Context: an optimization exercise on an open-source flow, tuned for small area, a short achievable clock period and few clock cycles. The choices shown serve that exercise and are no tape-out recipe. At most, simulation tests tie the RTL to the original design; equivalence was not proved. Not every run is shown, and edits may drop behaviour that the tests do not exercise. Function not checked in run 2: the RTL went through the layout flow alone.

### flow/design.v
module LASER (
input CLK,
input RST,
input [3:0] X,
input [3:0] Y,
output reg [3:0] C1X,
output reg [3:0] C1Y,
output reg [3:0] C2X,
output reg [3:0] C2Y,
output reg DONE);
reg [3:0] X_reg [0:39];
reg [3:0] Y_reg [0:39];
reg [2:0] c_state ,n_state ;
reg [7:0] c_counter, n_counter;
reg [5:0] c_counter1, n_counter1;
reg [5:0] cir_count,n_cir_count,cir_count_2;
reg [5:0] max_cir_count;
reg [6:0] old_cir_count;
reg [7:0] max_address;
wire [8:0] dis1,dis2;
reg  label_reg [0:39];
parameter IDLE = 3'd0, TAKE = 3'd1, FIND_1 = 3'd2,COMPARE = 3'd3,CONVERGE = 3'd4,LABEL = 3'd5,FINISH = 3'd7;
integer i;
always @(posedge CLK or posedge RST)begin
	if(RST)begin
		c_state <= IDLE;
	end
	else begin
		c_state <= n_state;
	end
end
always @(*)begin
	case(c_state)
		IDLE : 
			n_state = TAKE;
		TAKE :
			n_state = (c_counter == 6'd39) ? FIND_1 : TAKE;
		FIND_1 :
			n_state = (c_counter1 == 6'd38) ? COMPARE : FIND_1;
		COMPARE :
			n_state = (c_counter == 8'd255) ? CONVERGE : FIND_1;
		CONVERGE:
			n_state = (max_cir_count + cir_count_2 == old_cir_count) ? FINISH : LABEL;
		LABEL:
			n_state = (c_counter1 == 6'd38) ? FIND_1 : LABEL ;
		FINISH:
			n_state = IDLE;
		default:
			n_state = c_state;
	endcase
end
always @(posedge CLK or posedge RST)begin
	if(RST)begin
		for (i = 0 ; i <=39 ; i = i + 1)
			X_reg[i] <= 0;
	end
	else begin
		case(c_state)
			IDLE :
				X_reg[0] <= X;
			TAKE :
				X_reg[c_counter] <= X;
			default:
				for (i = 0 ; i <=39 ; i = i + 1)
					X_reg[i] <= X_reg[i];
		endcase
	end
end
always @(posedge CLK or posedge RST)begin
	if(RST)begin
		for (i = 0 ; i <=39 ; i = i + 1)
			Y_reg[i] <= 0;
	end
	else begin
		case(c_state)
			IDLE :
				Y_reg[0] <= Y;
			TAKE :
				Y_reg[c_counter] <= Y;
			default:
				for (i = 0 ; i <=39 ; i = i + 1)
					Y_reg[i] <= Y_reg[i];
		endcase
	end
end
always @(posedge CLK or posedge RST)begin
	if(RST)begin
		c_counter <= 1;
	end
	else begin
		c_counter <= n_counter;
	end
end
always @(*)begin
	case(c_state)
		TAKE : 
			n_counter = (c_counter == 6'd39) ? 0 : c_counter + 1;
		COMPARE :
			n_counter = (c_counter == 8'd255) ? 0 : c_counter + 1;
		CONVERGE :
			n_counter = {C1Y,C1X};
		LABEL :
			n_counter = (c_counter1 == 6'd38) ? 0 : c_counter; 
		FINISH :
			n_counter = 1;
		default:
			n_counter = c_counter;
	endcase
end
always @(posedge CLK or posedge RST)begin
	if(RST)begin
		c_counter1 <= 0;
	end
	else begin
		c_counter1 <= n_counter1;
	end
end
always @(*)begin
	case(c_state)
		FIND_1 :
			n_counter1 = (c_counter1 == 6'd38) ? 0 : c_counter1 + 2;
		LABEL :
			n_counter1 = (c_counter1 == 6'd38) ? 0 : c_counter1 + 2;
		FINISH :
			n_counter1 = 0;
		default:
			n_counter1 = c_counter1;
	endcase
end
assign dis1 = (X_reg[c_counter1] - c_counter[3:0]) * (X_reg[c_counter1] - c_counter[3:0])
+ (Y_reg[c_counter1] - c_counter[7:4]) * (Y_reg[c_counter1] - c_counter[7:4]) | {8{label_reg[c_counter1]}};
assign dis2 = (X_reg[c_counter1 + 1] - c_counter[3:0]) * (X_reg[c_counter1 + 1] - c_counter[3:0])
+ (Y_reg[c_counter1 + 1] - c_counter[7:4]) * (Y_reg[c_counter1 + 1] - c_counter[7:4]) | {8{label_reg[c_counter1 + 1]}};
always @(posedge CLK or posedge RST)begin
	if(RST)begin
		cir_count <= 0;
	end
	else begin
		cir_count <= n_cir_count;
	end
end
always @(posedge CLK or posedge RST)begin
	if(RST)begin
		cir_count_2 <= 0;
	end
	else begin
		case(c_state)
			CONVERGE:
				cir_count_2 <= max_cir_count;
			FINISH :
				cir_count_2 <= 0;
			default :
				cir_count_2 <= cir_count_2;
		endcase
	end
end
always @(*)begin
	case(c_state)
		FIND_1 :begin
			if((dis1 <= 5'd16) && (dis2 <= 5'd16))
				n_cir_count = cir_count + 2;
			else if((dis1 <= 5'd16) || (dis2 <= 5'd16))
				n_cir_count = cir_count + 1;
			else
				n_cir_count = cir_count;
		end
		COMPARE :
			n_cir_count = 0;
		default: 
			n_cir_count = cir_count;
	endcase
end
always @(posedge CLK or posedge RST)begin
	if(RST)begin
		max_cir_count <= 0;
	end
	else begin
		case(c_state)
			COMPARE:begin
				if(cir_count >= max_cir_count)
					max_cir_count <= cir_count ;
				else
					max_cir_count <= max_cir_count;
			end
			CONVERGE:begin
				max_cir_count <= 0;
			end
			default :
				max_cir_count <= max_cir_count;
		endcase
	end
end
always @(posedge CLK or posedge RST)begin
	if(RST)begin
		old_cir_count <= 0;
	end
	else begin
		case(c_state)
			CONVERGE:
				old_cir_count <= max_cir_count + cir_count_2;
			FINISH:
				old_cir_count <= 0;
			default :
				old_cir_count <= old_cir_count;
		endcase
	end
end
always @(posedge CLK or posedge RST)begin
	if(RST)begin
		max_address <= 0;
	end
	else begin
		case(c_state)
			COMPARE:begin
				if(cir_count  >= max_cir_count)
					max_address <= c_counter;
			end
			default
				max_address <= max_address;
		endcase
	end
end
always @(posedge CLK or posedge RST)begin
	if(RST)begin
		for(i = 0 ; i <=39 ; i = i + 1)
			label_reg[i] <= 0;
	end
	else begin
		case(c_state)
			CONVERGE:
				for(i = 0 ; i <=39 ; i = i + 1)
					label_reg[i] <= 0;			
			LABEL: begin
				if(dis1 <= 5'd16)
					label_reg[c_counter1] <= 1;
				else
					label_reg[c_counter1] <=label_reg[c_counter1];
				if(dis2 <= 5'd16)
					label_reg[c_counter1 + 1] <= 1;
				else
					label_reg[c_counter1 + 1] <=label_reg[c_counter1 + 1];				
			end
			default:
				for(i = 0 ; i <=39 ; i = i + 1)
						label_reg[i] <= label_reg[i];			
		endcase
	end
end
always @(posedge CLK or posedge RST)begin
	if(RST)begin
		C1X <= 0;
		C1Y <= 0;
	end
	else begin
		case(c_state)
			COMPARE :begin
				if(cir_count >= max_cir_count)begin
					C1X <= c_counter[3:0];
					C1Y <= c_counter[7:4];
				end
				else begin
					C1X <= C1X; 
					C1Y <= C1Y;
				end
			end
			default:begin
				C1X <= C1X; 
				C1Y <= C1Y;
			end
		endcase
	end
end
always @(posedge CLK or posedge RST)begin
	if(RST)begin
		C2X <= 0;
		C2Y <= 0;
	end
	else begin
		case(c_state)
			LABEL :begin
				C2X <= C1X; 
				C2Y <= C1Y;				
			end
			default:begin
				C2X <= C2X; 
				C2Y <= C2Y;
			end
		endcase
	end
end
always @(posedge CLK or posedge RST)begin
	if(RST)begin 
		DONE <= 0;
	end
	else begin
		if(c_state == CONVERGE)begin
			if(max_cir_count + cir_count_2 == old_cir_count)
				DONE <= 1;
			else begin
				DONE <= 0;
			end
		end
		else begin
			DONE <=0;
		end
	end
end
endmodule
### flow/run.sh
#!/bin/bash
# synth_recipe.tcl (not shown) runs the flow's synth.tcl, then flattens the netlist and writes it again
# the make line also repeats each setting of config.mk as NAME=value (left out here)
make -C /OpenROAD-flow-scripts/flow DESIGN_CONFIG=/design/flow/config.mk WORK_HOME=/design/flow/orfs CLKGATE_MAP_FILE= SYNTH_SCRIPT=/design/flow/synth_recipe.tcl finish
### flow/config.mk
export PLATFORM = sky130hd
export DESIGN_NAME = LASER
export DESIGN_NICKNAME = LASER
export VERILOG_FILES = /design/flow/design.v
export SDC_FILE = /design/flow/constraint.sdc
export NUM_CORES = 4
export LEC_CHECK = 0
export CAP_MARGIN = 20
export CORE_MARGIN = 2
export CORE_UTILIZATION = 40
export SLEW_MARGIN = 20
### flow/constraint.sdc
create_clock -name core_clock -period 10.0 [get_ports {CLK}]
set_input_delay 2.0000 -clock core_clock [delete_from_list [all_inputs] [get_ports {CLK}]]
set_output_delay 2.0000 -clock core_clock [all_outputs]
set_load 0.01 [all_outputs]
run_1/logic_types.png
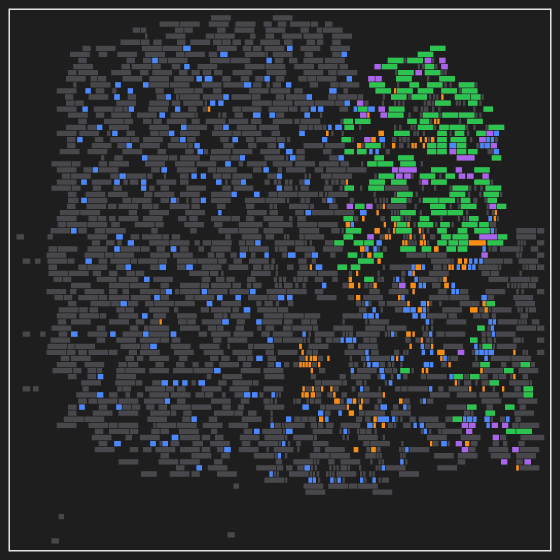
- orange: NOR gates (cells 124)
- green: adder and majority cells (cells 147)
- blue: inverting AOI/OAI gates (cells 263)
- purple: XOR/XNOR gates (cells 45; where a column on the right)

run_1/sizes.png
The bar under the picture is 50 microns long.
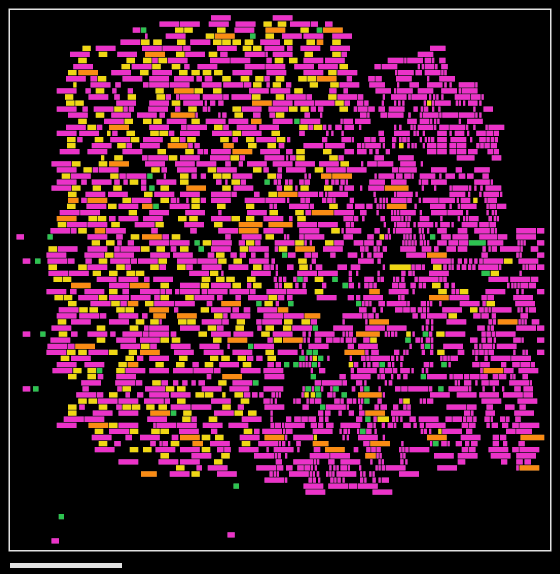
- yellow: _2 cells (cells 350)
- magenta: _0 and _1 cells (cells 1547)
- orange: _6 and larger (cells 71)
- green: _3 and _4 cells (cells 57)

==> results_tabular.tex, run 1 <==
\begin{tabular}{lr}
\hline
Metric & Value \\
\hline
\multicolumn{2}{l}{\textbf{Finish}} \\
Share of cells above drive strength 1 & 0.236 \\
Synth-to-layout area growth & 12.9\% \\
Diodes inserted & 0 \\
Number of nets in the final layout & 2146 \\
Utilization after layout & 0.455 \\
Fill count & 5169 \\
\multicolumn{2}{l}{\textbf{Clock tree}} \\
Number of buffers inserted during clock tree synthesis & 46 \\
Hold-fix buffers, CTS & 0 \\
Number of H-tree branching levels & 2 \\
Clock slew at reported path FFs & 0.06 ns \\
Number of gates given a new drive strength after cts & 0 \\
Buffer cell driving the clock tree root & sky130\_fd\_sc\_hd\_\_clkbuf\_16 \\
Clock Sink Count & 418 \\
Post CTS Setup Buffer Count & 0 \\
TritonCTS clock tree & done \\
Maximum number of buffers from clock root to sink & 3 \\
\multicolumn{2}{l}{\textbf{Place}} \\
Port buffer count & 26 \\
Post-placement worst setup slack & 0.759 ns \\
Routability Congestion & 0.885 \\
DP Wirelength & 44.6 mm \\
\multicolumn{2}{l}{\textbf{Global routing}} \\
Total overflow reported by the global router & 0 \\
Number of global-route vias before repair & 16300 \\
Wire length of the first global-routing pass & 101 mm \\
Largest net degree at the start of global routing & 180 \\
Overall routing resource usage & 0.226 \\
Antenna violations before repair & 1 \\
\multicolumn{2}{l}{\textbf{Setup path}} \\
Worst Path Arrival & 9.81 ns \\
Worst Setup Path Type & reg -> reg \\
Critical path data required time & 10.48 ns \\
Endpoint type of the worst setup path & flop \\
Max FO, Critical Path & 19 \\
CP max stage delay & 0.67 ns \\
Startpoint type of the worst setup path & flop \\
Standard cell with the maximum stage delay on the critical path & sky130\_fd\_sc\_hd\_\_dfrtp\_1 \\
\multicolumn{2}{l}{\textbf{Timing}} \\
Final worst-path setup slack & 0.666 ns \\
Fmax & 107 MHz \\
Final-layout worst hold slack & 0.470 ns \\
Max-slew violation total from the final report & 0 \\
Setup TNS & 0 ns \\
Final setup fails & 0 \\
Worst Tran Pin Value & 1.14 ns \\
Final Critical Period & 9.33 ns \\
Tcrit/Tclk final & 0.933 \\
Final hold violations & 0 \\
Setup repair after global routing missed its margin & no \\
Relative slew slack & 0.237 \\
\multicolumn{2}{l}{\textbf{Die}} \\
X dimension of the die & 242 microns \\
Std-Cell Core Area & 0.0561 sq mm \\
Area of the die & 0.0583 sq mm \\
Die Span Y & 242 microns \\
Number of standard-cell rows in the floorplan & 87 \\
Initial standard-cell utilization of the core & 0.403 \\
Boundary pin count & 27 \\
\multicolumn{2}{l}{\textbf{Route}} \\
Detailed-route DRC error count & 0 \\
Number of nets with antenna violations after routing & 0 \\
DR vias/cell & 5.77 \\
First DRT Iteration DRCs & 1418 \\
Final routed wirelength across all metal layers & 66.0 mm \\
Number of iterations in the first detailed-routing pass & 6 \\
Vias post-DR & 16100 \\
WL/cell & 23.7 microns \\
\multicolumn{2}{l}{\textbf{Logic synthesis}} \\
Synthesis Warnings & 4 \\
Area contributors post-synth & sky130\_fd\_sc\_hd\_\_dfrtp\_1 (46\%), sky130\_fd\_sc\_hd\_\_mux2\_2 (16\%), sky130\_fd\_sc\_hd\_\_fa\_1 (6.1\%), sky130\_fd\_sc\_hd\_\_ha\_1 (4.2\%), sky130\_fd\_sc\_hd\_\_a22oi\_1 (3.3\%) \\
Top cell type by total area after synthesis & sky130\_fd\_sc\_hd\_\_dfrtp\_1 \\
Total of flip-flops plus latches after synthesis & 418 \\
Post-synth EDFFs & 0 \\
Fraction of synthesis flops using an asynchronous set or reset pin & 1.00 \\
Commonest cells in the synthesized netlist & sky130\_fd\_sc\_hd\_\_dfrtp\_1 (417), sky130\_fd\_sc\_hd\_\_mux2\_2 (328), sky130\_fd\_sc\_hd\_\_nand2\_1 (177) \\
Area fraction of the dominant cell type after synthesis & 0.462 \\
Most common cell in the netlist & sky130\_fd\_sc\_hd\_\_dfrtp\_1 \\
Net count after synthesis & 2120 \\
Average cell area after synthesis & 11.5 sq um \\
Portion of the post-synthesis area used by sequential elements & 0.463 \\
Cells after synthesis & 1966 \\
Netlist cell types & 70 \\
Leading register cell type out of synthesis & sky130\_fd\_sc\_hd\_\_dfrtp\_1 \\
Cell Area, Synth & 0.0226 sq mm \\
\multicolumn{2}{l}{\textbf{Hold path}} \\
Hold crit path type & reg -> reg \\
\multicolumn{2}{l}{\textbf{Run status}} \\
Result of the run & no timing/DRC/antenna violations \\
\multicolumn{2}{l}{\textbf{Flow run}} \\
Max-capacitance violation count & 0 \\
\hline
\end{tabular}
Testbench counts for the RTL of run 1, summed over its fixed seeds: cycles 869,925.
run_1/detail.png
Window x 96 to 146, y 96 to 146 microns. Cells in grey, sequential cells in the stronger grey; small squares are vias.
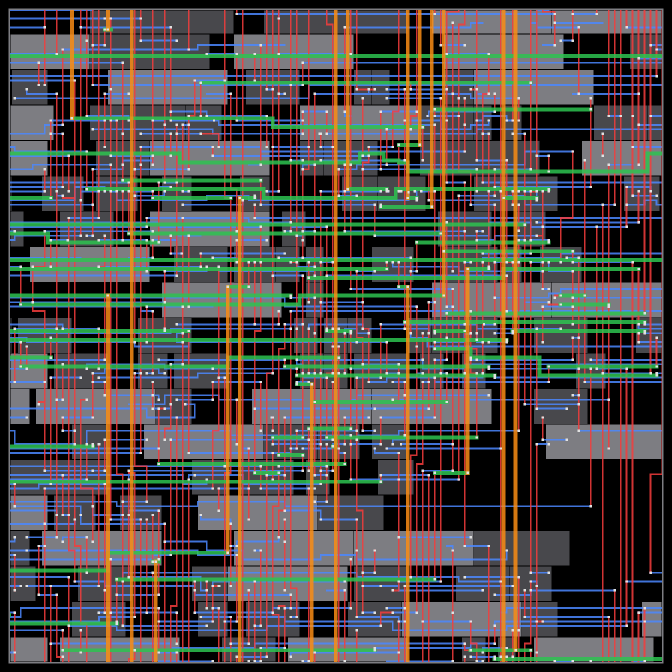
- blue: metal 1
- orange: metal 4
- green: metal 3
- red: metal 2
- netlist names of flops here include: `Y_reg` (23), `X_reg` (4), `label_reg` (2)
- sequential cells in the window: 29
- most frequent: dfrtp_1 (29), mux2_2 (27), nand3_1 (12)
- cells with their middle in the window: 120

run_1/clocks.png
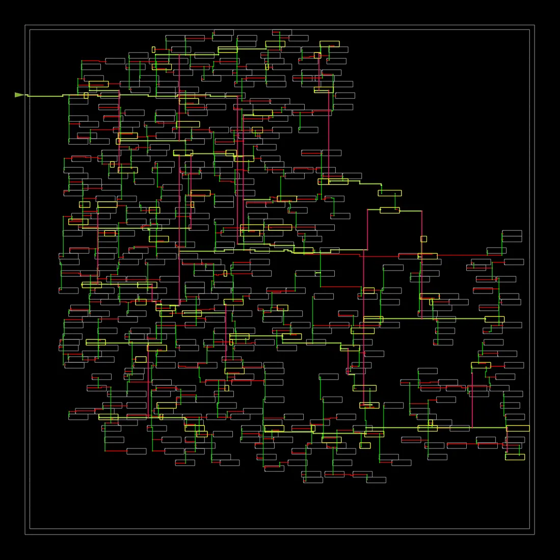
Clock Latency Late Sink: 0.62 ns
FF+latch count: 418
# clk buffers: 65
final worst clock skew: 0.0545 ns

run 1: worst max-delay path: cells and delay by family, from the launching register on:
| family | cells | cell delay, ns |
|---|---|---|
| and+or+nand+nor | 10 | 2.32 |
| DFF | 1 | 0.67 |
| buffers and inverters | 6 | 0.55 |
| adders and majority gates | 7 | 2.95 |
| AOI/OAI and AO/OA | 8 | 2.27 |
| xor gates and xnor gates | 2 | 0.46 |
run 1: final timing paths:
| kind | endpoint | cells after the start | slack (ns) | start |
|---|---|---|---|---|
| worst min-delay path | C2X[1] | 2 | 0.47 | C2X[1] |
| worst min register to register | C2X[1] | 2 | 0.47 | C2X[1] |
| max in group asynchronous | cir_count[3] | 3 | 6.48 | RST |
| min in group asynchronous | X_reg[7][2] | 2 | 1.95 | RST |
| worst max register to register | cir_count[4] | 33 | 0.67 | c_counter1[5] |
| worst max-delay path | cir_count[4] | 33 | 0.67 | c_counter1[5] |
run 1: metal layers:
layer | GRT usage | vias up | routed length, microns
met3 | 0.0489 | 135 | 4780
met2 | 0.352 | 590 | 30000
met1 | 0.309 | 8243 | 28700
met5 | 0 | - | 12
li1 | - | 7081 | -
met4 | 0.0855 | 2 | 2440
run 1: kinds of logic after synthesis:
logic type	Yosys count	share of synthesized area
mux	341	0.169
xor+xnor	45	0.0193
buf+inv	232	0.0391
fa+ha+maj	147	0.104
compound gates	352	0.114
simple gates	431	0.0903
flops	418	0.463
run 1: stage by stage:
step / cell area [sq um] / instances
floorplan: 22600 / 1966
global placement: 23800 / 2699
detailed placement: 23800 / 2699
CTS: 25500 / 2780
global route: 25500 / 2781
finish: 25500 / 2781
run 1: layout make-up:
class                   count  area, sq um  area share
repair buffers             83          746      0.0293
well taps                 756          946      0.0371
clock buffers              65         1340      0.0527
flip-flops and latches    418        10500       0.410
inverters                 127          480      0.0189
multi-input cells        1316        11200       0.441
clock inverters            16          273      0.0107
run 1: cells in the final DEF, fill, tap and decap left out, drive strengths merged, types with 5 or more instances in the layout:
cell type / count
or3: 6
a21o: 11
nor3: 18
nor2b: 11
a22oi: 99
nand3: 39
buf: 57
clkbuf: 65
nand2b: 12
mux2: 329
bufinv: 5
nor4: 5
nand3b: 6
nand4: 40
xnor2: 25
a222oi: 7
mux2i: 12
a211oi: 13
o22ai: 5
clkdlybuf4s50: 26
and2: 6
fa: 69
a221oi: 26
dfrtp: 417
nor3b: 7
inv: 126
nor2: 83
a21oi: 35
o21ai: 56
and3: 7
nand2: 177
or2: 5
clkinv: 10
xor2: 17
a22o: 60
ha: 75
--- run 2 (changed files replaced; the others as in run 1) ---
==> flow/design.v <==
module LASER (
input CLK,
input RST,
input [3:0] X,
input [3:0] Y,
output [3:0] C1X,
output [3:0] C1Y,
output [3:0] C2X,
output [3:0] C2Y,
output reg DONE);
localparam S_LOAD = 3'd0, S_SCAN = 3'd1, S_DRAIN = 3'd2, S_LABEL = 3'd3, S_DONE = 3'd4;
reg [2:0] state;
reg [5:0] ld_cnt;
reg [4:0] seg;       
reg [3:0] rx [0:39];
reg [3:0] ry [0:39];
reg       rl [0:39];
reg        s2_valid;
reg [4:0] s2_seg;
reg [5:0]  cnt_r [0:7];
reg [5:0]  M, Mp1, Mp2;
reg [7:0]  B, Bp;
assign C1X = B[3:0];
assign C1Y = B[7:4];
assign C2X = Bp[3:0];
assign C2Y = Bp[7:4];
wire labeling = (state == S_LABEL);
wire [3:0] row = labeling ? B[7:4] : seg[4:1];
wire [0:0] half = labeling ? B[3:3] : seg[0:0];
wire [7:0] bx_oh = 8'd1 << B[2:0];
wire [7:0] mask [0:39];
wire [39:0] inside_b;
genvar gi, gj;
generate
for (gi = 0; gi < 40; gi = gi + 1) begin : pt
	wire [3:0] px = rx[gi];
	wire [3:0] py = ry[gi];
	wire [4:0] e = {1'b0, py} - {1'b0, row};
	reg c0, c12, c3, c4;
	always @(*) begin
		c0 = 1'b0; c12 = 1'b0; c3 = 1'b0; c4 = 1'b0;
		case (e)
			5'd0: c0 = 1'b1;
			5'd1, 5'd2, 5'd31, 5'd30: c12 = 1'b1;
			5'd3, 5'd29: c3 = 1'b1;
			5'd4, 5'd28: c4 = 1'b1;
			default: ;
		endcase
	end
	wire [2:0] r = c0 ? 3'd4 : c12 ? 3'd3 : c3 ? 3'd2 : 3'd0;
	wire near = c0 | c12 | c3 | c4;
	wire [4:0] lo = {1'b0, px} - {2'b00, r};
	wire [4:0] hi = {1'b0, px} + {2'b00, r};
	wire [7:0] tl, th;
	therm_le3 u_tl (.u(lo[2:0]), .t(tl));
	therm_ge3 u_th (.u(hi[2:0]), .t(th));
	wire [7:0] tl8 = half[0] ? (tl | {8{~lo[3]}}) : (tl & {8{~lo[3]}});
	wire [7:0] th8 = half[0] ? (th & {8{hi[3]}}) : (th | {8{hi[3]}});
	wire [7:0] m = (tl8 | {8{lo[4]}}) & (th8 | {8{hi[4]}}) & {8{near}};
	assign mask[gi] = m & {8{~rl[gi]}};
	assign inside_b[gi] = |(m & bx_oh);
end
endgenerate
wire [5:0] cnt [0:7];
generate
for (gj = 0; gj < 8; gj = gj + 1) begin : pcol
	wire [39:0] bits;
	for (gi = 0; gi < 40; gi = gi + 1) begin : b
		assign bits[gi] = mask[gi][gj];
	end
	pc40 u_pc (.a(bits), .s(cnt[gj]));
end
endgenerate
wire [5:0] lv_c [0:14];
wire [2:0] lv_i [0:14];
generate
for (gj = 0; gj < 8; gj = gj + 1) begin : lv0
	assign lv_c[gj] = cnt_r[gj];
	assign lv_i[gj] = gj;
end
for (gj = 0; gj < 7; gj = gj + 1) begin : lvn
	wire right = lv_c[2*gj+1] >= lv_c[2*gj];
	assign lv_c[8+gj] = right ? lv_c[2*gj+1] : lv_c[2*gj];
	assign lv_i[8+gj] = right ? lv_i[2*gj+1] : lv_i[2*gj];
end
endgenerate
wire [5:0] rmax = lv_c[14];
wire [2:0] rcol = lv_i[14];
wire take = (rmax >= M);
wire finish = take ? (rmax == Mp2) : (M == Mp2);
integer i, j;
always @(posedge CLK or posedge RST) begin
	if (RST) begin
		state <= S_LOAD;
		ld_cnt <= 6'd0;
		seg <= 5'd0;
		s2_valid <= 1'b0;
		s2_seg <= 5'd0;
		DONE <= 1'b0;
		M <= 6'd0;
		Mp1 <= 6'd0;
		Mp2 <= 6'd0;
		B <= 8'd0;
		Bp <= 8'd0;
	end else begin
		DONE <= 1'b0;
		s2_valid <= (state == S_SCAN);
		s2_seg <= seg;
		case (state)
			S_LOAD: begin
				ld_cnt <= ld_cnt + 6'd1;
				seg <= 5'd0;
				M <= 6'd0;
				Mp1 <= 6'd0;
				Mp2 <= 6'd0;
				if (ld_cnt == 6'd39) begin
					ld_cnt <= 6'd0;
					state <= S_SCAN;
				end
			end
			S_SCAN: begin
				seg <= seg + 5'd1;
				if (seg == {5{1'b1}})
					state <= S_DRAIN;
			end
			S_DRAIN: begin
				if (finish) begin
					DONE <= 1'b1;
					state <= S_DONE;
				end else
					state <= S_LABEL;
			end
			S_LABEL: begin
				Mp2 <= Mp1;
				Mp1 <= M;
				M <= 6'd0;
				Bp <= B;
				state <= S_SCAN;
			end
			default: begin
				state <= S_LOAD;
			end
		endcase
		if (s2_valid && take) begin
			M <= rmax;
			B <= {s2_seg, rcol};
		end
	end
end
always @(posedge CLK) begin
	for (j = 0; j < 8; j = j + 1)
		cnt_r[j] <= cnt[j];
	for (i = 1; i < 40; i = i + 1) begin
		rx[i] <= rx[i-1];
		ry[i] <= ry[i-1];
		rl[i] <= labeling ? inside_b[i-1] : rl[i-1];
	end
	if (state == S_LOAD) begin
		rx[0] <= X;
		ry[0] <= Y;
		rl[0] <= 1'b0;
	end else begin
		rx[0] <= rx[39];
		ry[0] <= ry[39];
		rl[0] <= labeling ? inside_b[39] : rl[39];
	end
end
endmodule
module therm_le3 (input [2:0] u, output [7:0] t);
wire [3:0] t2 = {1'b1, ~(u[1] & u[0]), ~u[1], ~(u[1] | u[0])};
assign t = {{4{~u[2]}} | t2, {4{~u[2]}} & t2};
endmodule
module therm_le4 (input [3:0] u, output [15:0] t);
wire [7:0] t3;
therm_le3 u3 (.u(u[2:0]), .t(t3));
assign t = {{8{~u[3]}} | t3, {8{~u[3]}} & t3};
endmodule
module therm_ge3 (input [2:0] u, output [7:0] t);
wire [7:0] n;
therm_le3 u_n (.u(~u), .t(n));
genvar k;
generate
for (k = 0; k < 8; k = k + 1) begin : rev
	assign t[k] = n[7 - k];
end
endgenerate
endmodule
module therm_ge4 (input [3:0] u, output [15:0] t);
wire [15:0] n;
therm_le4 u_n (.u(~u), .t(n));
genvar k;
generate
for (k = 0; k < 16; k = k + 1) begin : rev
	assign t[k] = n[15 - k];
end
endgenerate
endmodule
module pc40 (input [39:0] a, output [5:0] s);
	wire t1 = a[0] ^ a[1] ^ a[2];
	wire t2 = (a[0] & a[1]) | (a[0] & a[2]) | (a[1] & a[2]);
	wire t3 = a[3] ^ a[4] ^ a[5];
	wire t4 = (a[3] & a[4]) | (a[3] & a[5]) | (a[4] & a[5]);
	wire t5 = a[6] ^ a[7] ^ a[8];
	wire t6 = (a[6] & a[7]) | (a[6] & a[8]) | (a[7] & a[8]);
	wire t7 = a[9] ^ a[10] ^ a[11];
	wire t8 = (a[9] & a[10]) | (a[9] & a[11]) | (a[10] & a[11]);
	wire t9 = a[12] ^ a[13] ^ a[14];
	wire t10 = (a[12] & a[13]) | (a[12] & a[14]) | (a[13] & a[14]);
	wire t11 = a[15] ^ a[16] ^ a[17];
	wire t12 = (a[15] & a[16]) | (a[15] & a[17]) | (a[16] & a[17]);
	wire t13 = a[18] ^ a[19] ^ a[20];
	wire t14 = (a[18] & a[19]) | (a[18] & a[20]) | (a[19] & a[20]);
	wire t15 = a[21] ^ a[22] ^ a[23];
	wire t16 = (a[21] & a[22]) | (a[21] & a[23]) | (a[22] & a[23]);
	wire t17 = a[24] ^ a[25] ^ a[26];
	wire t18 = (a[24] & a[25]) | (a[24] & a[26]) | (a[25] & a[26]);
	wire t19 = a[27] ^ a[28] ^ a[29];
	wire t20 = (a[27] & a[28]) | (a[27] & a[29]) | (a[28] & a[29]);
	wire t21 = a[30] ^ a[31] ^ a[32];
	wire t22 = (a[30] & a[31]) | (a[30] & a[32]) | (a[31] & a[32]);
	wire t23 = a[33] ^ a[34] ^ a[35];
	wire t24 = (a[33] & a[34]) | (a[33] & a[35]) | (a[34] & a[35]);
	wire t25 = a[36] ^ a[37] ^ a[38];
	wire t26 = (a[36] & a[37]) | (a[36] & a[38]) | (a[37] & a[38]);
	wire t27 = t1 ^ t3 ^ t5;
	wire t28 = (t1 & t3) | (t1 & t5) | (t3 & t5);
	wire t29 = t7 ^ t9 ^ t11;
	wire t30 = (t7 & t9) | (t7 & t11) | (t9 & t11);
	wire t31 = t13 ^ t15 ^ t17;
	wire t32 = (t13 & t15) | (t13 & t17) | (t15 & t17);
	wire t33 = t19 ^ t21 ^ t23;
	wire t34 = (t19 & t21) | (t19 & t23) | (t21 & t23);
	wire t35 = t25 ^ a[39];
	wire t36 = t25 & a[39];
	wire t37 = t2 ^ t4 ^ t6;
	wire t38 = (t2 & t4) | (t2 & t6) | (t4 & t6);
	wire t39 = t8 ^ t10 ^ t12;
	wire t40 = (t8 & t10) | (t8 & t12) | (t10 & t12);
	wire t41 = t14 ^ t16 ^ t18;
	wire t42 = (t14 & t16) | (t14 & t18) | (t16 & t18);
	wire t43 = t20 ^ t22 ^ t24;
	wire t44 = (t20 & t22) | (t20 & t24) | (t22 & t24);
	wire t45 = t27 ^ t29 ^ t31;
	wire t46 = (t27 & t29) | (t27 & t31) | (t29 & t31);
	wire t47 = t33 ^ t35;
	wire t48 = t33 & t35;
	wire t49 = t28 ^ t30 ^ t32;
	wire t50 = (t28 & t30) | (t28 & t32) | (t30 & t32);
	wire t51 = t34 ^ t36 ^ t37;
	wire t52 = (t34 & t36) | (t34 & t37) | (t36 & t37);
	wire t53 = t39 ^ t41 ^ t43;
	wire t54 = (t39 & t41) | (t39 & t43) | (t41 & t43);
	wire t55 = t38 ^ t40 ^ t42;
	wire t56 = (t38 & t40) | (t38 & t42) | (t40 & t42);
	wire t57 = t45 ^ t47;
	wire t58 = t45 & t47;
	wire t59 = t46 ^ t48 ^ t49;
	wire t60 = (t46 & t48) | (t46 & t49) | (t48 & t49);
	wire t61 = t51 ^ t53 ^ t26;
	wire t62 = (t51 & t53) | (t51 & t26) | (t53 & t26);
	wire t63 = t50 ^ t52 ^ t54;
	wire t64 = (t50 & t52) | (t50 & t54) | (t52 & t54);
	wire t65 = t55 ^ t44;
	wire t66 = t55 & t44;
	wire t67 = t58 ^ t59 ^ t61;
	wire t68 = (t58 & t59) | (t58 & t61) | (t59 & t61);
	wire t69 = t60 ^ t62 ^ t63;
	wire t70 = (t60 & t62) | (t60 & t63) | (t62 & t63);
	wire t71 = t64 ^ t66 ^ t56;
	wire t72 = (t64 & t66) | (t64 & t56) | (t66 & t56);
	wire t73 = t68 ^ t69 ^ t65;
	wire t74 = (t68 & t69) | (t68 & t65) | (t69 & t65);
	wire t75 = t70 ^ t71;
	wire t76 = t70 & t71;
	wire t77 = t74 ^ t75;
	wire t78 = t74 & t75;
	wire t79 = t76 ^ t72;
	wire t80 = t76 & t72;
	wire t81 = t78 ^ t79;
	wire t82 = t78 & t79;
	wire t83 = t82 ^ t80;
	wire t84 = t82 & t80;
	assign s = {t83, t81, t77, t73, t67, t57};
endmodule
run_2/detail.png
Window x 168 to 218, y 168 to 218 microns. Cells in grey, sequential cells in the stronger grey; small squares are vias.
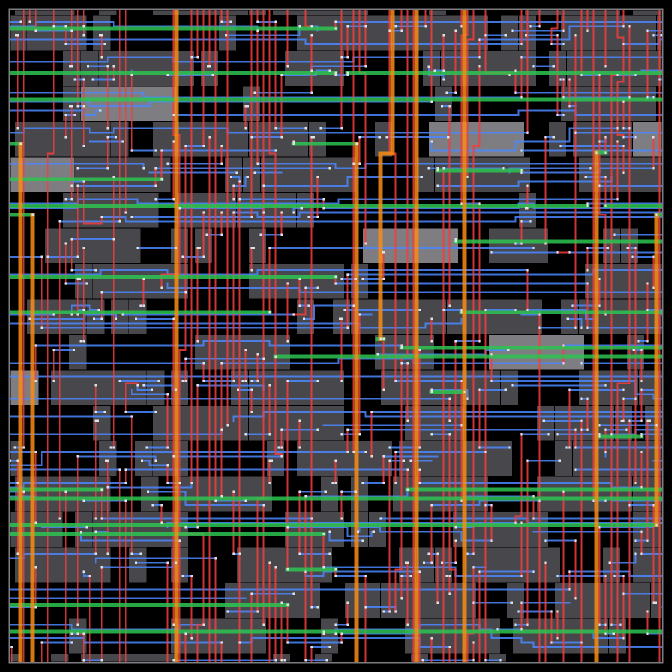
- blue: metal 1
- green: metal 3
- red: metal 2
- orange: metal 4
- cells with their middle in the window: 135
- sequential cells in the window: 5
- netlist names of flops here include: `cnt_r` (5)
- most frequent: inv_1 (67), fa_1 (45), ha_1 (13)

==> run 2 against run 1 <==
Still clean on timing, DRC and antenna. Worst setup slack worse by 0.15 ns. First-iteration DRC count rose to 3.5 times the previous value. Critical path depth down 4. Synthesized cell count rose to 3.8 times the previous value. Register-to-register slack worse by 0.15 ns. Maximum frequency down 1.6%. Die area rose to 2.6 times the previous value. Critical path type unchanged. Critical endpoint is now cnt_r[2][4]. Largest cell class unchanged.
==> results_tabular.tex, run 2 <==
\begin{tabular}{lr}
\hline
Metric & Value \\
\hline
\multicolumn{2}{l}{\textbf{Die}} \\
Number of standard-cell rows in the floorplan & 140 \\
Boundary pin count & 27 \\
Die Span Y & 386 microns \\
Area of the die & 0.149 sq mm \\
Initial standard-cell utilization of the core & 0.402 \\
Std-Cell Core Area & 0.145 sq mm \\
\multicolumn{2}{l}{\textbf{Finish}} \\
Leading cell type in the layout, fill and taps excluded & sky130\_fd\_sc\_hd\_\_inv\_1 \\
Final instance count without filler cells & 9348 \\
Number of nets in the final layout & 8359 \\
Total area of multi-input combinational cells & 0.0441 sq mm \\
Utilization after layout & 0.434 \\
Sequential Area & 0.00955 sq mm \\
Fill count & 14400 \\
\multicolumn{2}{l}{\textbf{Route}} \\
Final routed wirelength across all metal layers & 198 mm \\
Number of nets with antenna violations after routing & 0 \\
Number of iterations in the first detailed-routing pass & 6 \\
WL/cell & 21.2 microns \\
Detailed-route DRC error count & 0 \\
\multicolumn{2}{l}{\textbf{Setup path}} \\
Register-to-register setup slack & 0.52 ns \\
Reg2reg path depth & 29 \\
Endpoint type of the worst setup path & flop \\
Worst Setup Path Type & reg -> reg \\
Max FO, Critical Path & 19 \\
CP bufs+invs & 5 \\
Worst Path Arrival & 10.06 ns \\
Startpoint type of the worst setup path & flop \\
Logic depth of the worst setup path including buffers & 29 \\
Largest delay share family, worst path & adder cells \\
Crit Reg-Reg Startpoint & state[2] \\
Standard cell with the maximum stage delay on the critical path & sky130\_fd\_sc\_hd\_\_fa\_1 \\
Critical path data required time & 10.58 ns \\
\multicolumn{2}{l}{\textbf{Logic synthesis}} \\
Fraction of synthesis flops using an asynchronous set or reset pin & 0.119 \\
Net count after synthesis & 8479 \\
Portion of the post-synthesis area used by sequential elements & 0.164 \\
Area contributors post-synth & sky130\_fd\_sc\_hd\_\_dfxtp\_1 (14\%), sky130\_fd\_sc\_hd\_\_fa\_1 (13\%), sky130\_fd\_sc\_hd\_\_ha\_1 (12\%), sky130\_fd\_sc\_hd\_\_inv\_1 (6.1\%), sky130\_fd\_sc\_hd\_\_o21ai\_0 (4.2\%) \\
Netlist cell types & 100 \\
Post-synth EDFFs & 0 \\
Total of flip-flops plus latches after synthesis & 463 \\
Average cell area after synthesis & 7.78 sq um \\
Cell Area, Synth & 0.0584 sq mm \\
Leading register cell type out of synthesis & sky130\_fd\_sc\_hd\_\_dfxtp\_1 \\
Synthesis Warnings & 9 \\
Top cell type by total area after synthesis & sky130\_fd\_sc\_hd\_\_dfxtp\_1 \\
\multicolumn{2}{l}{\textbf{Hold path}} \\
Sink of the worst hold path & ry[20][0] \\
Hold crit path type & reg -> reg \\
Hold Path Origin & ry[19][0] \\
\multicolumn{2}{l}{\textbf{Timing}} \\
Final Critical Period & 9.48 ns \\
Fmax & 105 MHz \\
Worst Tran Pin Value & 1.14 ns \\
Final setup fails & 0 \\
Final hold violations & 0 \\
Final worst clock skew & 0.0394 ns \\
Relative slew slack & 0.235 \\
\multicolumn{2}{l}{\textbf{Clock tree}} \\
Number of H-tree branching levels & 3 \\
Clock slew at reported path FFs & 0.06 ns \\
Clock Latency Late Sink & 0.70 ns \\
Number of buffers inserted during clock tree synthesis & 67 \\
Buffer cell driving the clock tree root & sky130\_fd\_sc\_hd\_\_clkbuf\_16 \\
TritonCTS clock tree & done \\
Clock Sink Count & 463 \\
\multicolumn{2}{l}{\textbf{Place}} \\
DP Wirelength & 156 mm \\
Total placed cells including tap cells & 9224 \\
Routability Congestion & 1.01 \\
Port buffer count & 26 \\
\multicolumn{2}{l}{\textbf{Global routing}} \\
Number of global-route vias before repair & 51700 \\
Largest net degree at the start of global routing & 98 \\
\multicolumn{2}{l}{\textbf{Run status}} \\
Result of the run & no timing/DRC/antenna violations \\
\hline
\end{tabular}
run_2/sizes.png
The bar under the picture is 100 microns long.
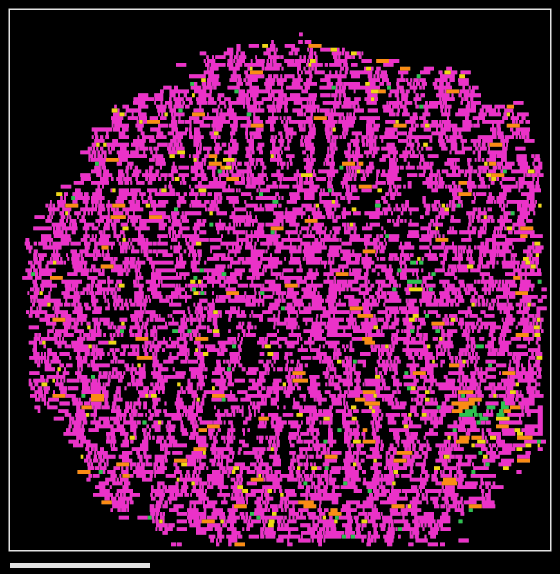
- orange: _6 and larger (cells 107)
- green: _3 and _4 cells (cells 93)
- yellow: _2 cells (cells 177)
- magenta: _0 and _1 cells (cells 7052)
Buffers excl. clock: 113
synth-to-layout area growth: 8.08%
post-route cell area: 0.0631 sq mm
final worst-path setup slack: 0.517 ns

[run 2: final cells by class]
| cell class | instances | area share |
|---|---|---|
| multi-input combinational | 5790 | 0.700 |
| sequential | 463 | 0.151 |
| inverter | 943 | 0.0561 |
| tap | 1917 | 0.0380 |
| clock buffer | 81 | 0.0288 |
| timing repair buffer | 113 | 0.0173 |
| clock inverter | 39 | 0.00841 |
| antenna | 2 | 0.0000793 |
[run 2: cell families (layout without fill, tap and decap cells)]
logic type      after synthesis  after routing  share of synthesized area
compound gates             2162           2162                      0.247
xor+xnor                    175            175                     0.0267
fa+ha+maj                  1016           1016                      0.266
buf+inv                    1245           1176                     0.0830
flops                       463            463                      0.164
mux                          77             77                     0.0140
other cells                   0              2                          0
simple gates               2360           2360                      0.200
[run 2: worst max-delay path by stage]
stage	slack, ns	endpoint	startpoint
after global routing	-0.004	cnt_r[2][4]	state[2]
final	0.52	cnt_r[2][4]	state[2]
after floorplan	0.01	cnt_r[0][4]	state[0]
after global placement	0.45	cnt_r[7][4]	state[2]
after CTS	0.23	cnt_r[6][4]	state[2]
after detailed placement	0.25	cnt_r[6][4]	state[2]
[run 2: layer usage]
| layer | track usage | wire, microns |
|---|---|---|
| met5 | 0 | 0 |
| met4 | 0.0909 | 7590 |
| met3 | 0.0395 | 14100 |
| met2 | 0.420 | 87800 |
| met1 | 0.358 | 88500 |
[run 2: timing repair]
action / CTS / global route
endpoints found under the setup margin: 0 / 15
setup buffers: 0 / 2
resized for setup: 0 / 13
[run 2: per-stage QoR]
stage / TNS [ns] / area (sq um)
after floorplan: 0 / 58400
after global placement: 0 / 60600
after detailed placement: 0 / 60700
after CTS: 0 / 63000
after global routing: -0.00419 / 63100
final: 0 / 63100
## Run 3: what changed since run 2
--- a/flow/design.v
+++ b/flow/design.v
@@ -13,3 +13,3 @@
 reg [5:0] ld_cnt;
-reg [4:0] seg;       
+reg [3:0] cy;
 reg [3:0] rx [0:39];
@@ -18,4 +18,4 @@
 reg        s2_valid;
-reg [4:0] s2_seg;
-reg [5:0]  cnt_r [0:7];
+reg [3:0]  s2_row;
+reg [5:0]  cnt_r [0:15];
 reg [5:0]  M, Mp1, Mp2;
@@ -27,7 +27,6 @@
 wire labeling = (state == S_LABEL);
-wire [3:0] row = labeling ? B[7:4] : seg[4:1];
-wire [0:0] half = labeling ? B[3:3] : seg[0:0];
-wire [7:0] bx_oh = 8'd1 << B[2:0];
-wire [7:0] mask [0:39];
+wire [3:0] row = labeling ? B[7:4] : cy;
+wire [15:0] mask [0:39];
 wire [39:0] inside_b;
+wire [15:0] bx_oh = 16'd1 << B[3:0];
 genvar gi, gj;
@@ -53,9 +52,7 @@
 	wire [4:0] hi = {1'b0, px} + {2'b00, r};
-	wire [7:0] tl, th;
-	therm_le3 u_tl (.u(lo[2:0]), .t(tl));
-	therm_ge3 u_th (.u(hi[2:0]), .t(th));
-	wire [7:0] tl8 = half[0] ? (tl | {8{~lo[3]}}) : (tl & {8{~lo[3]}});
-	wire [7:0] th8 = half[0] ? (th & {8{hi[3]}}) : (th | {8{hi[3]}});
-	wire [7:0] m = (tl8 | {8{lo[4]}}) & (th8 | {8{hi[4]}}) & {8{near}};
-	assign mask[gi] = m & {8{~rl[gi]}};
+	wire [15:0] tl, th;
+	therm_le u_tl (.u(lo[3:0]), .t(tl));
+	therm_ge u_th (.u(hi[3:0]), .t(th));
+	wire [15:0] m = (tl | {16{lo[4]}}) & (th | {16{hi[4]}}) & {16{near}};
+	assign mask[gi] = m & {16{~rl[gi]}};
 	assign inside_b[gi] = |(m & bx_oh);
@@ -63,5 +60,5 @@
 endgenerate
-wire [5:0] cnt [0:7];
-generate
-for (gj = 0; gj < 8; gj = gj + 1) begin : pcol
+wire [5:0] cnt [0:15];
+generate
+for (gj = 0; gj < 16; gj = gj + 1) begin : pcol
 	wire [39:0] bits;
@@ -73,6 +70,7 @@
 endgenerate
-wire [5:0] lv_c [0:14];
-wire [2:0] lv_i [0:14];
-generate
-for (gj = 0; gj < 8; gj = gj + 1) begin : lv0
+integer i, j;
+wire [5:0] lv_c [0:30];
+wire [3:0] lv_i [0:30];
+generate
+for (gj = 0; gj < 16; gj = gj + 1) begin : lv0
 	assign lv_c[gj] = cnt_r[gj];
@@ -80,13 +78,12 @@
 end
-for (gj = 0; gj < 7; gj = gj + 1) begin : lvn
+for (gj = 0; gj < 15; gj = gj + 1) begin : lvn
 	wire right = lv_c[2*gj+1] >= lv_c[2*gj];
-	assign lv_c[8+gj] = right ? lv_c[2*gj+1] : lv_c[2*gj];
-	assign lv_i[8+gj] = right ? lv_i[2*gj+1] : lv_i[2*gj];
-end
-endgenerate
-wire [5:0] rmax = lv_c[14];
-wire [2:0] rcol = lv_i[14];
+	assign lv_c[16+gj] = right ? lv_c[2*gj+1] : lv_c[2*gj];
+	assign lv_i[16+gj] = right ? lv_i[2*gj+1] : lv_i[2*gj];
+end
+endgenerate
+wire [5:0] rmax = lv_c[30];
+wire [3:0] rcol = lv_i[30];
 wire take = (rmax >= M);
 wire finish = take ? (rmax == Mp2) : (M == Mp2);
-integer i, j;
 always @(posedge CLK or posedge RST) begin
@@ -95,5 +92,5 @@
 		ld_cnt <= 6'd0;
-		seg <= 5'd0;
+		cy <= 4'd0;
 		s2_valid <= 1'b0;
-		s2_seg <= 5'd0;
+		s2_row <= 4'd0;
 		DONE <= 1'b0;
@@ -107,3 +104,3 @@
 		s2_valid <= (state == S_SCAN);
-		s2_seg <= seg;
+		s2_row <= cy;
 		case (state)
@@ -111,3 +108,3 @@
 				ld_cnt <= ld_cnt + 6'd1;
-				seg <= 5'd0;
+				cy <= 4'd0;
 				M <= 6'd0;
@@ -121,4 +118,4 @@
 			S_SCAN: begin
-				seg <= seg + 5'd1;
-				if (seg == {5{1'b1}})
+				cy <= cy + 4'd1;
+				if (cy == 4'd15)
 					state <= S_DRAIN;
@@ -145,3 +142,3 @@
 			M <= rmax;
-			B <= {s2_seg, rcol};
+			B <= {s2_row, rcol};
 		end
@@ -150,3 +147,3 @@
 always @(posedge CLK) begin
-	for (j = 0; j < 8; j = j + 1)
+	for (j = 0; j < 16; j = j + 1)
 		cnt_r[j] <= cnt[j];
@@ -167,31 +164,2 @@
 end
-endmodule
-module therm_le3 (input [2:0] u, output [7:0] t);
-wire [3:0] t2 = {1'b1, ~(u[1] & u[0]), ~u[1], ~(u[1] | u[0])};
-assign t = {{4{~u[2]}} | t2, {4{~u[2]}} & t2};
-endmodule
-module therm_le4 (input [3:0] u, output [15:0] t);
-wire [7:0] t3;
-therm_le3 u3 (.u(u[2:0]), .t(t3));
-assign t = {{8{~u[3]}} | t3, {8{~u[3]}} & t3};
-endmodule
-module therm_ge3 (input [2:0] u, output [7:0] t);
-wire [7:0] n;
-therm_le3 u_n (.u(~u), .t(n));
-genvar k;
-generate
-for (k = 0; k < 8; k = k + 1) begin : rev
-	assign t[k] = n[7 - k];
-end
-endgenerate
-endmodule
-module therm_ge4 (input [3:0] u, output [15:0] t);
-wire [15:0] n;
-therm_le4 u_n (.u(~u), .t(n));
-genvar k;
-generate
-for (k = 0; k < 16; k = k + 1) begin : rev
-	assign t[k] = n[15 - k];
-end
-endgenerate
 endmodule
@@ -284 +252,16 @@
 endmodule
+module therm_le (input [3:0] u, output [15:0] t);
+wire [3:0] t2 = {1'b1, ~(u[1] & u[0]), ~u[1], ~(u[1] | u[0])};
+wire [7:0] t3 = {{4{~u[2]}} | t2, {4{~u[2]}} & t2};
+assign t = {{8{~u[3]}} | t3, {8{~u[3]}} & t3};
+endmodule
+module therm_ge (input [3:0] u, output [15:0] t);
+wire [15:0] n;
+therm_le u_n (.u(~u), .t(n));
+genvar k;
+generate
+for (k = 0; k < 16; k = k + 1) begin : rev
+	assign t[k] = n[15 - k];
+end
+endgenerate
+endmodule
run_3/sizes.png
The bar under the picture is 100 microns long.
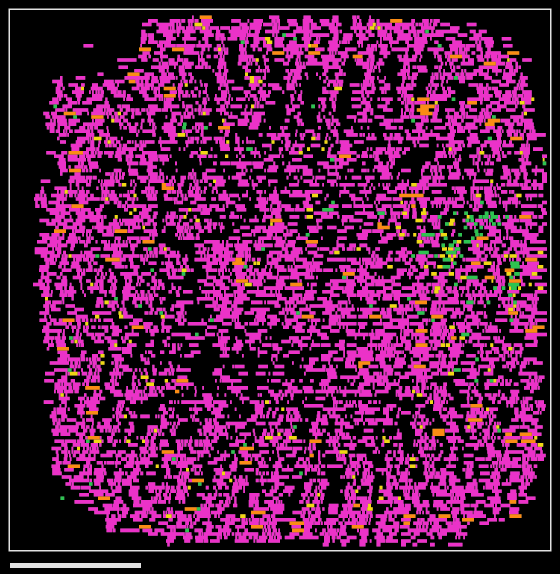
- orange: _6 and larger (cells 106)
- yellow: _2 cells (cells 187)
- magenta: _0 and _1 cells (cells 7906)
- green: _3 and _4 cells (cells 120)

==> run 3 against run 2 <==
Worst hold slack worse by 0.0034 ns. Global-route usage up 6.8 points. Synthesized cell count up 10%. Critical path depth up 9. Clock-buffer cell count up 12. Critical path type unchanged. Largest cell class unchanged.
==> results_tabular.tex, run 3 <==
\begin{tabular}{lr}
\hline
Metric & Value \\
\hline
\multicolumn{2}{l}{\textbf{Run status}} \\
Result of the run & no timing/DRC/antenna violations \\
\multicolumn{2}{l}{\textbf{Logic synthesis}} \\
Share of synthesized area spent on multiplexers & 0.0142 \\
Simple-gate portion of the synthesized area & 0.175 \\
Fraction of the mapped netlist area in adder cells & 0.332 \\
Dominant combinational cell family by area after synthesis & adder cells \\
Commonest cells in the synthesized netlist & sky130\_fd\_sc\_hd\_\_inv\_1 (1190), sky130\_fd\_sc\_hd\_\_nor2\_1 (975), sky130\_fd\_sc\_hd\_\_ha\_1 (706) \\
Total of flip-flops plus latches after synthesis & 509 \\
Cell Area, Synth & 0.0667 sq mm \\
Area contributors post-synth & sky130\_fd\_sc\_hd\_\_fa\_1 (20\%), sky130\_fd\_sc\_hd\_\_dfxtp\_1 (14\%), sky130\_fd\_sc\_hd\_\_ha\_1 (13\%), sky130\_fd\_sc\_hd\_\_inv\_1 (6.7\%), sky130\_fd\_sc\_hd\_\_nor2\_1 (5.5\%) \\
Complex-gate fraction of the synthesized area & 0.203 \\
Cells after synthesis & 8280 \\
Average cell area after synthesis & 8.05 sq um \\
Portion of the post-synthesis area used by sequential elements & 0.157 \\
Top cell type by total area after synthesis & sky130\_fd\_sc\_hd\_\_fa\_1 \\
Netlist cell types & 97 \\
Most common cell in the netlist & sky130\_fd\_sc\_hd\_\_inv\_1 \\
Area fraction of the dominant cell type after synthesis & 0.199 \\
Fraction of synthesis flops using an asynchronous set or reset pin & 0.104 \\
Net count after synthesis & 9660 \\
Xor-xnor portion of the synthesized cell area & 0.0391 \\
Synthesis Warnings & 9 \\
Leading register cell type out of synthesis & sky130\_fd\_sc\_hd\_\_dfxtp\_1 \\
Post-synth EDFFs & 0 \\
\multicolumn{2}{l}{\textbf{Die}} \\
Std-Cell Core Area & 0.165 sq mm \\
Boundary pin count & 27 \\
Initial standard-cell utilization of the core & 0.404 \\
X dimension of the die & 412 microns \\
Number of standard-cell rows in the floorplan & 149 \\
Die Span Y & 412 microns \\
Area of the die & 0.170 sq mm \\
\multicolumn{2}{l}{\textbf{Clock tree}} \\
Maximum number of buffers from clock root to sink & 3 \\
Number of buffers inserted during clock tree synthesis & 71 \\
Buffer cell driving the clock tree root & sky130\_fd\_sc\_hd\_\_clkbuf\_16 \\
Clock Sink Count & 509 \\
Clock Latency Late Sink & 0.69 ns \\
Number of H-tree branching levels & 3 \\
Hold-fix buffers, CTS & 0 \\
Clock slew at reported path FFs & 0.06 ns \\
TritonCTS clock tree & done \\
\multicolumn{2}{l}{\textbf{Route}} \\
Number of iterations in the first detailed-routing pass & 9 \\
Final routed wirelength across all metal layers & 284 mm \\
Number of nets with antenna violations after routing & 0 \\
Vias post-DR & 62200 \\
DR vias/cell & 5.91 \\
Total met2 wirelength after detailed routing & 121 mm \\
Routed met3 length & 27.0 mm \\
WL/cell & 27.0 microns \\
Highest metal layer with signal wires & met5 \\
Routed length on met1 & 122 mm \\
First DRT Iteration DRCs & 7373 \\
Detailed-route DRC error count & 0 \\
\multicolumn{2}{l}{\textbf{Finish}} \\
Leading cell type in the layout, fill and taps excluded & sky130\_fd\_sc\_hd\_\_inv\_1 \\
Total area of multi-input combinational cells & 0.0512 sq mm \\
Fill count & 16400 \\
Synth-to-layout area growth & 8.69\% \\
Commonest cells after routing, fill and taps aside & sky130\_fd\_sc\_hd\_\_inv\_1 (1189), sky130\_fd\_sc\_hd\_\_nor2\_1 (966), sky130\_fd\_sc\_hd\_\_ha\_1 (706), sky130\_fd\_sc\_hd\_\_fa\_1 (664), sky130\_fd\_sc\_hd\_\_nand2\_1 (593) \\
Sequential Area & 0.0105 sq mm \\
Number of nets in the final layout & 9647 \\
Share of cells above drive strength 1 & 0.0496 \\
Utilization after layout & 0.439 \\
\multicolumn{2}{l}{\textbf{Timing}} \\
Relative slew slack & 0.215 \\
Fmax & 104 MHz \\
Max-slew violation total from the final report & 0 \\
Setup repair after global routing missed its margin & no \\
Final worst clock skew & 0.0295 ns \\
Setup TNS & 0 ns \\
Worst Tran Pin Value & 1.17 ns \\
Final Critical Period & 9.57 ns \\
Final hold violations & 0 \\
Tcrit/Tclk final & 0.957 \\
Final setup fails & 0 \\
\multicolumn{2}{l}{\textbf{Setup path}} \\
Worst setup path end & cnt\_r[8][4] \\
Largest delay share family, worst path & adder cells \\
Reg2reg path depth & 38 \\
RR Endpoint & cnt\_r[8][4] \\
Critical path data required time & 10.58 ns \\
Worst Path Arrival & 10.16 ns \\
Endpoint type of the worst setup path & flop \\
Register-to-register setup slack & 0.43 ns \\
Worst Setup Path Type & reg -> reg \\
Most used cell along the critical path & sky130\_fd\_sc\_hd\_\_fa\_1 \\
CP max stage delay & 0.60 ns \\
Standard cell with the maximum stage delay on the critical path & sky130\_fd\_sc\_hd\_\_fa\_1 \\
Max FO, Critical Path & 12 \\
Crit Reg-Reg Startpoint & state[0] \\
Startpoint type of the worst setup path & flop \\
Logic depth of the worst setup path including buffers & 38 \\
Crit path from & state[0] \\
CP bufs+invs & 10 \\
\multicolumn{2}{l}{\textbf{Hold path}} \\
Hold crit path type & reg -> reg \\
Hold Path Origin & ry[31][0] \\
\multicolumn{2}{l}{\textbf{Global routing}} \\
Largest net degree at the start of global routing & 54 \\
Total overflow reported by the global router & 0 \\
Wire length of the first global-routing pass & 410 mm \\
Overall routing resource usage & 0.330 \\
Antenna violations before repair & 13 \\
Number of global-route vias before repair & 60300 \\
\multicolumn{2}{l}{\textbf{Place}} \\
Routability Congestion & 1.09 \\
DP Wirelength & 235 mm \\
Port buffer count & 26 \\
\multicolumn{2}{l}{\textbf{Flow run}} \\
Max-capacitance violation count & 0 \\
\hline
\end{tabular}
Testbench counts for the RTL of run 3, summed over its fixed seeds: cycles 4,818.
run_3/detail.png
Window x 181 to 231, y 181 to 231 microns. Cells in grey, sequential cells in the stronger grey; small squares are vias.
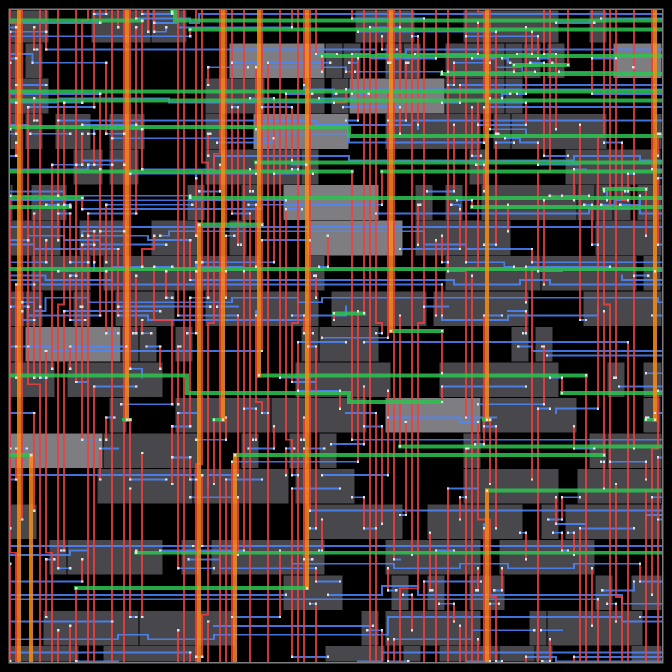
- blue: metal 1
- orange: metal 4
- green: metal 3
- red: metal 2
- netlist names of flops here include: `cnt_r` (9)
- cells with their middle in the window: 126
- sequential cells in the window: 9
- most frequent: inv_1 (54), fa_1 (37), ha_1 (14)

-- run 3: cell types whose count changed in the layout (fill, tap and decap cells not counted), sizes merged, moves of 78 or more --
cell	before	now
a21o	80	205
fa	389	664
ha	582	706
inv	945	1197
nor2	588	977
o22ai	49	140
xnor2	113	191
-- run 3: what timing repair did --
action / 4_1_cts / 5_1_grt
gates resized for setup: 0 / 30
endpoints found under the setup margin: 0 / 49
buffers inserted: 0 / 2
-- run 3: metrics by stage --
step / hold WS, ns / instances / area [sq um] / setup slack (ns)
4_1_cts: 0.349 / 10500 / 72300 / 0.152
6_report: 0.347 / 10500 / 72500 / 0.429
3_3_place_gp: 0.337 / 10400 / 69800 / 0.159
3_5_place_dp: 0.336 / 10400 / 69800 / 0.202
2_1_floorplan: 0.329 / 8280 / 66700 / 0.127
5_1_grt: 0.358 / 10500 / 72400 / 0.00534
-- run 3: logic make-up (layout without fill, tap and decap cells) --
logic type / count (synthesis) / count (layout)
mux: 89 / 89
compound gates: 2073 / 2073
simple gates: 2537 / 2537
xor+xnor: 297 / 297
fa+ha+maj: 1373 / 1373
other cells: 0 / 9
flops: 509 / 509
buf+inv: 1402 / 1441
-- run 3: cell type report --
type | instances | share of cell area
tap | 2189 | 0.0378
antenna | 9 | 0.000311
multi-input combinational | 6369 | 0.707
clock inverter | 32 | 0.00603
sequential | 509 | 0.144
clock buffer | 93 | 0.0281
inverter | 1193 | 0.0618
timing repair buffer | 123 | 0.0149
-- run 3: worst min path at each step --
stage                           end  cells after the start
final                     ry[32][0]                      0
after global routing      ry[22][0]                      0
after CTS                 ry[22][0]                      0
after detailed placement   ry[3][0]                      0
after global placement    ry[19][0]                      0
after floorplan           rx[10][3]                      0
-- run 3: routing by layer --
metal / vias to the layer above / track usage
met3: 646 / 0.0648
met4: 2 / 0.140
met5: - / 0
met2: 3172 / 0.499
li1: 28100 / -
met1: 30300 / 0.457
==> run 4: a larger rewrite; changed files in full <==
==> flow/design.v <==
module LASER (
input CLK,
input RST,
input [3:0] X,
input [3:0] Y,
output [3:0] C1X,
output [3:0] C1Y,
output [3:0] C2X,
output [3:0] C2Y,
output reg DONE);
localparam S_LOAD = 3'd0, S_SCAN = 3'd1, S_DRAIN = 3'd2, S_PRE = 3'd3, S_LABEL = 3'd4, S_DONE = 3'd5, S_FILL = 3'd6, S_DRAIN2 = 3'd7;
reg [2:0] state;
reg [5:0] ld_cnt;
reg [3:0] row;           
reg [3:0] nrow;          
reg [3:0] rx [0:39];
reg [3:0] ry [0:39];
reg       rl [0:39];
reg [3:0] rlo [0:39];
reg [3:0] rhi [0:39];
reg        s2_valid;
reg [3:0]  s2_row;
reg [5:0]  cnt_r [0:15];
reg [5:0]  M, Mp1, Mp2;
reg [7:0]  B, Bp;
assign C1X = B[3:0];
assign C1Y = B[7:4];
assign C2X = Bp[3:0];
assign C2Y = Bp[7:4];
wire labeling = (state == S_LABEL);
wire loading = (state == S_LOAD);
wire [15:0] bx_oh = 16'd1 << B[3:0];
wire [3:0] in_x [0:39];
wire [3:0] in_y [0:39];
wire       in_l [0:39];
wire [39:0] inside_b;
genvar gi, gj;
generate
for (gi = 0; gi < 40; gi = gi + 1) begin : rin
	if (gi == 0) begin : first
		assign in_x[gi] = loading ? X : rx[39];
		assign in_y[gi] = loading ? Y : ry[39];
		assign in_l[gi] = loading ? 1'b0 : labeling ? inside_b[39] : rl[39];
	end else begin : rest
		assign in_x[gi] = rx[gi-1];
		assign in_y[gi] = ry[gi-1];
		assign in_l[gi] = labeling ? inside_b[gi-1] : rl[gi-1];
	end
end
endgenerate
wire [3:0] nlo [0:39];
wire [3:0] nhi [0:39];
wire gate_l = (state != S_PRE);    
generate
for (gi = 0; gi < 40; gi = gi + 1) begin : cls
	wire [3:0] px = rx[(gi + 39) % 40];
	wire [3:0] py = ry[(gi + 39) % 40];
	wire [3:0] nr = ~nrow;
	wire [4:0] sc;
	wire [3:0] s;
	assign sc[0] = 1'b1;
	for (gj = 0; gj < 4; gj = gj + 1) begin : sb
		assign s[gj] = py[gj] ^ nr[gj] ^ sc[gj];
		assign sc[gj+1] = (py[gj] & nr[gj]) | (sc[gj] & (py[gj] ^ nr[gj]));
	end
	wire pos = sc[4];
	wire lo4 = ~s[3] & ~s[2];
	wire hi12 = s[3] & s[2];
	wire c0  = pos & lo4 & ~s[1] & ~s[0];
	wire c12 = pos & lo4 & (s[1] ^ s[0]) | ~pos & hi12 & s[1];
	wire c3  = pos & lo4 & s[1] & s[0] | ~pos & hi12 & ~s[1] & s[0];
	wire c4  = pos & ~s[3] & s[2] & ~s[1] & ~s[0] | ~pos & hi12 & ~s[1] & ~s[0];
	wire on = (c0 | c12 | c3 | c4) & ~(gate_l & in_l[gi]);
	wire [3:0] rr = {1'b0, c0, c12 | c3, c12};
	wire [3:0] nrr = ~rr;
	wire [4:0] ch, cl;
	wire [3:0] lo, hi;
	assign ch[0] = 1'b0;
	assign cl[0] = 1'b1;
	for (gj = 0; gj < 4; gj = gj + 1) begin : ad
		assign hi[gj] = px[gj] ^ rr[gj] ^ ch[gj];
		assign ch[gj+1] = (px[gj] & rr[gj]) | (ch[gj] & (px[gj] ^ rr[gj]));
		assign lo[gj] = px[gj] ^ nrr[gj] ^ cl[gj];
		assign cl[gj+1] = (px[gj] & nrr[gj]) | (cl[gj] & (px[gj] ^ nrr[gj]));
	end
	assign nlo[gi] = ~on ? 4'd15 : ~cl[4] ? 4'd0 : lo;
	assign nhi[gi] = ~on ? 4'd0 : ch[4] ? 4'd15 : hi;
end
endgenerate
wire [15:0] mask [0:39];
generate
for (gi = 0; gi < 40; gi = gi + 1) begin : pt
	wire [15:0] tl, tg;
	therm_le4 u_tl (.u(rlo[gi]), .t(tg));    
	therm_le4 u_th (.u(~rhi[gi]), .t(tl));   
	wire [15:0] m;
	for (gj = 0; gj < 16; gj = gj + 1) begin : col
		assign m[gj] = tg[gj] & tl[15 - gj];
	end
	assign mask[gi] = m;
	assign inside_b[gi] = |(m & bx_oh);
end
endgenerate
wire [5:0] cnt [0:15];
generate
for (gj = 0; gj < 16; gj = gj + 1) begin : pcol
	wire [39:0] bits;
	for (gi = 0; gi < 40; gi = gi + 1) begin : b
		assign bits[gi] = mask[gi][gj];
	end
	pc40 u_pc (.a(bits), .s(cnt[gj]));
end
endgenerate
function ge6;
	input [5:0] a, b;
	reg [5:0] g, e;
	reg g10, e10, g32, e32, g54, e54;
	begin
		g = a & ~b;
		e = ~(a ^ b);
		g10 = g[1] | e[1] & (a[0] | ~b[0]);
		g32 = g[3] | e[3] & g[2];  e32 = e[3] & e[2];
		g54 = g[5] | e[5] & g[4];  e54 = e[5] & e[4];
		ge6 = g54 | e54 & (g32 | e32 & g10);
	end
endfunction
wire [5:0] lv_c [0:30];
wire [3:0] lv_i [0:30];
reg  [5:0] q_c [0:3];
reg  [3:0] q_i [0:3];
reg        s3_valid;
reg  [3:0] s3_row;
generate
for (gj = 0; gj < 16; gj = gj + 1) begin : lv0
	assign lv_c[gj] = cnt_r[gj];
	assign lv_i[gj] = gj;
end
for (gj = 0; gj < 15; gj = gj + 1) begin : lvn
	wire [5:0] lc, rc;
	wire [3:0] li, ri;
	if (gj == 12 || gj == 13) begin : reg_in
		assign lc = q_c[2*gj-24];
		assign rc = q_c[2*gj-23];
		assign li = q_i[2*gj-24];
		assign ri = q_i[2*gj-23];
	end else begin : comb_in
		assign lc = lv_c[2*gj];
		assign rc = lv_c[2*gj+1];
		assign li = lv_i[2*gj];
		assign ri = lv_i[2*gj+1];
	end
	wire right = ge6(rc, lc);
	assign lv_c[16+gj] = right ? rc : lc;
	assign lv_i[16+gj] = right ? ri : li;
end
endgenerate
always @(posedge CLK) begin
	q_c[0] <= lv_c[24]; q_c[1] <= lv_c[25]; q_c[2] <= lv_c[26]; q_c[3] <= lv_c[27];
	q_i[0] <= lv_i[24]; q_i[1] <= lv_i[25]; q_i[2] <= lv_i[26]; q_i[3] <= lv_i[27];
end
wire [5:0] rmax = lv_c[30];
wire [3:0] rcol = lv_i[30];
wire take = ge6(rmax, M);
wire finish = take ? (rmax == Mp2) : (M == Mp2);
integer i, j;
always @(posedge CLK or posedge RST) begin
	if (RST) begin
		state <= S_LOAD;
		ld_cnt <= 6'd0;
		row <= 4'd0;
		nrow <= 4'd0;
		s2_valid <= 1'b0;
		s2_row <= 4'd0;
		s3_valid <= 1'b0;
		s3_row <= 4'd0;
		DONE <= 1'b0;
		M <= 6'd0;
		Mp1 <= 6'd0;
		Mp2 <= 6'd0;
		B <= 8'd0;
		Bp <= 8'd0;
	end else begin
		DONE <= 1'b0;
		s2_valid <= (state == S_SCAN);
		s2_row <= row;
		s3_valid <= s2_valid;
		s3_row <= s2_row;
		case (state)
			S_LOAD: begin
				ld_cnt <= ld_cnt + 6'd1;
				row <= 4'd0;
				nrow <= 4'd0;
				M <= 6'd0;
				Mp1 <= 6'd0;
				Mp2 <= 6'd0;
				if (ld_cnt == 6'd39) begin
					ld_cnt <= 6'd0;
					state <= S_FILL;
				end
			end
			S_FILL: begin
				nrow <= 4'd1;
				state <= S_SCAN;
			end
			S_SCAN: begin
				row <= row + 4'd1;
				nrow <= nrow + 4'd1;
				if (row == 4'd15)
					state <= S_DRAIN;
			end
			S_DRAIN: begin
				state <= S_DRAIN2;
			end
			S_DRAIN2: begin
				nrow <= (s3_valid && take) ? s3_row : B[7:4];
				if (finish) begin
					DONE <= 1'b1;
					state <= S_DONE;
				end else
					state <= S_PRE;
			end
			S_PRE: begin
				nrow <= 4'd0;
				state <= S_LABEL;
			end
			S_LABEL: begin
				Mp2 <= Mp1;
				Mp1 <= M;
				M <= 6'd0;
				Bp <= B;
				row <= 4'd0;
				nrow <= 4'd1;
				state <= S_SCAN;
			end
			default: begin
				state <= S_LOAD;
			end
		endcase
		if (s3_valid && take) begin
			M <= rmax;
			B <= {s3_row, rcol};
		end
	end
end
always @(posedge CLK) begin
	for (j = 0; j < 16; j = j + 1)
		cnt_r[j] <= cnt[j];
	for (i = 0; i < 40; i = i + 1) begin
		rx[i] <= in_x[i];
		ry[i] <= in_y[i];
		rl[i] <= in_l[i];
		rlo[i] <= nlo[i];
		rhi[i] <= nhi[i];
	end
end
endmodule
module therm_le4 (input [3:0] u, output [15:0] t);
wire [3:0] t2 = {1'b1, ~(u[1] & u[0]), ~u[1], ~(u[1] | u[0])};
wire [7:0] t3 = {{4{~u[2]}} | t2, {4{~u[2]}} & t2};
assign t = {{8{~u[3]}} | t3, {8{~u[3]}} & t3};
endmodule
module pc40 (input [39:0] a, output [5:0] s);
	wire t1 = a[0] ^ a[1] ^ a[2];
	wire t2 = (a[0] & a[1]) | (a[0] & a[2]) | (a[1] & a[2]);
	wire t3 = a[3] ^ a[4] ^ a[5];
	wire t4 = (a[3] & a[4]) | (a[3] & a[5]) | (a[4] & a[5]);
	wire t5 = a[6] ^ a[7] ^ a[8];
	wire t6 = (a[6] & a[7]) | (a[6] & a[8]) | (a[7] & a[8]);
	wire t7 = a[9] ^ a[10] ^ a[11];
	wire t8 = (a[9] & a[10]) | (a[9] & a[11]) | (a[10] & a[11]);
	wire t9 = a[12] ^ a[13] ^ a[14];
	wire t10 = (a[12] & a[13]) | (a[12] & a[14]) | (a[13] & a[14]);
	wire t11 = a[15] ^ a[16] ^ a[17];
	wire t12 = (a[15] & a[16]) | (a[15] & a[17]) | (a[16] & a[17]);
	wire t13 = a[18] ^ a[19] ^ a[20];
	wire t14 = (a[18] & a[19]) | (a[18] & a[20]) | (a[19] & a[20]);
	wire t15 = a[21] ^ a[22] ^ a[23];
	wire t16 = (a[21] & a[22]) | (a[21] & a[23]) | (a[22] & a[23]);
	wire t17 = a[24] ^ a[25] ^ a[26];
	wire t18 = (a[24] & a[25]) | (a[24] & a[26]) | (a[25] & a[26]);
	wire t19 = a[27] ^ a[28] ^ a[29];
	wire t20 = (a[27] & a[28]) | (a[27] & a[29]) | (a[28] & a[29]);
	wire t21 = a[30] ^ a[31] ^ a[32];
	wire t22 = (a[30] & a[31]) | (a[30] & a[32]) | (a[31] & a[32]);
	wire t23 = a[33] ^ a[34] ^ a[35];
	wire t24 = (a[33] & a[34]) | (a[33] & a[35]) | (a[34] & a[35]);
	wire t25 = a[36] ^ a[37] ^ a[38];
	wire t26 = (a[36] & a[37]) | (a[36] & a[38]) | (a[37] & a[38]);
	wire t27 = t1 ^ t3 ^ t5;
	wire t28 = (t1 & t3) | (t1 & t5) | (t3 & t5);
	wire t29 = t7 ^ t9 ^ t11;
	wire t30 = (t7 & t9) | (t7 & t11) | (t9 & t11);
	wire t31 = t13 ^ t15 ^ t17;
	wire t32 = (t13 & t15) | (t13 & t17) | (t15 & t17);
	wire t33 = t19 ^ t21 ^ t23;
	wire t34 = (t19 & t21) | (t19 & t23) | (t21 & t23);
	wire t35 = t25 ^ a[39];
	wire t36 = t25 & a[39];
	wire t37 = t2 ^ t4 ^ t6;
	wire t38 = (t2 & t4) | (t2 & t6) | (t4 & t6);
	wire t39 = t8 ^ t10 ^ t12;
	wire t40 = (t8 & t10) | (t8 & t12) | (t10 & t12);
	wire t41 = t14 ^ t16 ^ t18;
	wire t42 = (t14 & t16) | (t14 & t18) | (t16 & t18);
	wire t43 = t20 ^ t22 ^ t24;
	wire t44 = (t20 & t22) | (t20 & t24) | (t22 & t24);
	wire t45 = t27 ^ t29 ^ t31;
	wire t46 = (t27 & t29) | (t27 & t31) | (t29 & t31);
	wire t47 = t33 ^ t35;
	wire t48 = t33 & t35;
	wire t49 = t28 ^ t30 ^ t32;
	wire t50 = (t28 & t30) | (t28 & t32) | (t30 & t32);
	wire t51 = t34 ^ t36 ^ t37;
	wire t52 = (t34 & t36) | (t34 & t37) | (t36 & t37);
	wire t53 = t39 ^ t41 ^ t43;
	wire t54 = (t39 & t41) | (t39 & t43) | (t41 & t43);
	wire t55 = t38 ^ t40 ^ t42;
	wire t56 = (t38 & t40) | (t38 & t42) | (t40 & t42);
	wire t57 = t45 ^ t47;
	wire t58 = t45 & t47;
	wire t59 = t46 ^ t48 ^ t49;
	wire t60 = (t46 & t48) | (t46 & t49) | (t48 & t49);
	wire t61 = t51 ^ t53 ^ t26;
	wire t62 = (t51 & t53) | (t51 & t26) | (t53 & t26);
	wire t63 = t50 ^ t52 ^ t54;
	wire t64 = (t50 & t52) | (t50 & t54) | (t52 & t54);
	wire t65 = t55 ^ t44;
	wire t66 = t55 & t44;
	wire t67 = t58 ^ t59 ^ t61;
	wire t68 = (t58 & t59) | (t58 & t61) | (t59 & t61);
	wire t69 = t60 ^ t62 ^ t63;
	wire t70 = (t60 & t62) | (t60 & t63) | (t62 & t63);
	wire t71 = t64 ^ t66 ^ t56;
	wire t72 = (t64 & t66) | (t64 & t56) | (t66 & t56);
	wire t73 = t68 ^ t69 ^ t65;
	wire t74 = (t68 & t69) | (t68 & t65) | (t69 & t65);
	wire t75 = t70 ^ t71;
	wire t76 = t70 & t71;
	wire t77 = t74 ^ t75;
	wire t78 = t74 & t75;
	wire t79 = t76 ^ t72;
	wire t80 = t76 & t72;
	wire t81 = t78 ^ t79;
	wire t82 = t78 & t79;
	wire t83 = t82 ^ t80;
	wire t84 = t82 & t80;
	assign s = {t83, t81, t77, t73, t67, t57};
endmodule
==> flow/config.mk <==
export PLATFORM = sky130hd
export DESIGN_NAME = LASER
export DESIGN_NICKNAME = LASER
export VERILOG_FILES = /design/flow/design.v
export SDC_FILE = /design/flow/constraint.sdc
export NUM_CORES = 4
export LEC_CHECK = 0
export ABC_CLOCK_PERIOD_IN_PS = 4500
export CAP_MARGIN = 20
export CORE_MARGIN = 2
export CORE_UTILIZATION = 40
export SETUP_SLACK_MARGIN = 5
export SLEW_MARGIN = 20
run_4/clocks.png
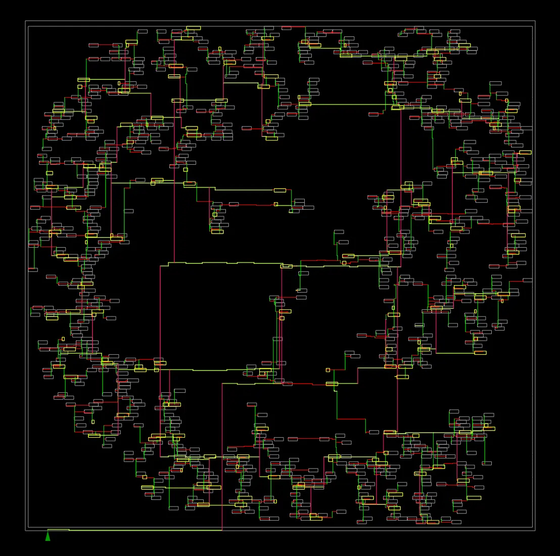
FF+latch count: 870
Clock Latency Late Sink: 0.75 ns
Clock Sink Count: 870
number of buffers inserted during clock tree synthesis: 100

==> run 4 against run 3 <==
Maximum frequency rose by 90%. Synthesized cell count fell by 19%. First-iteration DRC count fell by 26%. Still clean. Non-clock buffer count rose by 26. Critical path type unchanged.
==> results_tabular.tex, run 4 <==
\begin{tabular}{lr}
\hline
Metric & Value \\
\hline
\multicolumn{2}{l}{\textbf{Clock tree}} \\
Number of H-tree branching levels & 3 \\
Clock slew at reported path FFs & 0.06 ns \\
Buffer cell driving the clock tree root & sky130\_fd\_sc\_hd\_\_clkbuf\_16 \\
TritonCTS clock tree & done \\
Maximum number of buffers from clock root to sink & 3 \\
Hold-fix buffers, CTS & 0 \\
\multicolumn{2}{l}{\textbf{Timing}} \\
Final hold violations & 0 \\
Worst Tran Pin Value & 1.17 ns \\
Fmax & 199 MHz \\
Setup TNS & 0 ns \\
Tcrit/Tclk final & 0.503 \\
Max-slew violation total from the final report & 0 \\
Final-layout worst hold slack & 0.349 ns \\
Final setup fails & 0 \\
Setup repair after global routing missed its margin & yes \\
\multicolumn{2}{l}{\textbf{Finish}} \\
Post-route cell area & 0.0723 sq mm \\
Leading cell type in the layout, fill and taps excluded & sky130\_fd\_sc\_hd\_\_inv\_1 \\
Commonest cells after routing, fill and taps aside & sky130\_fd\_sc\_hd\_\_inv\_1 (1072), sky130\_fd\_sc\_hd\_\_fa\_1 (720), sky130\_fd\_sc\_hd\_\_dfxtp\_1 (601), sky130\_fd\_sc\_hd\_\_nand2\_1 (543), sky130\_fd\_sc\_hd\_\_a21oi\_1 (309) \\
Number of nets in the final layout & 7775 \\
\multicolumn{2}{l}{\textbf{Run status}} \\
Result of the run & no timing/DRC/antenna violations \\
\multicolumn{2}{l}{\textbf{Setup path}} \\
Max FO, Critical Path & 11 \\
Worst Path Arrival & 5.64 ns \\
Worst Setup Path Type & reg -> reg \\
Endpoint type of the worst setup path & flop \\
Standard cell with the maximum stage delay on the critical path & sky130\_fd\_sc\_hd\_\_fa\_2 \\
Startpoint type of the worst setup path & flop \\
Critical path data required time & 10.61 ns \\
\multicolumn{2}{l}{\textbf{Logic synthesis}} \\
Cells after synthesis & 6675 \\
Synthesis Warnings & 17 \\
Xor-xnor portion of the synthesized cell area & 0.00693 \\
Netlist cell types & 75 \\
Commonest cells in the synthesized netlist & sky130\_fd\_sc\_hd\_\_inv\_1 (1102), sky130\_fd\_sc\_hd\_\_fa\_1 (824), sky130\_fd\_sc\_hd\_\_dfxtp\_1 (808) \\
Total of flip-flops plus latches after synthesis & 870 \\
Average cell area after synthesis & 9.47 sq um \\
Fraction of the mapped netlist area in adder cells & 0.320 \\
Area fraction of the dominant cell type after synthesis & 0.261 \\
Net count after synthesis & 7809 \\
Simple-gate portion of the synthesized area & 0.108 \\
Area contributors post-synth & sky130\_fd\_sc\_hd\_\_fa\_1 (26\%), sky130\_fd\_sc\_hd\_\_dfxtp\_1 (26\%), sky130\_fd\_sc\_hd\_\_inv\_1 (6.5\%), sky130\_fd\_sc\_hd\_\_ha\_1 (5.9\%), sky130\_fd\_sc\_hd\_\_nand2\_1 (3.3\%) \\
Fraction of synthesis flops using an asynchronous set or reset pin & 0.0713 \\
Cell Area, Synth & 0.0632 sq mm \\
Most common cell in the netlist & sky130\_fd\_sc\_hd\_\_inv\_1 \\
Portion of the post-synthesis area used by sequential elements & 0.280 \\
\multicolumn{2}{l}{\textbf{Place}} \\
Total placed cells including tap cells & 8526 \\
DP Wirelength & 192 mm \\
Area after DPL & 0.0655 sq mm \\
Port buffer count & 26 \\
Routability Congestion & 1.09 \\
\multicolumn{2}{l}{\textbf{Global routing}} \\
Overall routing resource usage & 0.290 \\
Number of global-route vias before repair & 49100 \\
Antenna violations before repair & 6 \\
Wire length of the first global-routing pass & 339 mm \\
\multicolumn{2}{l}{\textbf{Flow run}} \\
Max-capacitance violation count & 0 \\
\multicolumn{2}{l}{\textbf{Route}} \\
First DRT Iteration DRCs & 5452 \\
WL/cell & 27.1 microns \\
Number of nets with antenna violations after routing & 0 \\
Number of iterations in the first detailed-routing pass & 6 \\
\multicolumn{2}{l}{\textbf{Die}} \\
Number of standard-cell rows in the floorplan & 145 \\
Die Span Y & 402 microns \\
Std-Cell Core Area & 0.157 sq mm \\
X dimension of the die & 402 microns \\
\multicolumn{2}{l}{\textbf{Hold path}} \\
Hold crit path type & reg -> reg \\
\hline
\end{tabular}
Testbench counts for the RTL of run 4, summed over its fixed seeds: cycles 5,140.
run_4/metal_density.png
The bar under the picture is 100 microns long. The die is cut into 20 by 20 equal tiles; white is low, dark blue is high, scaled to the fullest tile. Values are wire area over tile area, all layers added.
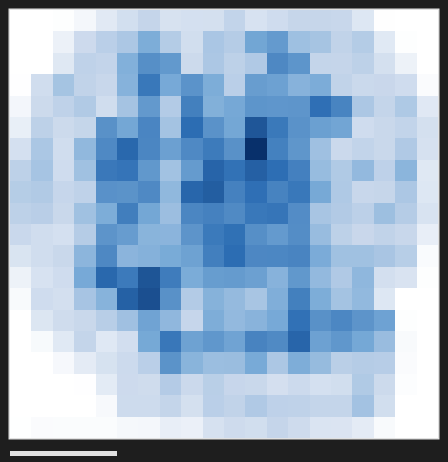
- tiles over half the peak: 28%
- fullest tile: 0.71
- emptiest ninth of the die: south-west
- nearly empty tiles: 10%
- mean over tiles: 0.25
final routed wirelength across all metal layers: 238 mm
vias post-DR: 50300

run 4: layer usage:
layer / vias up / track usage / wire, microns
met1: 25000 / 0.395 / 101000
met4: 4 / 0.147 / 13900
li1: 22500 / - / -
met2: 2330 / 0.435 / 103000
met5: - / 0 / 24
met3: 528 / 0.0584 / 20200
run 4: final cells by class:
type / instances / area (sq um)
Clock buffer: 128 / 2770
Fill cell: 14800 / 84200
Clock inverter: 55 / 798
Multi-Input combinational cell: 4418 / 42600
Inverter: 1102 / 4150
Sequential cell: 870 / 18200
Timing Repair Buffer: 149 / 1260
Antenna cell: 2 / 5.00
Tap cell: 2058 / 2570
run 4: cells by family after synthesis:
kind of cell / Yosys count
adders and majority gates: 1124
DFF: 870
AOI/OAI and AO/OA: 1698
and+or+nand+nor: 1464
muxes: 81
buffers and inverters: 1388
xor gates and xnor gates: 50
run 4: critical path, delay by kind of cell, from the launching register on:
kind,cells,cell delay [ns]
fa+ha+maj,8,3.62
flops,1,0.44
simple gates,1,0.14
compound gates,1,0.36
buf+inv,4,0.34
run 4: final timing paths:
check / cells after the start / from / endpoint / slack, ns
worst min register to register: 0 / s2_row[1] / s3_row[1] / 0.35
worst min-delay path: 0 / s2_row[1] / s3_row[1] / 0.35
min in group asynchronous: 3 / RST / Bp[7] / 1.83
max in group asynchronous: 3 / RST / nrow[3] / 7.61
worst max register to register: 14 / rhi[29][3] / cnt_r[3][4] / 4.97
worst max-delay path: 14 / rhi[29][3] / cnt_r[3][4] / 4.97
run 4: timing repair:
| action | CTS | global route |
|---|---|---|
| endpoints found under the setup margin | 53 | 111 |
| pin swaps | 43 | 94 |
| buffers inserted | 24 | 46 |
| resized for setup | 393 | 455 |
| gates cloned | 0 | 1 |
| endpoints found under the hold margin | 0 | 0 |
## Run 5: what changed since run 4
--- a/flow/design.v
+++ b/flow/design.v
@@ -52,3 +52,3 @@
 wire [3:0] nhi [0:39];
-wire gate_l = (state != S_PRE);    
+wire gate_l = (state != S_PRE) && (state != S_DRAIN2);    
 generate
@@ -211,2 +211,3 @@
 			S_DRAIN: begin
+				nrow <= (s3_valid && take) ? s3_row : B[7:4];
 				state <= S_DRAIN2;
@@ -214,3 +215,2 @@
 			S_DRAIN2: begin
-				nrow <= (s3_valid && take) ? s3_row : B[7:4];
 				if (finish) begin
@@ -218,4 +218,9 @@
 					state <= S_DONE;
-				end else
+				end else if (take) begin
+					nrow <= s3_row;
 					state <= S_PRE;
+				end else begin
+					nrow <= 4'd0;
+					state <= S_LABEL;
+				end
 			end
run_5/logic_types.png
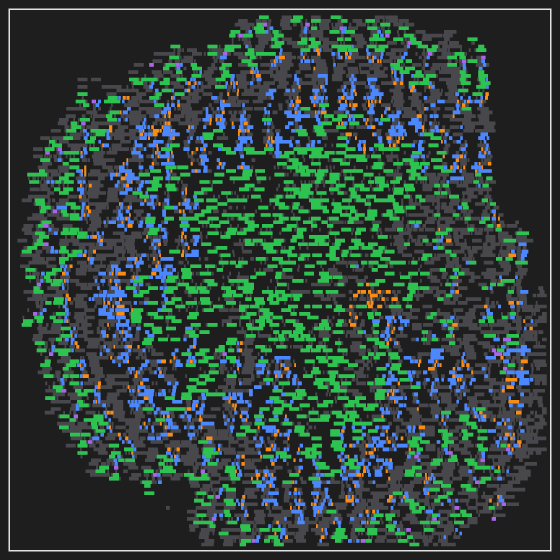
- blue: inverting AOI/OAI gates (cells 1281; where spread over the die)
- green: adder and majority cells (cells 1124; where spread over the die)
- orange: NOR gates (cells 494; where spread over the die)
- purple: XOR/XNOR gates (cells 47; where spread over the die)
share of the final layout cell area in multi-input gates: 0.585
final instance count without filler cells: 8781

==> run 5 against run 4 <==
Worst hold slack got worse by 0.0046 ns. Global-route usage fell by 1.7 points. First-iteration DRC count fell by 4.7%. Clock skew rose by 0.015 ns.
==> results_tabular.tex, run 5 <==
\begin{tabular}{lr}
\hline
Metric & Value \\
\hline
\multicolumn{2}{l}{\textbf{Route}} \\
First DRT Iteration DRCs & 5197 \\
Detailed-route DRC error count & 0 \\
DR vias/cell & 5.69 \\
Number of nets with antenna violations after routing & 0 \\
Number of iterations in the first detailed-routing pass & 9 \\
\multicolumn{2}{l}{\textbf{Timing}} \\
Setup TNS & 0 ns \\
Final setup fails & 0 \\
Tcrit/Tclk final & 0.557 \\
Fmax & 180 MHz \\
Relative slew slack & 0.177 \\
Worst Tran Pin Value & 1.23 ns \\
Max-slew violation total from the final report & 0 \\
Final worst clock skew & 0.0537 ns \\
Final Critical Period & 5.57 ns \\
Setup repair after global routing missed its margin & yes \\
Final hold violations & 0 \\
\multicolumn{2}{l}{\textbf{Finish}} \\
Synth-to-layout area growth & 15.1\% \\
Share of cells above drive strength 1 & 0.166 \\
Number of nets in the final layout & 7770 \\
Leading cell type in the layout, fill and taps excluded & sky130\_fd\_sc\_hd\_\_inv\_1 \\
Commonest cells after routing, fill and taps aside & sky130\_fd\_sc\_hd\_\_inv\_1 (1085), sky130\_fd\_sc\_hd\_\_fa\_1 (733), sky130\_fd\_sc\_hd\_\_dfxtp\_1 (579), sky130\_fd\_sc\_hd\_\_nand2\_1 (519), sky130\_fd\_sc\_hd\_\_nor2\_1 (294) \\
\multicolumn{2}{l}{\textbf{Setup path}} \\
Reg2reg path depth & 28 \\
Max FO, Critical Path & 6 \\
CP max stage delay & 0.50 ns \\
Startpoint type of the worst setup path & flop \\
Worst Setup Path Type & reg -> reg \\
Crit Reg-Reg Startpoint & q\_c[2][3] \\
Crit path from & q\_c[2][3] \\
Standard cell with the maximum stage delay on the critical path & sky130\_fd\_sc\_hd\_\_a211oi\_2 \\
Critical path data required time & 10.63 ns \\
Worst setup path end & nrow[2] \\
Most used cell along the critical path & sky130\_fd\_sc\_hd\_\_buf\_4 \\
Worst Path Arrival & 6.20 ns \\
Register-to-register setup slack & 4.43 ns \\
Endpoint type of the worst setup path & flop \\
RR Endpoint & nrow[2] \\
\multicolumn{2}{l}{\textbf{Logic synthesis}} \\
Commonest cells in the synthesized netlist & sky130\_fd\_sc\_hd\_\_inv\_1 (1111), sky130\_fd\_sc\_hd\_\_fa\_1 (824), sky130\_fd\_sc\_hd\_\_dfxtp\_1 (808) \\
Net count after synthesis & 7756 \\
Total of flip-flops plus latches after synthesis & 870 \\
Area fraction of the dominant cell type after synthesis & 0.261 \\
Netlist cell types & 85 \\
Area contributors post-synth & sky130\_fd\_sc\_hd\_\_fa\_1 (26\%), sky130\_fd\_sc\_hd\_\_dfxtp\_1 (26\%), sky130\_fd\_sc\_hd\_\_inv\_1 (6.6\%), sky130\_fd\_sc\_hd\_\_ha\_1 (5.9\%), sky130\_fd\_sc\_hd\_\_nand2\_1 (3.2\%) \\
Portion of the post-synthesis area used by sequential elements & 0.281 \\
Cell Area, Synth & 0.0631 sq mm \\
Leading register cell type out of synthesis & sky130\_fd\_sc\_hd\_\_dfxtp\_1 \\
Most common cell in the netlist & sky130\_fd\_sc\_hd\_\_inv\_1 \\
Post-synth EDFFs & 0 \\
Synthesis Warnings & 17 \\
Average cell area after synthesis & 9.53 sq um \\
Top cell type by total area after synthesis & sky130\_fd\_sc\_hd\_\_fa\_1 \\
Fraction of synthesis flops using an asynchronous set or reset pin & 0.0713 \\
Cells after synthesis & 6622 \\
\multicolumn{2}{l}{\textbf{Clock tree}} \\
Number of buffers inserted during clock tree synthesis & 101 \\
Clock Sink Count & 870 \\
Buffer cell driving the clock tree root & sky130\_fd\_sc\_hd\_\_clkbuf\_16 \\
TritonCTS clock tree & done \\
Clock slew at reported path FFs & 0.06 ns \\
Maximum number of buffers from clock root to sink & 3 \\
Number of H-tree branching levels & 3 \\
Clock Latency Late Sink & 0.75 ns \\
\multicolumn{2}{l}{\textbf{Die}} \\
Area of the die & 0.161 sq mm \\
Number of standard-cell rows in the floorplan & 145 \\
X dimension of the die & 401 microns \\
Boundary pin count & 27 \\
Std-Cell Core Area & 0.156 sq mm \\
Initial standard-cell utilization of the core & 0.403 \\
Die Span Y & 401 microns \\
\multicolumn{2}{l}{\textbf{Global routing}} \\
Largest net degree at the start of global routing & 63 \\
Wire length of the first global-routing pass & 324 mm \\
Antenna violations before repair & 15 \\
Total overflow reported by the global router & 0 \\
Number of global-route vias before repair & 48700 \\
\multicolumn{2}{l}{\textbf{Flow run}} \\
Max-capacitance violation count & 0 \\
\multicolumn{2}{l}{\textbf{Place}} \\
Total placed cells including tap cells & 8481 \\
Routability Congestion & 1.04 \\
DP Wirelength & 179 mm \\
Port buffer count & 26 \\
\multicolumn{2}{l}{\textbf{Run status}} \\
Result of the run & no timing/DRC/antenna violations \\
\multicolumn{2}{l}{\textbf{Hold path}} \\
Hold crit path type & reg -> reg \\
\hline
\end{tabular}
Testbench counts for the RTL of run 5, summed over its fixed seeds: cycles 5,031.
run_5/metal_density.png
The bar under the picture is 100 microns long. The die is cut into 20 by 20 equal tiles; white is low, dark blue is high, scaled to the fullest tile. Values are wire area over tile area, all layers added.
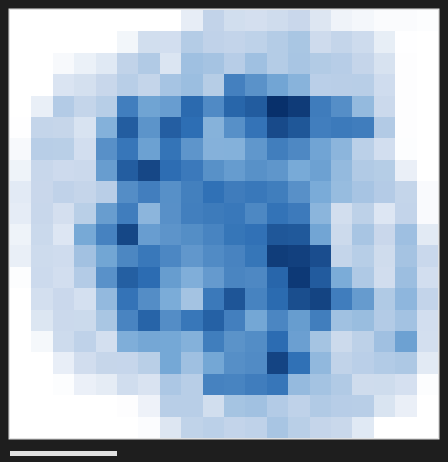
- mean over tiles: 0.23
- fullest tile: 0.64
- densest ninth of the die: centre
- tiles over half the peak: 33%
overall routing resource usage: 0.273
vias post-DR: 50000
final routed wirelength across all metal layers: 223 mm
WL/cell: 25.4 microns

run 5: cell types whose count changed after synthesis, moves of 12 or more:
cell and delta:
sky130_fd_sc_hd__a2111oi_0 -13, sky130_fd_sc_hd__nor2b_1 -12, sky130_fd_sc_hd__mux2_2 -18, sky130_fd_sc_hd__nand2_1 -23
sky130_fd_sc_hd__a21oi_1 -62, sky130_fd_sc_hd__o21ai_0 -12, sky130_fd_sc_hd__mux2i_1 +40
run 5: cell type report:
type / instances / area, sq um
clock buffer: 130 / 2830
clock inverter: 59 / 752
timing repair buffer: 186 / 1520
sequential: 870 / 18300
antenna: 1 / 2.50
fill: 14700 / 83800
tap: 2058 / 2570
inverter: 1112 / 4180
multi-input combinational: 4365 / 42500
run 5: routing by layer:
metal	vias up	track usage	part of all wire
met5	-	0	0.00033
met4	10	0.119	0.050
met3	524	0.0539	0.085
met2	2176	0.416	0.44
met1	24800	0.375	0.43
li1	22400	-	-
run 5: cells by family (layout without fill, tap and decap cells):
group,Yosys count,in the layout,synth area share
compound gates,1630,1630,0.183
simple gates,1455,1457,0.108
buf+inv,1389,1487,0.0828
fa+ha+maj,1124,1124,0.321
flops,870,870,0.281
mux,107,107,0.0176
xor+xnor,47,47,0.00676
other cells,0,1,0
run 5: through the flow:
step	area [sq um]	util	setup WS [ns]	hold WS (ns)
floorplan	63200	-	4.74	0.331
global placement	65500	0.419	3.13	0.332
detailed placement	65500	0.419	3.03	0.335
global route	72600	0.464	4.20	0.352
finish	72600	0.464	4.43	0.345
CTS	70300	0.450	4.40	0.348
run 5: how the worst min path moves through the flow:
| stage | end | startpoint | cells past startpoint |
|---|---|---|---|
| after floorplan | ry[10][0] | ry[9][0] | 0 |
| after global placement | s3_valid | s2_valid | 0 |
| after detailed placement | s3_row[0] | s2_row[0] | 0 |
| after CTS | s3_row[0] | s2_row[0] | 0 |
| after global routing | ry[23][3] | ry[22][3] | 0 |
| final | ry[23][3] | ry[22][3] | 0 |
run 5: critical path, delay by kind of cell, from the launching register on:
kind,cells,cell delay (ns)
muxes,1,0.27
DFF,1,0.33
adders and majority gates,2,0.48
AOI/OAI and AO/OA,13,2.69
buffers and inverters,10,1.27
and+or+nand+nor,2,0.44
run 5: what timing repair did:
action,CTS,global route
resized for setup,297,549
pin swaps,34,97
setup buffers,38,70
gates cloned,1,1
hold buffers,0,0
endpoints found under the setup margin,48,58
## Run 6: what changed since run 5
--- a/flow/design.v
+++ b/flow/design.v
@@ -25,2 +25,3 @@
 reg [7:0]  B, Bp;
+integer i, j;
 assign C1X = B[3:0];
@@ -113,2 +114,6 @@
 endgenerate
+always @(posedge CLK) begin
+	for (j = 0; j < 16; j = j + 1)
+		cnt_r[j] <= cnt[j];
+end
 function ge6;
@@ -126,4 +131,4 @@
 endfunction
-wire [5:0] lv_c [0:30];
-wire [3:0] lv_i [0:30];
+wire [5:0] lv_c [0:27];
+wire [3:0] lv_i [0:27];
 reg  [5:0] q_c [0:3];
@@ -137,16 +142,5 @@
 end
-for (gj = 0; gj < 15; gj = gj + 1) begin : lvn
-	wire [5:0] lc, rc;
-	wire [3:0] li, ri;
-	if (gj == 12 || gj == 13) begin : reg_in
-		assign lc = q_c[2*gj-24];
-		assign rc = q_c[2*gj-23];
-		assign li = q_i[2*gj-24];
-		assign ri = q_i[2*gj-23];
-	end else begin : comb_in
-		assign lc = lv_c[2*gj];
-		assign rc = lv_c[2*gj+1];
-		assign li = lv_i[2*gj];
-		assign ri = lv_i[2*gj+1];
-	end
+for (gj = 0; gj < 12; gj = gj + 1) begin : lvn
+	wire [5:0] lc = lv_c[2*gj], rc = lv_c[2*gj+1];
+	wire [3:0] li = lv_i[2*gj], ri = lv_i[2*gj+1];
 	wire right = ge6(rc, lc);
@@ -157,10 +151,27 @@
 always @(posedge CLK) begin
-	q_c[0] <= lv_c[24]; q_c[1] <= lv_c[25]; q_c[2] <= lv_c[26]; q_c[3] <= lv_c[27];
-	q_i[0] <= lv_i[24]; q_i[1] <= lv_i[25]; q_i[2] <= lv_i[26]; q_i[3] <= lv_i[27];
+	for (j = 0; j < 4; j = j + 1) begin
+		q_c[j] <= lv_c[24+j];
+		q_i[j] <= lv_i[24+j];
+	end
+end
+wire w01 = ge6(q_c[1], q_c[0]), w02 = ge6(q_c[2], q_c[0]), w03 = ge6(q_c[3], q_c[0]);
+wire w12 = ge6(q_c[2], q_c[1]), w13 = ge6(q_c[3], q_c[1]), w23 = ge6(q_c[3], q_c[2]);
+wire [3:0] sel;
+assign sel[0] = ~w01 & ~w02 & ~w03;
+assign sel[1] =  w01 & ~w12 & ~w13;
+assign sel[2] =  w02 &  w12 & ~w23;
+assign sel[3] =  w03 &  w13 &  w23;
+reg [5:0] rmax;
+reg [3:0] rcol;
+reg take, hitp;
+always @(*) begin
+	rmax = 6'd0; rcol = 4'd0; take = 1'b0; hitp = 1'b0;
+	for (j = 0; j < 4; j = j + 1) begin
+		rmax = rmax | ({6{sel[j]}} & q_c[j]);
+		rcol = rcol | ({4{sel[j]}} & q_i[j]);
+		take = take | (sel[j] & ge6(q_c[j], M));
+		hitp = hitp | (sel[j] & (q_c[j] == Mp2));
+	end
 end
-wire [5:0] rmax = lv_c[30];
-wire [3:0] rcol = lv_i[30];
-wire take = ge6(rmax, M);
-wire finish = take ? (rmax == Mp2) : (M == Mp2);
-integer i, j;
+wire finish = take ? hitp : (M == Mp2);
 always @(posedge CLK or posedge RST) begin
@@ -250,4 +261,2 @@
 always @(posedge CLK) begin
-	for (j = 0; j < 16; j = j + 1)
-		cnt_r[j] <= cnt[j];
 	for (i = 0; i < 40; i = i + 1) begin
run_6/detail.png
Window x 179 to 229, y 179 to 229 microns. Cells in grey, sequential cells in the stronger grey; small squares are vias.
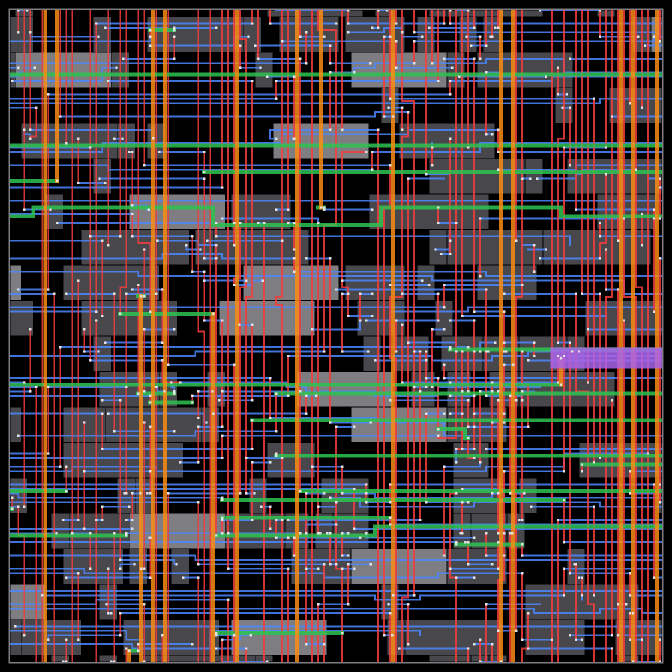
- orange: metal 4
- purple: metal 5
- green: metal 3
- blue: metal 1
- red: metal 2
- netlist names of flops here include: `cnt_r` (11)
- most frequent: inv_1 (43), fa_1 (18), ha_1 (16)
- sequential cells in the window: 11
- cells with their middle in the window: 108

==> run 6 against run 5 <==
Critical endpoint is now cnt_r[3][4]. Sequential cell count stayed put. Cell area shrank 0.12%. Clock-buffer cell count decreased by 5. Highest routed layer unchanged. Final cell count increased by 5.5%.
==> results_tabular.tex, run 6 <==
\begin{tabular}{lr}
\hline
Metric & Value \\
\hline
\multicolumn{2}{l}{\textbf{Route}} \\
Vias post-DR & 52000 \\
Detailed-route DRC error count & 0 \\
First DRT Iteration DRCs & 5477 \\
Number of nets with antenna violations after routing & 0 \\
DR vias/cell & 5.62 \\
WL/cell & 24.7 microns \\
Final routed wirelength across all metal layers & 229 mm \\
Number of iterations in the first detailed-routing pass & 8 \\
\multicolumn{2}{l}{\textbf{Global routing}} \\
Largest net degree at the start of global routing & 63 \\
Number of global-route vias before repair & 50600 \\
Antenna violations before repair & 13 \\
Wire length of the first global-routing pass & 334 mm \\
Total overflow reported by the global router & 0 \\
Overall routing resource usage & 0.272 \\
\multicolumn{2}{l}{\textbf{Finish}} \\
Share of cells above drive strength 1 & 0.107 \\
Fill count & 15700 \\
Total area of multi-input combinational cells & 0.0430 sq mm \\
Commonest cells after routing, fill and taps aside & sky130\_fd\_sc\_hd\_\_inv\_1 (1146), sky130\_fd\_sc\_hd\_\_fa\_1 (691), sky130\_fd\_sc\_hd\_\_dfxtp\_1 (629), sky130\_fd\_sc\_hd\_\_nor2\_1 (553), sky130\_fd\_sc\_hd\_\_nand2\_1 (499) \\
Synth-to-layout area growth & 11.4\% \\
Final instance count without filler cells & 9264 \\
Leading cell type in the layout, fill and taps excluded & sky130\_fd\_sc\_hd\_\_inv\_1 \\
Number of nets in the final layout & 8085 \\
Sequential Area & 0.0181 sq mm \\
\multicolumn{2}{l}{\textbf{Logic synthesis}} \\
Cells after synthesis & 7119 \\
Total of flip-flops plus latches after synthesis & 870 \\
Commonest cells in the synthesized netlist & sky130\_fd\_sc\_hd\_\_inv\_1 (1161), sky130\_fd\_sc\_hd\_\_dfxtp\_1 (808), sky130\_fd\_sc\_hd\_\_fa\_1 (738) \\
Net count after synthesis & 8202 \\
Portion of the post-synthesis area used by sequential elements & 0.272 \\
Netlist cell types & 90 \\
Area contributors post-synth & sky130\_fd\_sc\_hd\_\_dfxtp\_1 (25\%), sky130\_fd\_sc\_hd\_\_fa\_1 (23\%), sky130\_fd\_sc\_hd\_\_inv\_1 (6.7\%), sky130\_fd\_sc\_hd\_\_ha\_1 (6.4\%), sky130\_fd\_sc\_hd\_\_nor2\_1 (3.3\%) \\
Area fraction of the dominant cell type after synthesis & 0.248 \\
Cell Area, Synth & 0.0651 sq mm \\
Synthesis Warnings & 17 \\
Most common cell in the netlist & sky130\_fd\_sc\_hd\_\_inv\_1 \\
Leading register cell type out of synthesis & sky130\_fd\_sc\_hd\_\_dfxtp\_1 \\
Average cell area after synthesis & 9.15 sq um \\
Post-synth EDFFs & 0 \\
Fraction of synthesis flops using an asynchronous set or reset pin & 0.0713 \\
Top cell type by total area after synthesis & sky130\_fd\_sc\_hd\_\_dfxtp\_1 \\
\multicolumn{2}{l}{\textbf{Setup path}} \\
CP max stage delay & 0.60 ns \\
Crit Reg-Reg Startpoint & rlo[27][2] \\
Reg2reg path depth & 14 \\
Standard cell with the maximum stage delay on the critical path & sky130\_fd\_sc\_hd\_\_dfxtp\_1 \\
Most used cell along the critical path & sky130\_fd\_sc\_hd\_\_fa\_1 \\
Largest delay share family, worst path & adder cells \\
Worst Path Arrival & 5.57 ns \\
Critical path cell sequence & nor2\_1 -> a21boi\_2 -> fa\_1 -> fa\_1 -> inv\_1 -> fa\_1 -> fa\_1 -> fa\_1 -> fa\_1 -> inv\_1 -> ha\_1 -> inv\_1 -> fa\_1 -> inv\_1 \\
RR Endpoint & cnt\_r[3][4] \\
Register-to-register setup slack & 5.06 ns \\
Critical path data required time & 10.63 ns \\
Startpoint type of the worst setup path & flop \\
Worst Setup Path Type & reg -> reg \\
Max FO, Critical Path & 10 \\
CP bufs+invs & 4 \\
Endpoint type of the worst setup path & flop \\
\multicolumn{2}{l}{\textbf{Run status}} \\
Result of the run & no timing/DRC/antenna violations \\
\multicolumn{2}{l}{\textbf{Timing}} \\
Final worst-path setup slack & 5.06 ns \\
Setup TNS & 0 ns \\
Max-slew violation total from the final report & 0 \\
Tcrit/Tclk final & 0.494 \\
Final worst clock skew & 0.0436 ns \\
Setup repair after global routing missed its margin & yes \\
Final Critical Period & 4.94 ns \\
Final hold violations & 0 \\
Relative slew slack & 0.190 \\
Fmax & 203 MHz \\
Final setup fails & 0 \\
Worst Tran Pin Value & 1.21 ns \\
\multicolumn{2}{l}{\textbf{Place}} \\
Total placed cells including tap cells & 9062 \\
Routability Congestion & 1.04 \\
DP Wirelength & 187 mm \\
Port buffer count & 26 \\
Post-placement worst setup slack & 4.51 ns \\
\multicolumn{2}{l}{\textbf{Clock tree}} \\
TritonCTS clock tree & done \\
Number of buffers inserted during clock tree synthesis & 98 \\
Clock Latency Late Sink & 0.75 ns \\
Hold-fix buffers, CTS & 0 \\
Maximum number of buffers from clock root to sink & 3 \\
Number of H-tree branching levels & 3 \\
Clock slew at reported path FFs & 0.06 ns \\
Clock Sink Count & 870 \\
Buffer cell driving the clock tree root & sky130\_fd\_sc\_hd\_\_clkbuf\_16 \\
\multicolumn{2}{l}{\textbf{Hold path}} \\
Hold Path Origin & ry[18][3] \\
Sink of the worst hold path & ry[19][3] \\
Hold crit path type & reg -> reg \\
Worst Hold Depth & 0 \\
\multicolumn{2}{l}{\textbf{Die}} \\
X dimension of the die & 408 microns \\
Initial standard-cell utilization of the core & 0.402 \\
Die Span Y & 408 microns \\
Std-Cell Core Area & 0.162 sq mm \\
Area of the die & 0.166 sq mm \\
Number of standard-cell rows in the floorplan & 148 \\
Boundary pin count & 27 \\
\multicolumn{2}{l}{\textbf{Flow run}} \\
Max-capacitance violation count & 0 \\
\hline
\end{tabular}
Testbench counts for the RTL of run 6, summed over its fixed seeds: cycles 5,031.
run_6/logic_types.png
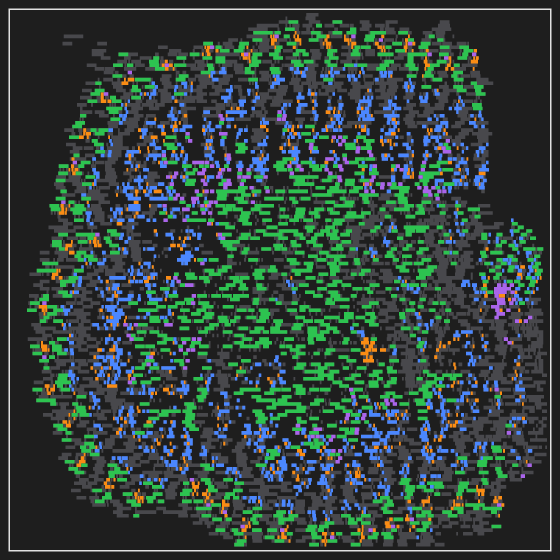
- purple: XOR/XNOR gates (cells 227)
- blue: inverting AOI/OAI gates (cells 1399; where spread over the die)
- orange: NOR gates (cells 770; where spread over the die)
- green: adder and majority cells (cells 1138; where spread over the die)

-- run 6: cell count changes after synthesis, sizes merged, moves of 42 or more --
cell / change
nand2b: +70
maj3: +65
or3: -42
nor2: +245
xor2: +57
or2: -52
a21boi: +59
o21ai: +60
xnor2: +123
fa: -86
inv: +50
a22oi: -70
-- run 6: logic make-up (layout without fill, tap and decap cells) --
logic type,count (synthesis),in the layout,synth area share
muxes,74,74,0.0115
other,0,4,0
AOI/OAI and AO/OA,1684,1684,0.181
DFF,870,870,0.272
buffers and inverters,1473,1439,0.0874
xor gates and xnor gates,227,227,0.0305
adders and majority gates,1138,1138,0.301
and+or+nand+nor,1653,1653,0.117
-- run 6: cell type report --
class                           instances  area share
Clock buffer                          125      0.0387
Tap cell                             2175      0.0375
Timing Repair Buffer                   95      0.0108
Inverter                             1161      0.0602
Clock inverter                         58      0.0105
Multi-Input combinational cell       4776       0.593
Antenna cell                            4    0.000138
Sequential cell                       870       0.249
-- run 6: worst register-to-register path, delay by kind of cell, from the launching register on --
kind | cells | cell delay (ns)
AO/OA/AOI/OAI | 1 | 0.21
adder cells (fa/ha/maj) | 8 | 3.53
buffers and inverters | 4 | 0.34
flip-flops | 1 | 0.60
AND/OR/NAND/NOR | 1 | 0.15
-- run 6: metrics by stage --
step	area (sq um)	utilization	hold WS [ns]
after global placement	67300	0.415	0.333
after CTS	71300	0.439	0.350
final	72500	0.447	0.350
after detailed placement	67300	0.415	0.336
after global routing	72500	0.447	0.353
after floorplan	65100	-	0.331
-- run 6: worst max path at each step --
stage,depth (start not counted),endpoint,slack [ns],start
after floorplan,17,cnt_r[1][4],5.03,rhi[9][2]
after global placement,14,cnt_r[1][4],4.38,rhi[28][2]
after detailed placement,16,cnt_r[1][4],4.51,rhi[10][2]
after CTS,15,cnt_r[3][4],4.94,rhi[31][1]
after global routing,17,cnt_r[10][4],4.92,rlo[28][1]
final,14,cnt_r[3][4],5.06,rlo[27][2]
-- run 6: metal layers --
metal / vias up / share of wire / global-route usage
met5: - / 0.00023 / 0
met4: 8 / 0.042 / 0.0983
met3: 433 / 0.078 / 0.0520
met2: 2079 / 0.45 / 0.433
met1: 25900 / 0.43 / 0.367
li1: 23600 / - / -
-- run 6: timing repair --
| action | 4_1_cts | 5_1_grt |
|---|---|---|
| pin swaps | 5 | 45 |
| setup endpoints to repair | 212 | 39 |
| gates resized for setup | 129 | 422 |
| setup buffers | 4 | 11 |
## Run 7: what changed since run 6
--- a/flow/design.v
+++ b/flow/design.v
@@ -104,10 +104,15 @@
 endgenerate
-wire [5:0] cnt [0:15];
+wire [4:0] cnta [0:15];
+wire [4:0] cntb [0:15];
+reg  [4:0] cnta_r [0:15];
+reg  [4:0] cntb_r [0:15];
 generate
 for (gj = 0; gj < 16; gj = gj + 1) begin : pcol
-	wire [39:0] bits;
-	for (gi = 0; gi < 40; gi = gi + 1) begin : b
-		assign bits[gi] = mask[gi][gj];
+	wire [19:0] bitsa, bitsb;
+	for (gi = 0; gi < 20; gi = gi + 1) begin : b
+		assign bitsa[gi] = mask[gi][gj];
+		assign bitsb[gi] = mask[gi + 20][gj];
 	end
-	pc40 u_pc (.a(bits), .s(cnt[gj]));
+	pc20 u_pca (.a(bitsa), .s(cnta[gj]));
+	pc20 u_pcb (.a(bitsb), .s(cntb[gj]));
 end
@@ -115,4 +120,10 @@
 always @(posedge CLK) begin
+	for (j = 0; j < 16; j = j + 1) begin
+		cnta_r[j] <= cnta[j];
+		cntb_r[j] <= cntb[j];
+	end
+end
+always @(*) begin
 	for (j = 0; j < 16; j = j + 1)
-		cnt_r[j] <= cnt[j];
+		cnt_r[j] = {1'b0, cnta_r[j]} + {1'b0, cntb_r[j]};
 end
@@ -275,3 +286,3 @@
 endmodule
-module pc40 (input [39:0] a, output [5:0] s);
+module pc20 (input [19:0] a, output [4:0] s);
 	wire t1 = a[0] ^ a[1] ^ a[2];
@@ -288,75 +299,33 @@
 	wire t12 = (a[15] & a[16]) | (a[15] & a[17]) | (a[16] & a[17]);
-	wire t13 = a[18] ^ a[19] ^ a[20];
-	wire t14 = (a[18] & a[19]) | (a[18] & a[20]) | (a[19] & a[20]);
-	wire t15 = a[21] ^ a[22] ^ a[23];
-	wire t16 = (a[21] & a[22]) | (a[21] & a[23]) | (a[22] & a[23]);
-	wire t17 = a[24] ^ a[25] ^ a[26];
-	wire t18 = (a[24] & a[25]) | (a[24] & a[26]) | (a[25] & a[26]);
-	wire t19 = a[27] ^ a[28] ^ a[29];
-	wire t20 = (a[27] & a[28]) | (a[27] & a[29]) | (a[28] & a[29]);
-	wire t21 = a[30] ^ a[31] ^ a[32];
-	wire t22 = (a[30] & a[31]) | (a[30] & a[32]) | (a[31] & a[32]);
-	wire t23 = a[33] ^ a[34] ^ a[35];
-	wire t24 = (a[33] & a[34]) | (a[33] & a[35]) | (a[34] & a[35]);
-	wire t25 = a[36] ^ a[37] ^ a[38];
-	wire t26 = (a[36] & a[37]) | (a[36] & a[38]) | (a[37] & a[38]);
-	wire t27 = t1 ^ t3 ^ t5;
-	wire t28 = (t1 & t3) | (t1 & t5) | (t3 & t5);
-	wire t29 = t7 ^ t9 ^ t11;
-	wire t30 = (t7 & t9) | (t7 & t11) | (t9 & t11);
-	wire t31 = t13 ^ t15 ^ t17;
-	wire t32 = (t13 & t15) | (t13 & t17) | (t15 & t17);
-	wire t33 = t19 ^ t21 ^ t23;
-	wire t34 = (t19 & t21) | (t19 & t23) | (t21 & t23);
-	wire t35 = t25 ^ a[39];
-	wire t36 = t25 & a[39];
-	wire t37 = t2 ^ t4 ^ t6;
-	wire t38 = (t2 & t4) | (t2 & t6) | (t4 & t6);
-	wire t39 = t8 ^ t10 ^ t12;
-	wire t40 = (t8 & t10) | (t8 & t12) | (t10 & t12);
-	wire t41 = t14 ^ t16 ^ t18;
-	wire t42 = (t14 & t16) | (t14 & t18) | (t16 & t18);
-	wire t43 = t20 ^ t22 ^ t24;
-	wire t44 = (t20 & t22) | (t20 & t24) | (t22 & t24);
-	wire t45 = t27 ^ t29 ^ t31;
-	wire t46 = (t27 & t29) | (t27 & t31) | (t29 & t31);
-	wire t47 = t33 ^ t35;
-	wire t48 = t33 & t35;
-	wire t49 = t28 ^ t30 ^ t32;
-	wire t50 = (t28 & t30) | (t28 & t32) | (t30 & t32);
-	wire t51 = t34 ^ t36 ^ t37;
-	wire t52 = (t34 & t36) | (t34 & t37) | (t36 & t37);
-	wire t53 = t39 ^ t41 ^ t43;
-	wire t54 = (t39 & t41) | (t39 & t43) | (t41 & t43);
-	wire t55 = t38 ^ t40 ^ t42;
-	wire t56 = (t38 & t40) | (t38 & t42) | (t40 & t42);
-	wire t57 = t45 ^ t47;
-	wire t58 = t45 & t47;
-	wire t59 = t46 ^ t48 ^ t49;
-	wire t60 = (t46 & t48) | (t46 & t49) | (t48 & t49);
-	wire t61 = t51 ^ t53 ^ t26;
-	wire t62 = (t51 & t53) | (t51 & t26) | (t53 & t26);
-	wire t63 = t50 ^ t52 ^ t54;
-	wire t64 = (t50 & t52) | (t50 & t54) | (t52 & t54);
-	wire t65 = t55 ^ t44;
-	wire t66 = t55 & t44;
-	wire t67 = t58 ^ t59 ^ t61;
-	wire t68 = (t58 & t59) | (t58 & t61) | (t59 & t61);
-	wire t69 = t60 ^ t62 ^ t63;
-	wire t70 = (t60 & t62) | (t60 & t63) | (t62 & t63);
-	wire t71 = t64 ^ t66 ^ t56;
-	wire t72 = (t64 & t66) | (t64 & t56) | (t66 & t56);
-	wire t73 = t68 ^ t69 ^ t65;
-	wire t74 = (t68 & t69) | (t68 & t65) | (t69 & t65);
-	wire t75 = t70 ^ t71;
-	wire t76 = t70 & t71;
-	wire t77 = t74 ^ t75;
-	wire t78 = t74 & t75;
-	wire t79 = t76 ^ t72;
-	wire t80 = t76 & t72;
-	wire t81 = t78 ^ t79;
-	wire t82 = t78 & t79;
-	wire t83 = t82 ^ t80;
-	wire t84 = t82 & t80;
-	assign s = {t83, t81, t77, t73, t67, t57};
+	wire t13 = a[18] ^ a[19];
+	wire t14 = a[18] & a[19];
+	wire t15 = t1 ^ t3 ^ t5;
+	wire t16 = (t1 & t3) | (t1 & t5) | (t3 & t5);
+	wire t17 = t7 ^ t9 ^ t11;
+	wire t18 = (t7 & t9) | (t7 & t11) | (t9 & t11);
+	wire t19 = t2 ^ t4 ^ t6;
+	wire t20 = (t2 & t4) | (t2 & t6) | (t4 & t6);
+	wire t21 = t8 ^ t10 ^ t12;
+	wire t22 = (t8 & t10) | (t8 & t12) | (t10 & t12);
+	wire t23 = t15 ^ t17 ^ t13;
+	wire t24 = (t15 & t17) | (t15 & t13) | (t17 & t13);
+	wire t25 = t16 ^ t18 ^ t19;
+	wire t26 = (t16 & t18) | (t16 & t19) | (t18 & t19);
+	wire t27 = t21 ^ t14;
+	wire t28 = t21 & t14;
+	wire t29 = t20 ^ t22;
+	wire t30 = t20 & t22;
+	wire t31 = t24 ^ t25 ^ t27;
+	wire t32 = (t24 & t25) | (t24 & t27) | (t25 & t27);
+	wire t33 = t26 ^ t28 ^ t29;
+	wire t34 = (t26 & t28) | (t26 & t29) | (t28 & t29);
+	wire t35 = t32 ^ t33;
+	wire t36 = t32 & t33;
+	wire t37 = t34 ^ t30;
+	wire t38 = t34 & t30;
+	wire t39 = t36 ^ t37;
+	wire t40 = t36 & t37;
+	wire t41 = t40 ^ t38;
+	wire t42 = t40 & t38;
+	assign s = {t41, t39, t35, t31, t23};
 endmodule
==> flow/flow/run.sh (new file) <==
#!/bin/bash
# The standard layout, with timing repair aiming further below the clock period
# (the constraints are unchanged). make's full output goes to layout.log.
set -euo pipefail
bash standard.sh SETUP_SLACK_MARGIN=6 finish > layout.log 2>&1
==> flow/standard.sh (new file) <==
#!/bin/bash
# synth_recipe.tcl (not shown) runs the flow's synth.tcl, then flattens the netlist and writes it again
# the make line also repeats each setting of config.mk as NAME=value (left out here)
make -C /OpenROAD-flow-scripts/flow DESIGN_CONFIG=/design/flow/config.mk WORK_HOME=/design/flow/orfs CLKGATE_MAP_FILE= SYNTH_SCRIPT=/design/flow/synth_recipe.tcl "${@:-finish}"
--- a/flow/config.mk
+++ b/flow/config.mk
@@ -7,7 +7,6 @@
 export LEC_CHECK = 0
-export ABC_CLOCK_PERIOD_IN_PS = 4500
+export ABC_CLOCK_PERIOD_IN_PS = 4000
 export CAP_MARGIN = 20
 export CORE_MARGIN = 2
-export CORE_UTILIZATION = 40
-export SETUP_SLACK_MARGIN = 5
+export CORE_UTILIZATION = 55
 export SLEW_MARGIN = 20
removed: flow/run.sh
run_7/metal_density.png
The bar under the picture is 100 microns long. The die is cut into 35 by 35 equal tiles; white is low, dark blue is high, scaled to the fullest tile. Values are wire area over tile area, all layers added.
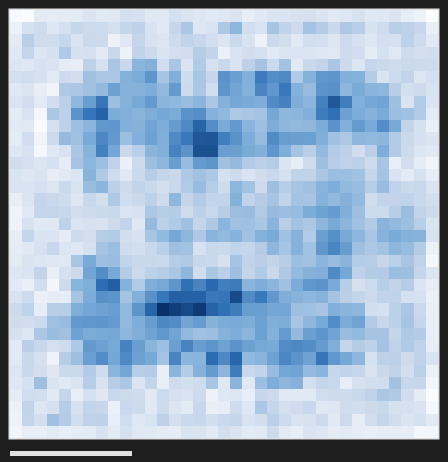
- nearly empty tiles: 0.10%
- mean over tiles: 0.32
- fullest tile: 0.99
- tiles over half the peak: 16%
vias post-DR: 53800
overall routing resource usage: 0.359

==> run 7 against run 6 <==
Synthesized cell count fell by 1.1%. Sequential share of layout area fell by 0.19 points. Maximum frequency rose by 18%. Utilization rose by 20 points. Worst hold slack got worse by 0.0021 ns. Area after synthesis rose by 2.3%. Clock-buffer cell count rose by 11.
==> results_tabular.tex, run 7 <==
\begin{tabular}{lr}
\hline
Metric & Value \\
\hline
\multicolumn{2}{l}{\textbf{Setup path}} \\
CP bufs+invs & 6 \\
Max FO, Critical Path & 5 \\
Reg2reg path depth & 19 \\
Crit Reg-Reg Startpoint & nrow[0] \\
Critical path data required time & 10.62 ns \\
Register-to-register setup slack & 5.80 ns \\
Standard cell with the maximum stage delay on the critical path & sky130\_fd\_sc\_hd\_\_fa\_1 \\
Endpoint type of the worst setup path & flop \\
\multicolumn{2}{l}{\textbf{Route}} \\
Detailed-route DRC error count & 0 \\
Number of nets with antenna violations after routing & 0 \\
Final routed wirelength across all metal layers & 230 mm \\
\multicolumn{2}{l}{\textbf{Timing}} \\
Final worst clock skew & 0.0332 ns \\
Final worst-path setup slack & 5.80 ns \\
Setup TNS & 0 ns \\
Final hold violations & 0 \\
Relative slew slack & 0.119 \\
Max-slew violation total from the final report & 0 \\
\multicolumn{2}{l}{\textbf{Clock tree}} \\
Clock slew at reported path FFs & 0.06 ns \\
TritonCTS clock tree & done \\
Buffer cell driving the clock tree root & sky130\_fd\_sc\_hd\_\_clkbuf\_16 \\
Clock Sink Count & 934 \\
\multicolumn{2}{l}{\textbf{Logic synthesis}} \\
Fraction of synthesis flops using an asynchronous set or reset pin & 0.0664 \\
Average cell area after synthesis & 9.47 sq um \\
Area fraction of the dominant cell type after synthesis & 0.262 \\
Portion of the post-synthesis area used by sequential elements & 0.285 \\
Net count after synthesis & 8276 \\
Cells after synthesis & 7041 \\
Area contributors post-synth & sky130\_fd\_sc\_hd\_\_dfxtp\_1 (26\%), sky130\_fd\_sc\_hd\_\_fa\_1 (23\%), sky130\_fd\_sc\_hd\_\_ha\_1 (8.4\%), sky130\_fd\_sc\_hd\_\_inv\_1 (6.0\%), sky130\_fd\_sc\_hd\_\_nor2\_1 (3.0\%) \\
Most common cell in the netlist & sky130\_fd\_sc\_hd\_\_inv\_1 \\
\multicolumn{2}{l}{\textbf{Hold path}} \\
Hold Path Origin & s2\_valid \\
Hold crit path type & reg -> reg \\
\multicolumn{2}{l}{\textbf{Place}} \\
Post-placement worst setup slack & 5.00 ns \\
DP Wirelength & 177 mm \\
Port buffer count & 26 \\
Routability Congestion & 1.12 \\
\multicolumn{2}{l}{\textbf{Die}} \\
Std-Cell Core Area & 0.120 sq mm \\
Die Span Y & 352 microns \\
\multicolumn{2}{l}{\textbf{Global routing}} \\
Total overflow reported by the global router & 0 \\
Number of global-route vias before repair & 51700 \\
Wire length of the first global-routing pass & 330 mm \\
\multicolumn{2}{l}{\textbf{Run status}} \\
Result of the run & no timing/DRC/antenna violations \\
\multicolumn{2}{l}{\textbf{Finish}} \\
Number of nets in the final layout & 8348 \\
Synth-to-layout area growth & 16.5\% \\
\hline
\end{tabular}
Testbench counts for the RTL of run 7, summed over its fixed seeds: cycles 5,031.
run_7/logic_types.png
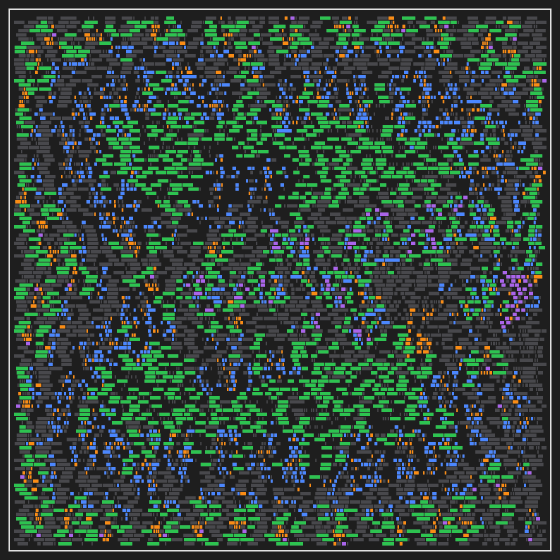
- orange: NOR gates (cells 721; where spread over the die)
- green: adder and majority cells (cells 1229; where spread over the die)
- purple: XOR/XNOR gates (cells 115)
- blue: inverting AOI/OAI gates (cells 1397; where spread over the die)

## run 7: logic make-up after synthesis
| kind of cell | share of synthesized area |
|---|---|
| simple gates | 0.113 |
| mux | 0.00723 |
| xor+xnor | 0.0151 |
| buf+inv | 0.0764 |
| flops | 0.285 |
| fa+ha+maj | 0.318 |
| compound gates | 0.185 |
## run 7: routing by layer
layer / GRT usage / up-vias / wire length [microns]
met3: 0.137 / 579 / 28500
met4: 0.148 / 10 / 11300
li1: - / 23900 / -
met2: 0.514 / 2804 / 95900
met5: 0 / - / 115
met1: 0.487 / 26400 / 94400
## run 7: final cells by class
type | count | area [sq um] | area share
diodes | 3 | 7.51 | 0.0000966
well taps | 1612 | 2020 | 0.0260
clock inverters | 51 | 691 | 0.00889
clock buffers | 136 | 2870 | 0.0369
repair buffers | 253 | 2530 | 0.0326
inverters | 1066 | 4010 | 0.0517
flip-flops and latches | 934 | 19200 | 0.247
multi-input cells | 4757 | 46300 | 0.597
## run 7: what timing repair did
action	in CTS	in global routing
pin swaps	127	336
cloned	3	3
resized for setup	350	897
endpoints found under the setup margin	372	341
buffers inserted	59	104
## run 7: metrics by stage
stage,cells,instance area [sq um],hold slack (ns)
after floorplan,7041,67400,0.331
after global placement,8453,69200,0.336
after detailed placement,8453,69200,0.336
after CTS,8702,74400,0.348
after global routing,8809,77700,0.360
final,8812,77700,0.348
## run 7: worst max-delay path by stage
stage	startpoint	depth (start not counted)	end
final	nrow[0]	19	rlo[37][2]
after global routing	nrow[0]	19	rlo[37][2]
after CTS	nrow[0]	18	rlo[11][2]
after detailed placement	nrow[0]	17	rlo[35][2]
after global placement	nrow[0]	17	rlo[35][2]
after floorplan	nrow[1]	14	rlo[34][2]

==> notes/layouts.md <==
Pictures saved along the way, in no particular order.

Sizing map.
The bar under the picture is 100 microns long.
shot_01.png
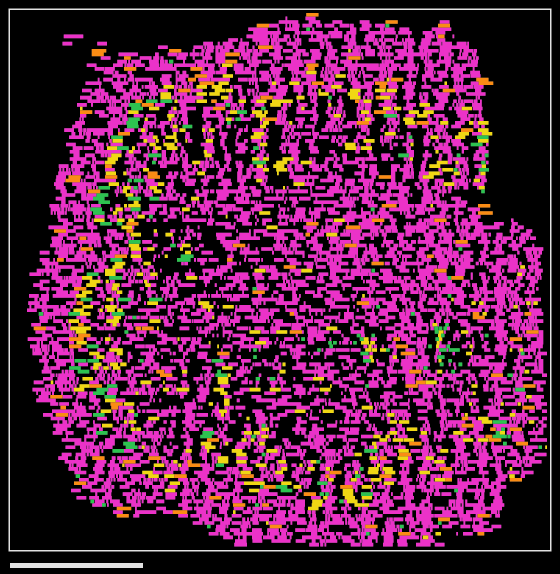
shot_02.png
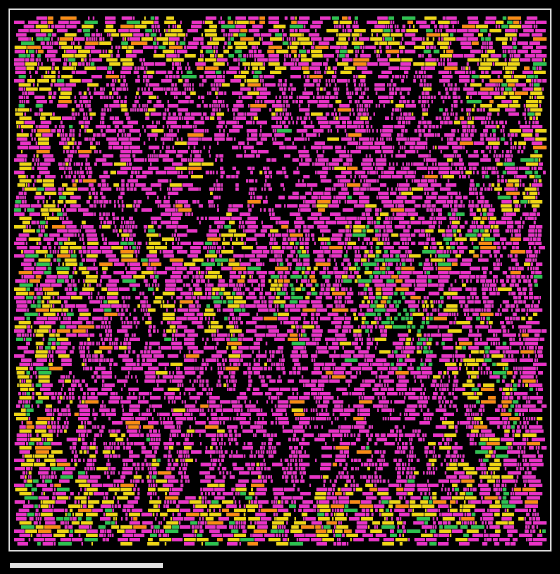
shot_03.png
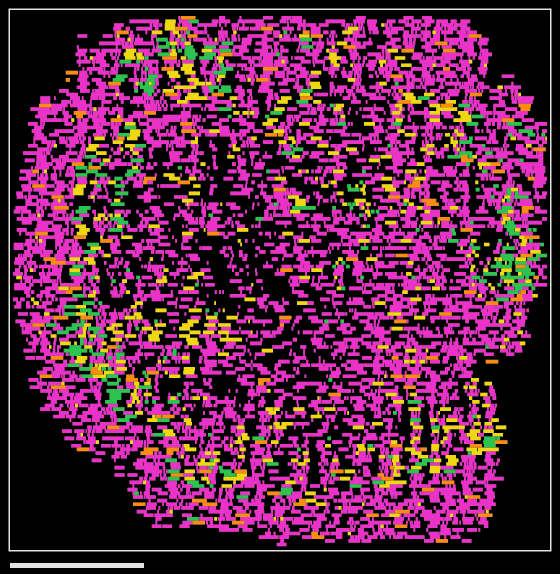
Run 7 is shot_02.png.
Run 4 is shot_03.png.
Run 6 is shot_01.png.


==> notes/layouts.md <==
Pictures saved along the way, in no particular order.

Clock nets.
Plate I
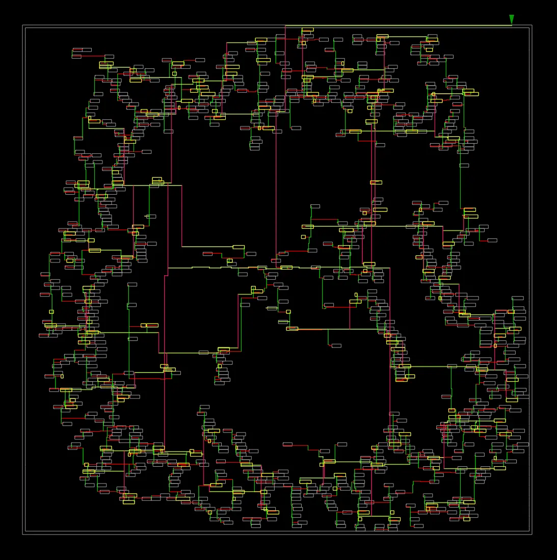
Plate II
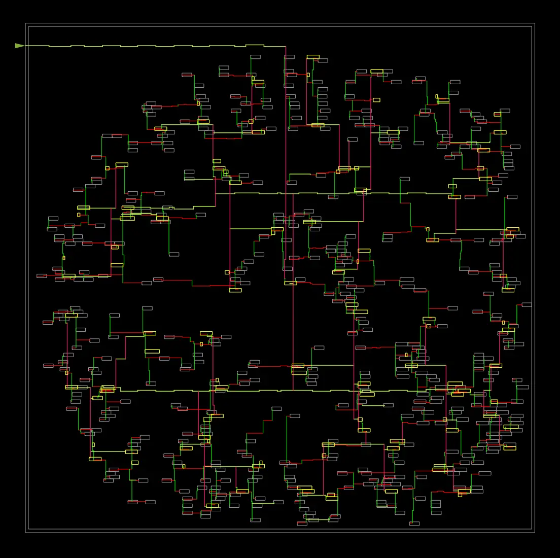
Plate III
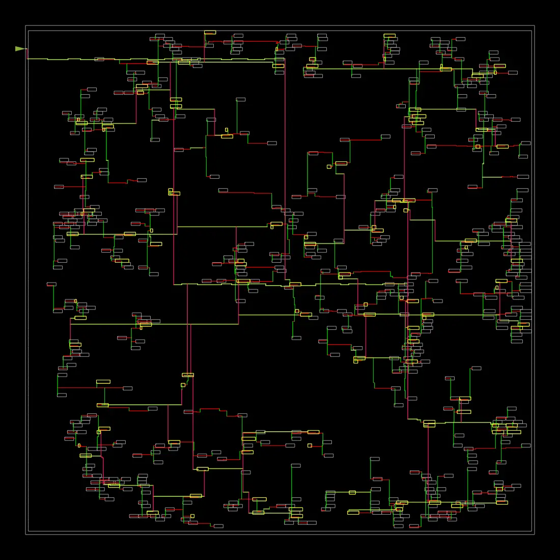
Plate IV
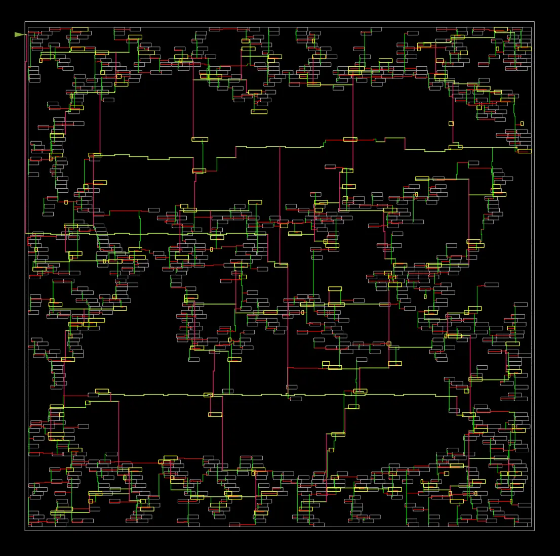
run 7: Plate IV
run 3: Plate III
run 6: Plate I
run 2: Plate II

==> separate check: timing with driven ports <==
Ports are ideal in the flow. The routed layouts listed here were re-timed in OpenROAD. Step 1, drivers: a clkbuf_16 drives CLK and a buf_2 each remaining input, both assumed. Step 2 also shifts input and output timing later by t, the mid clock arrival at the registers, as if the neighbouring blocks saw the same clock. Three values: no drivers, after step 1, after step 2; two values: the first two.
run | t, ns | setup WS [ns] | hold slack, ns
run 1 | 0.646 | 0.666 / 0.666 / 0.666 | 0.470 / 0.470 / 0.470
run 2 | 0.755 | 0.517 / 0.517 / 0.517 | 0.351 / 0.351 / 0.351
run 3 | 0.770 | 0.429 / 0.429 / 0.429 | 0.347 / 0.347 / 0.347
run 4 | 0.804 | 4.971 / 4.971 / 4.971 | 0.349 / 0.349 / 0.349
run 5 | 0.801 | 4.433 / 4.433 / 4.433 | 0.345 / 0.345 / 0.345
run 6 | 0.802 | 5.065 / 5.065 / 5.065 | 0.350 / 0.350 / 0.350
run 7 | 0.800 | 5.803 / 5.803 / 5.803 | 0.348 / 0.348 / 0.348
After both steps setup and hold are still met in every run listed.
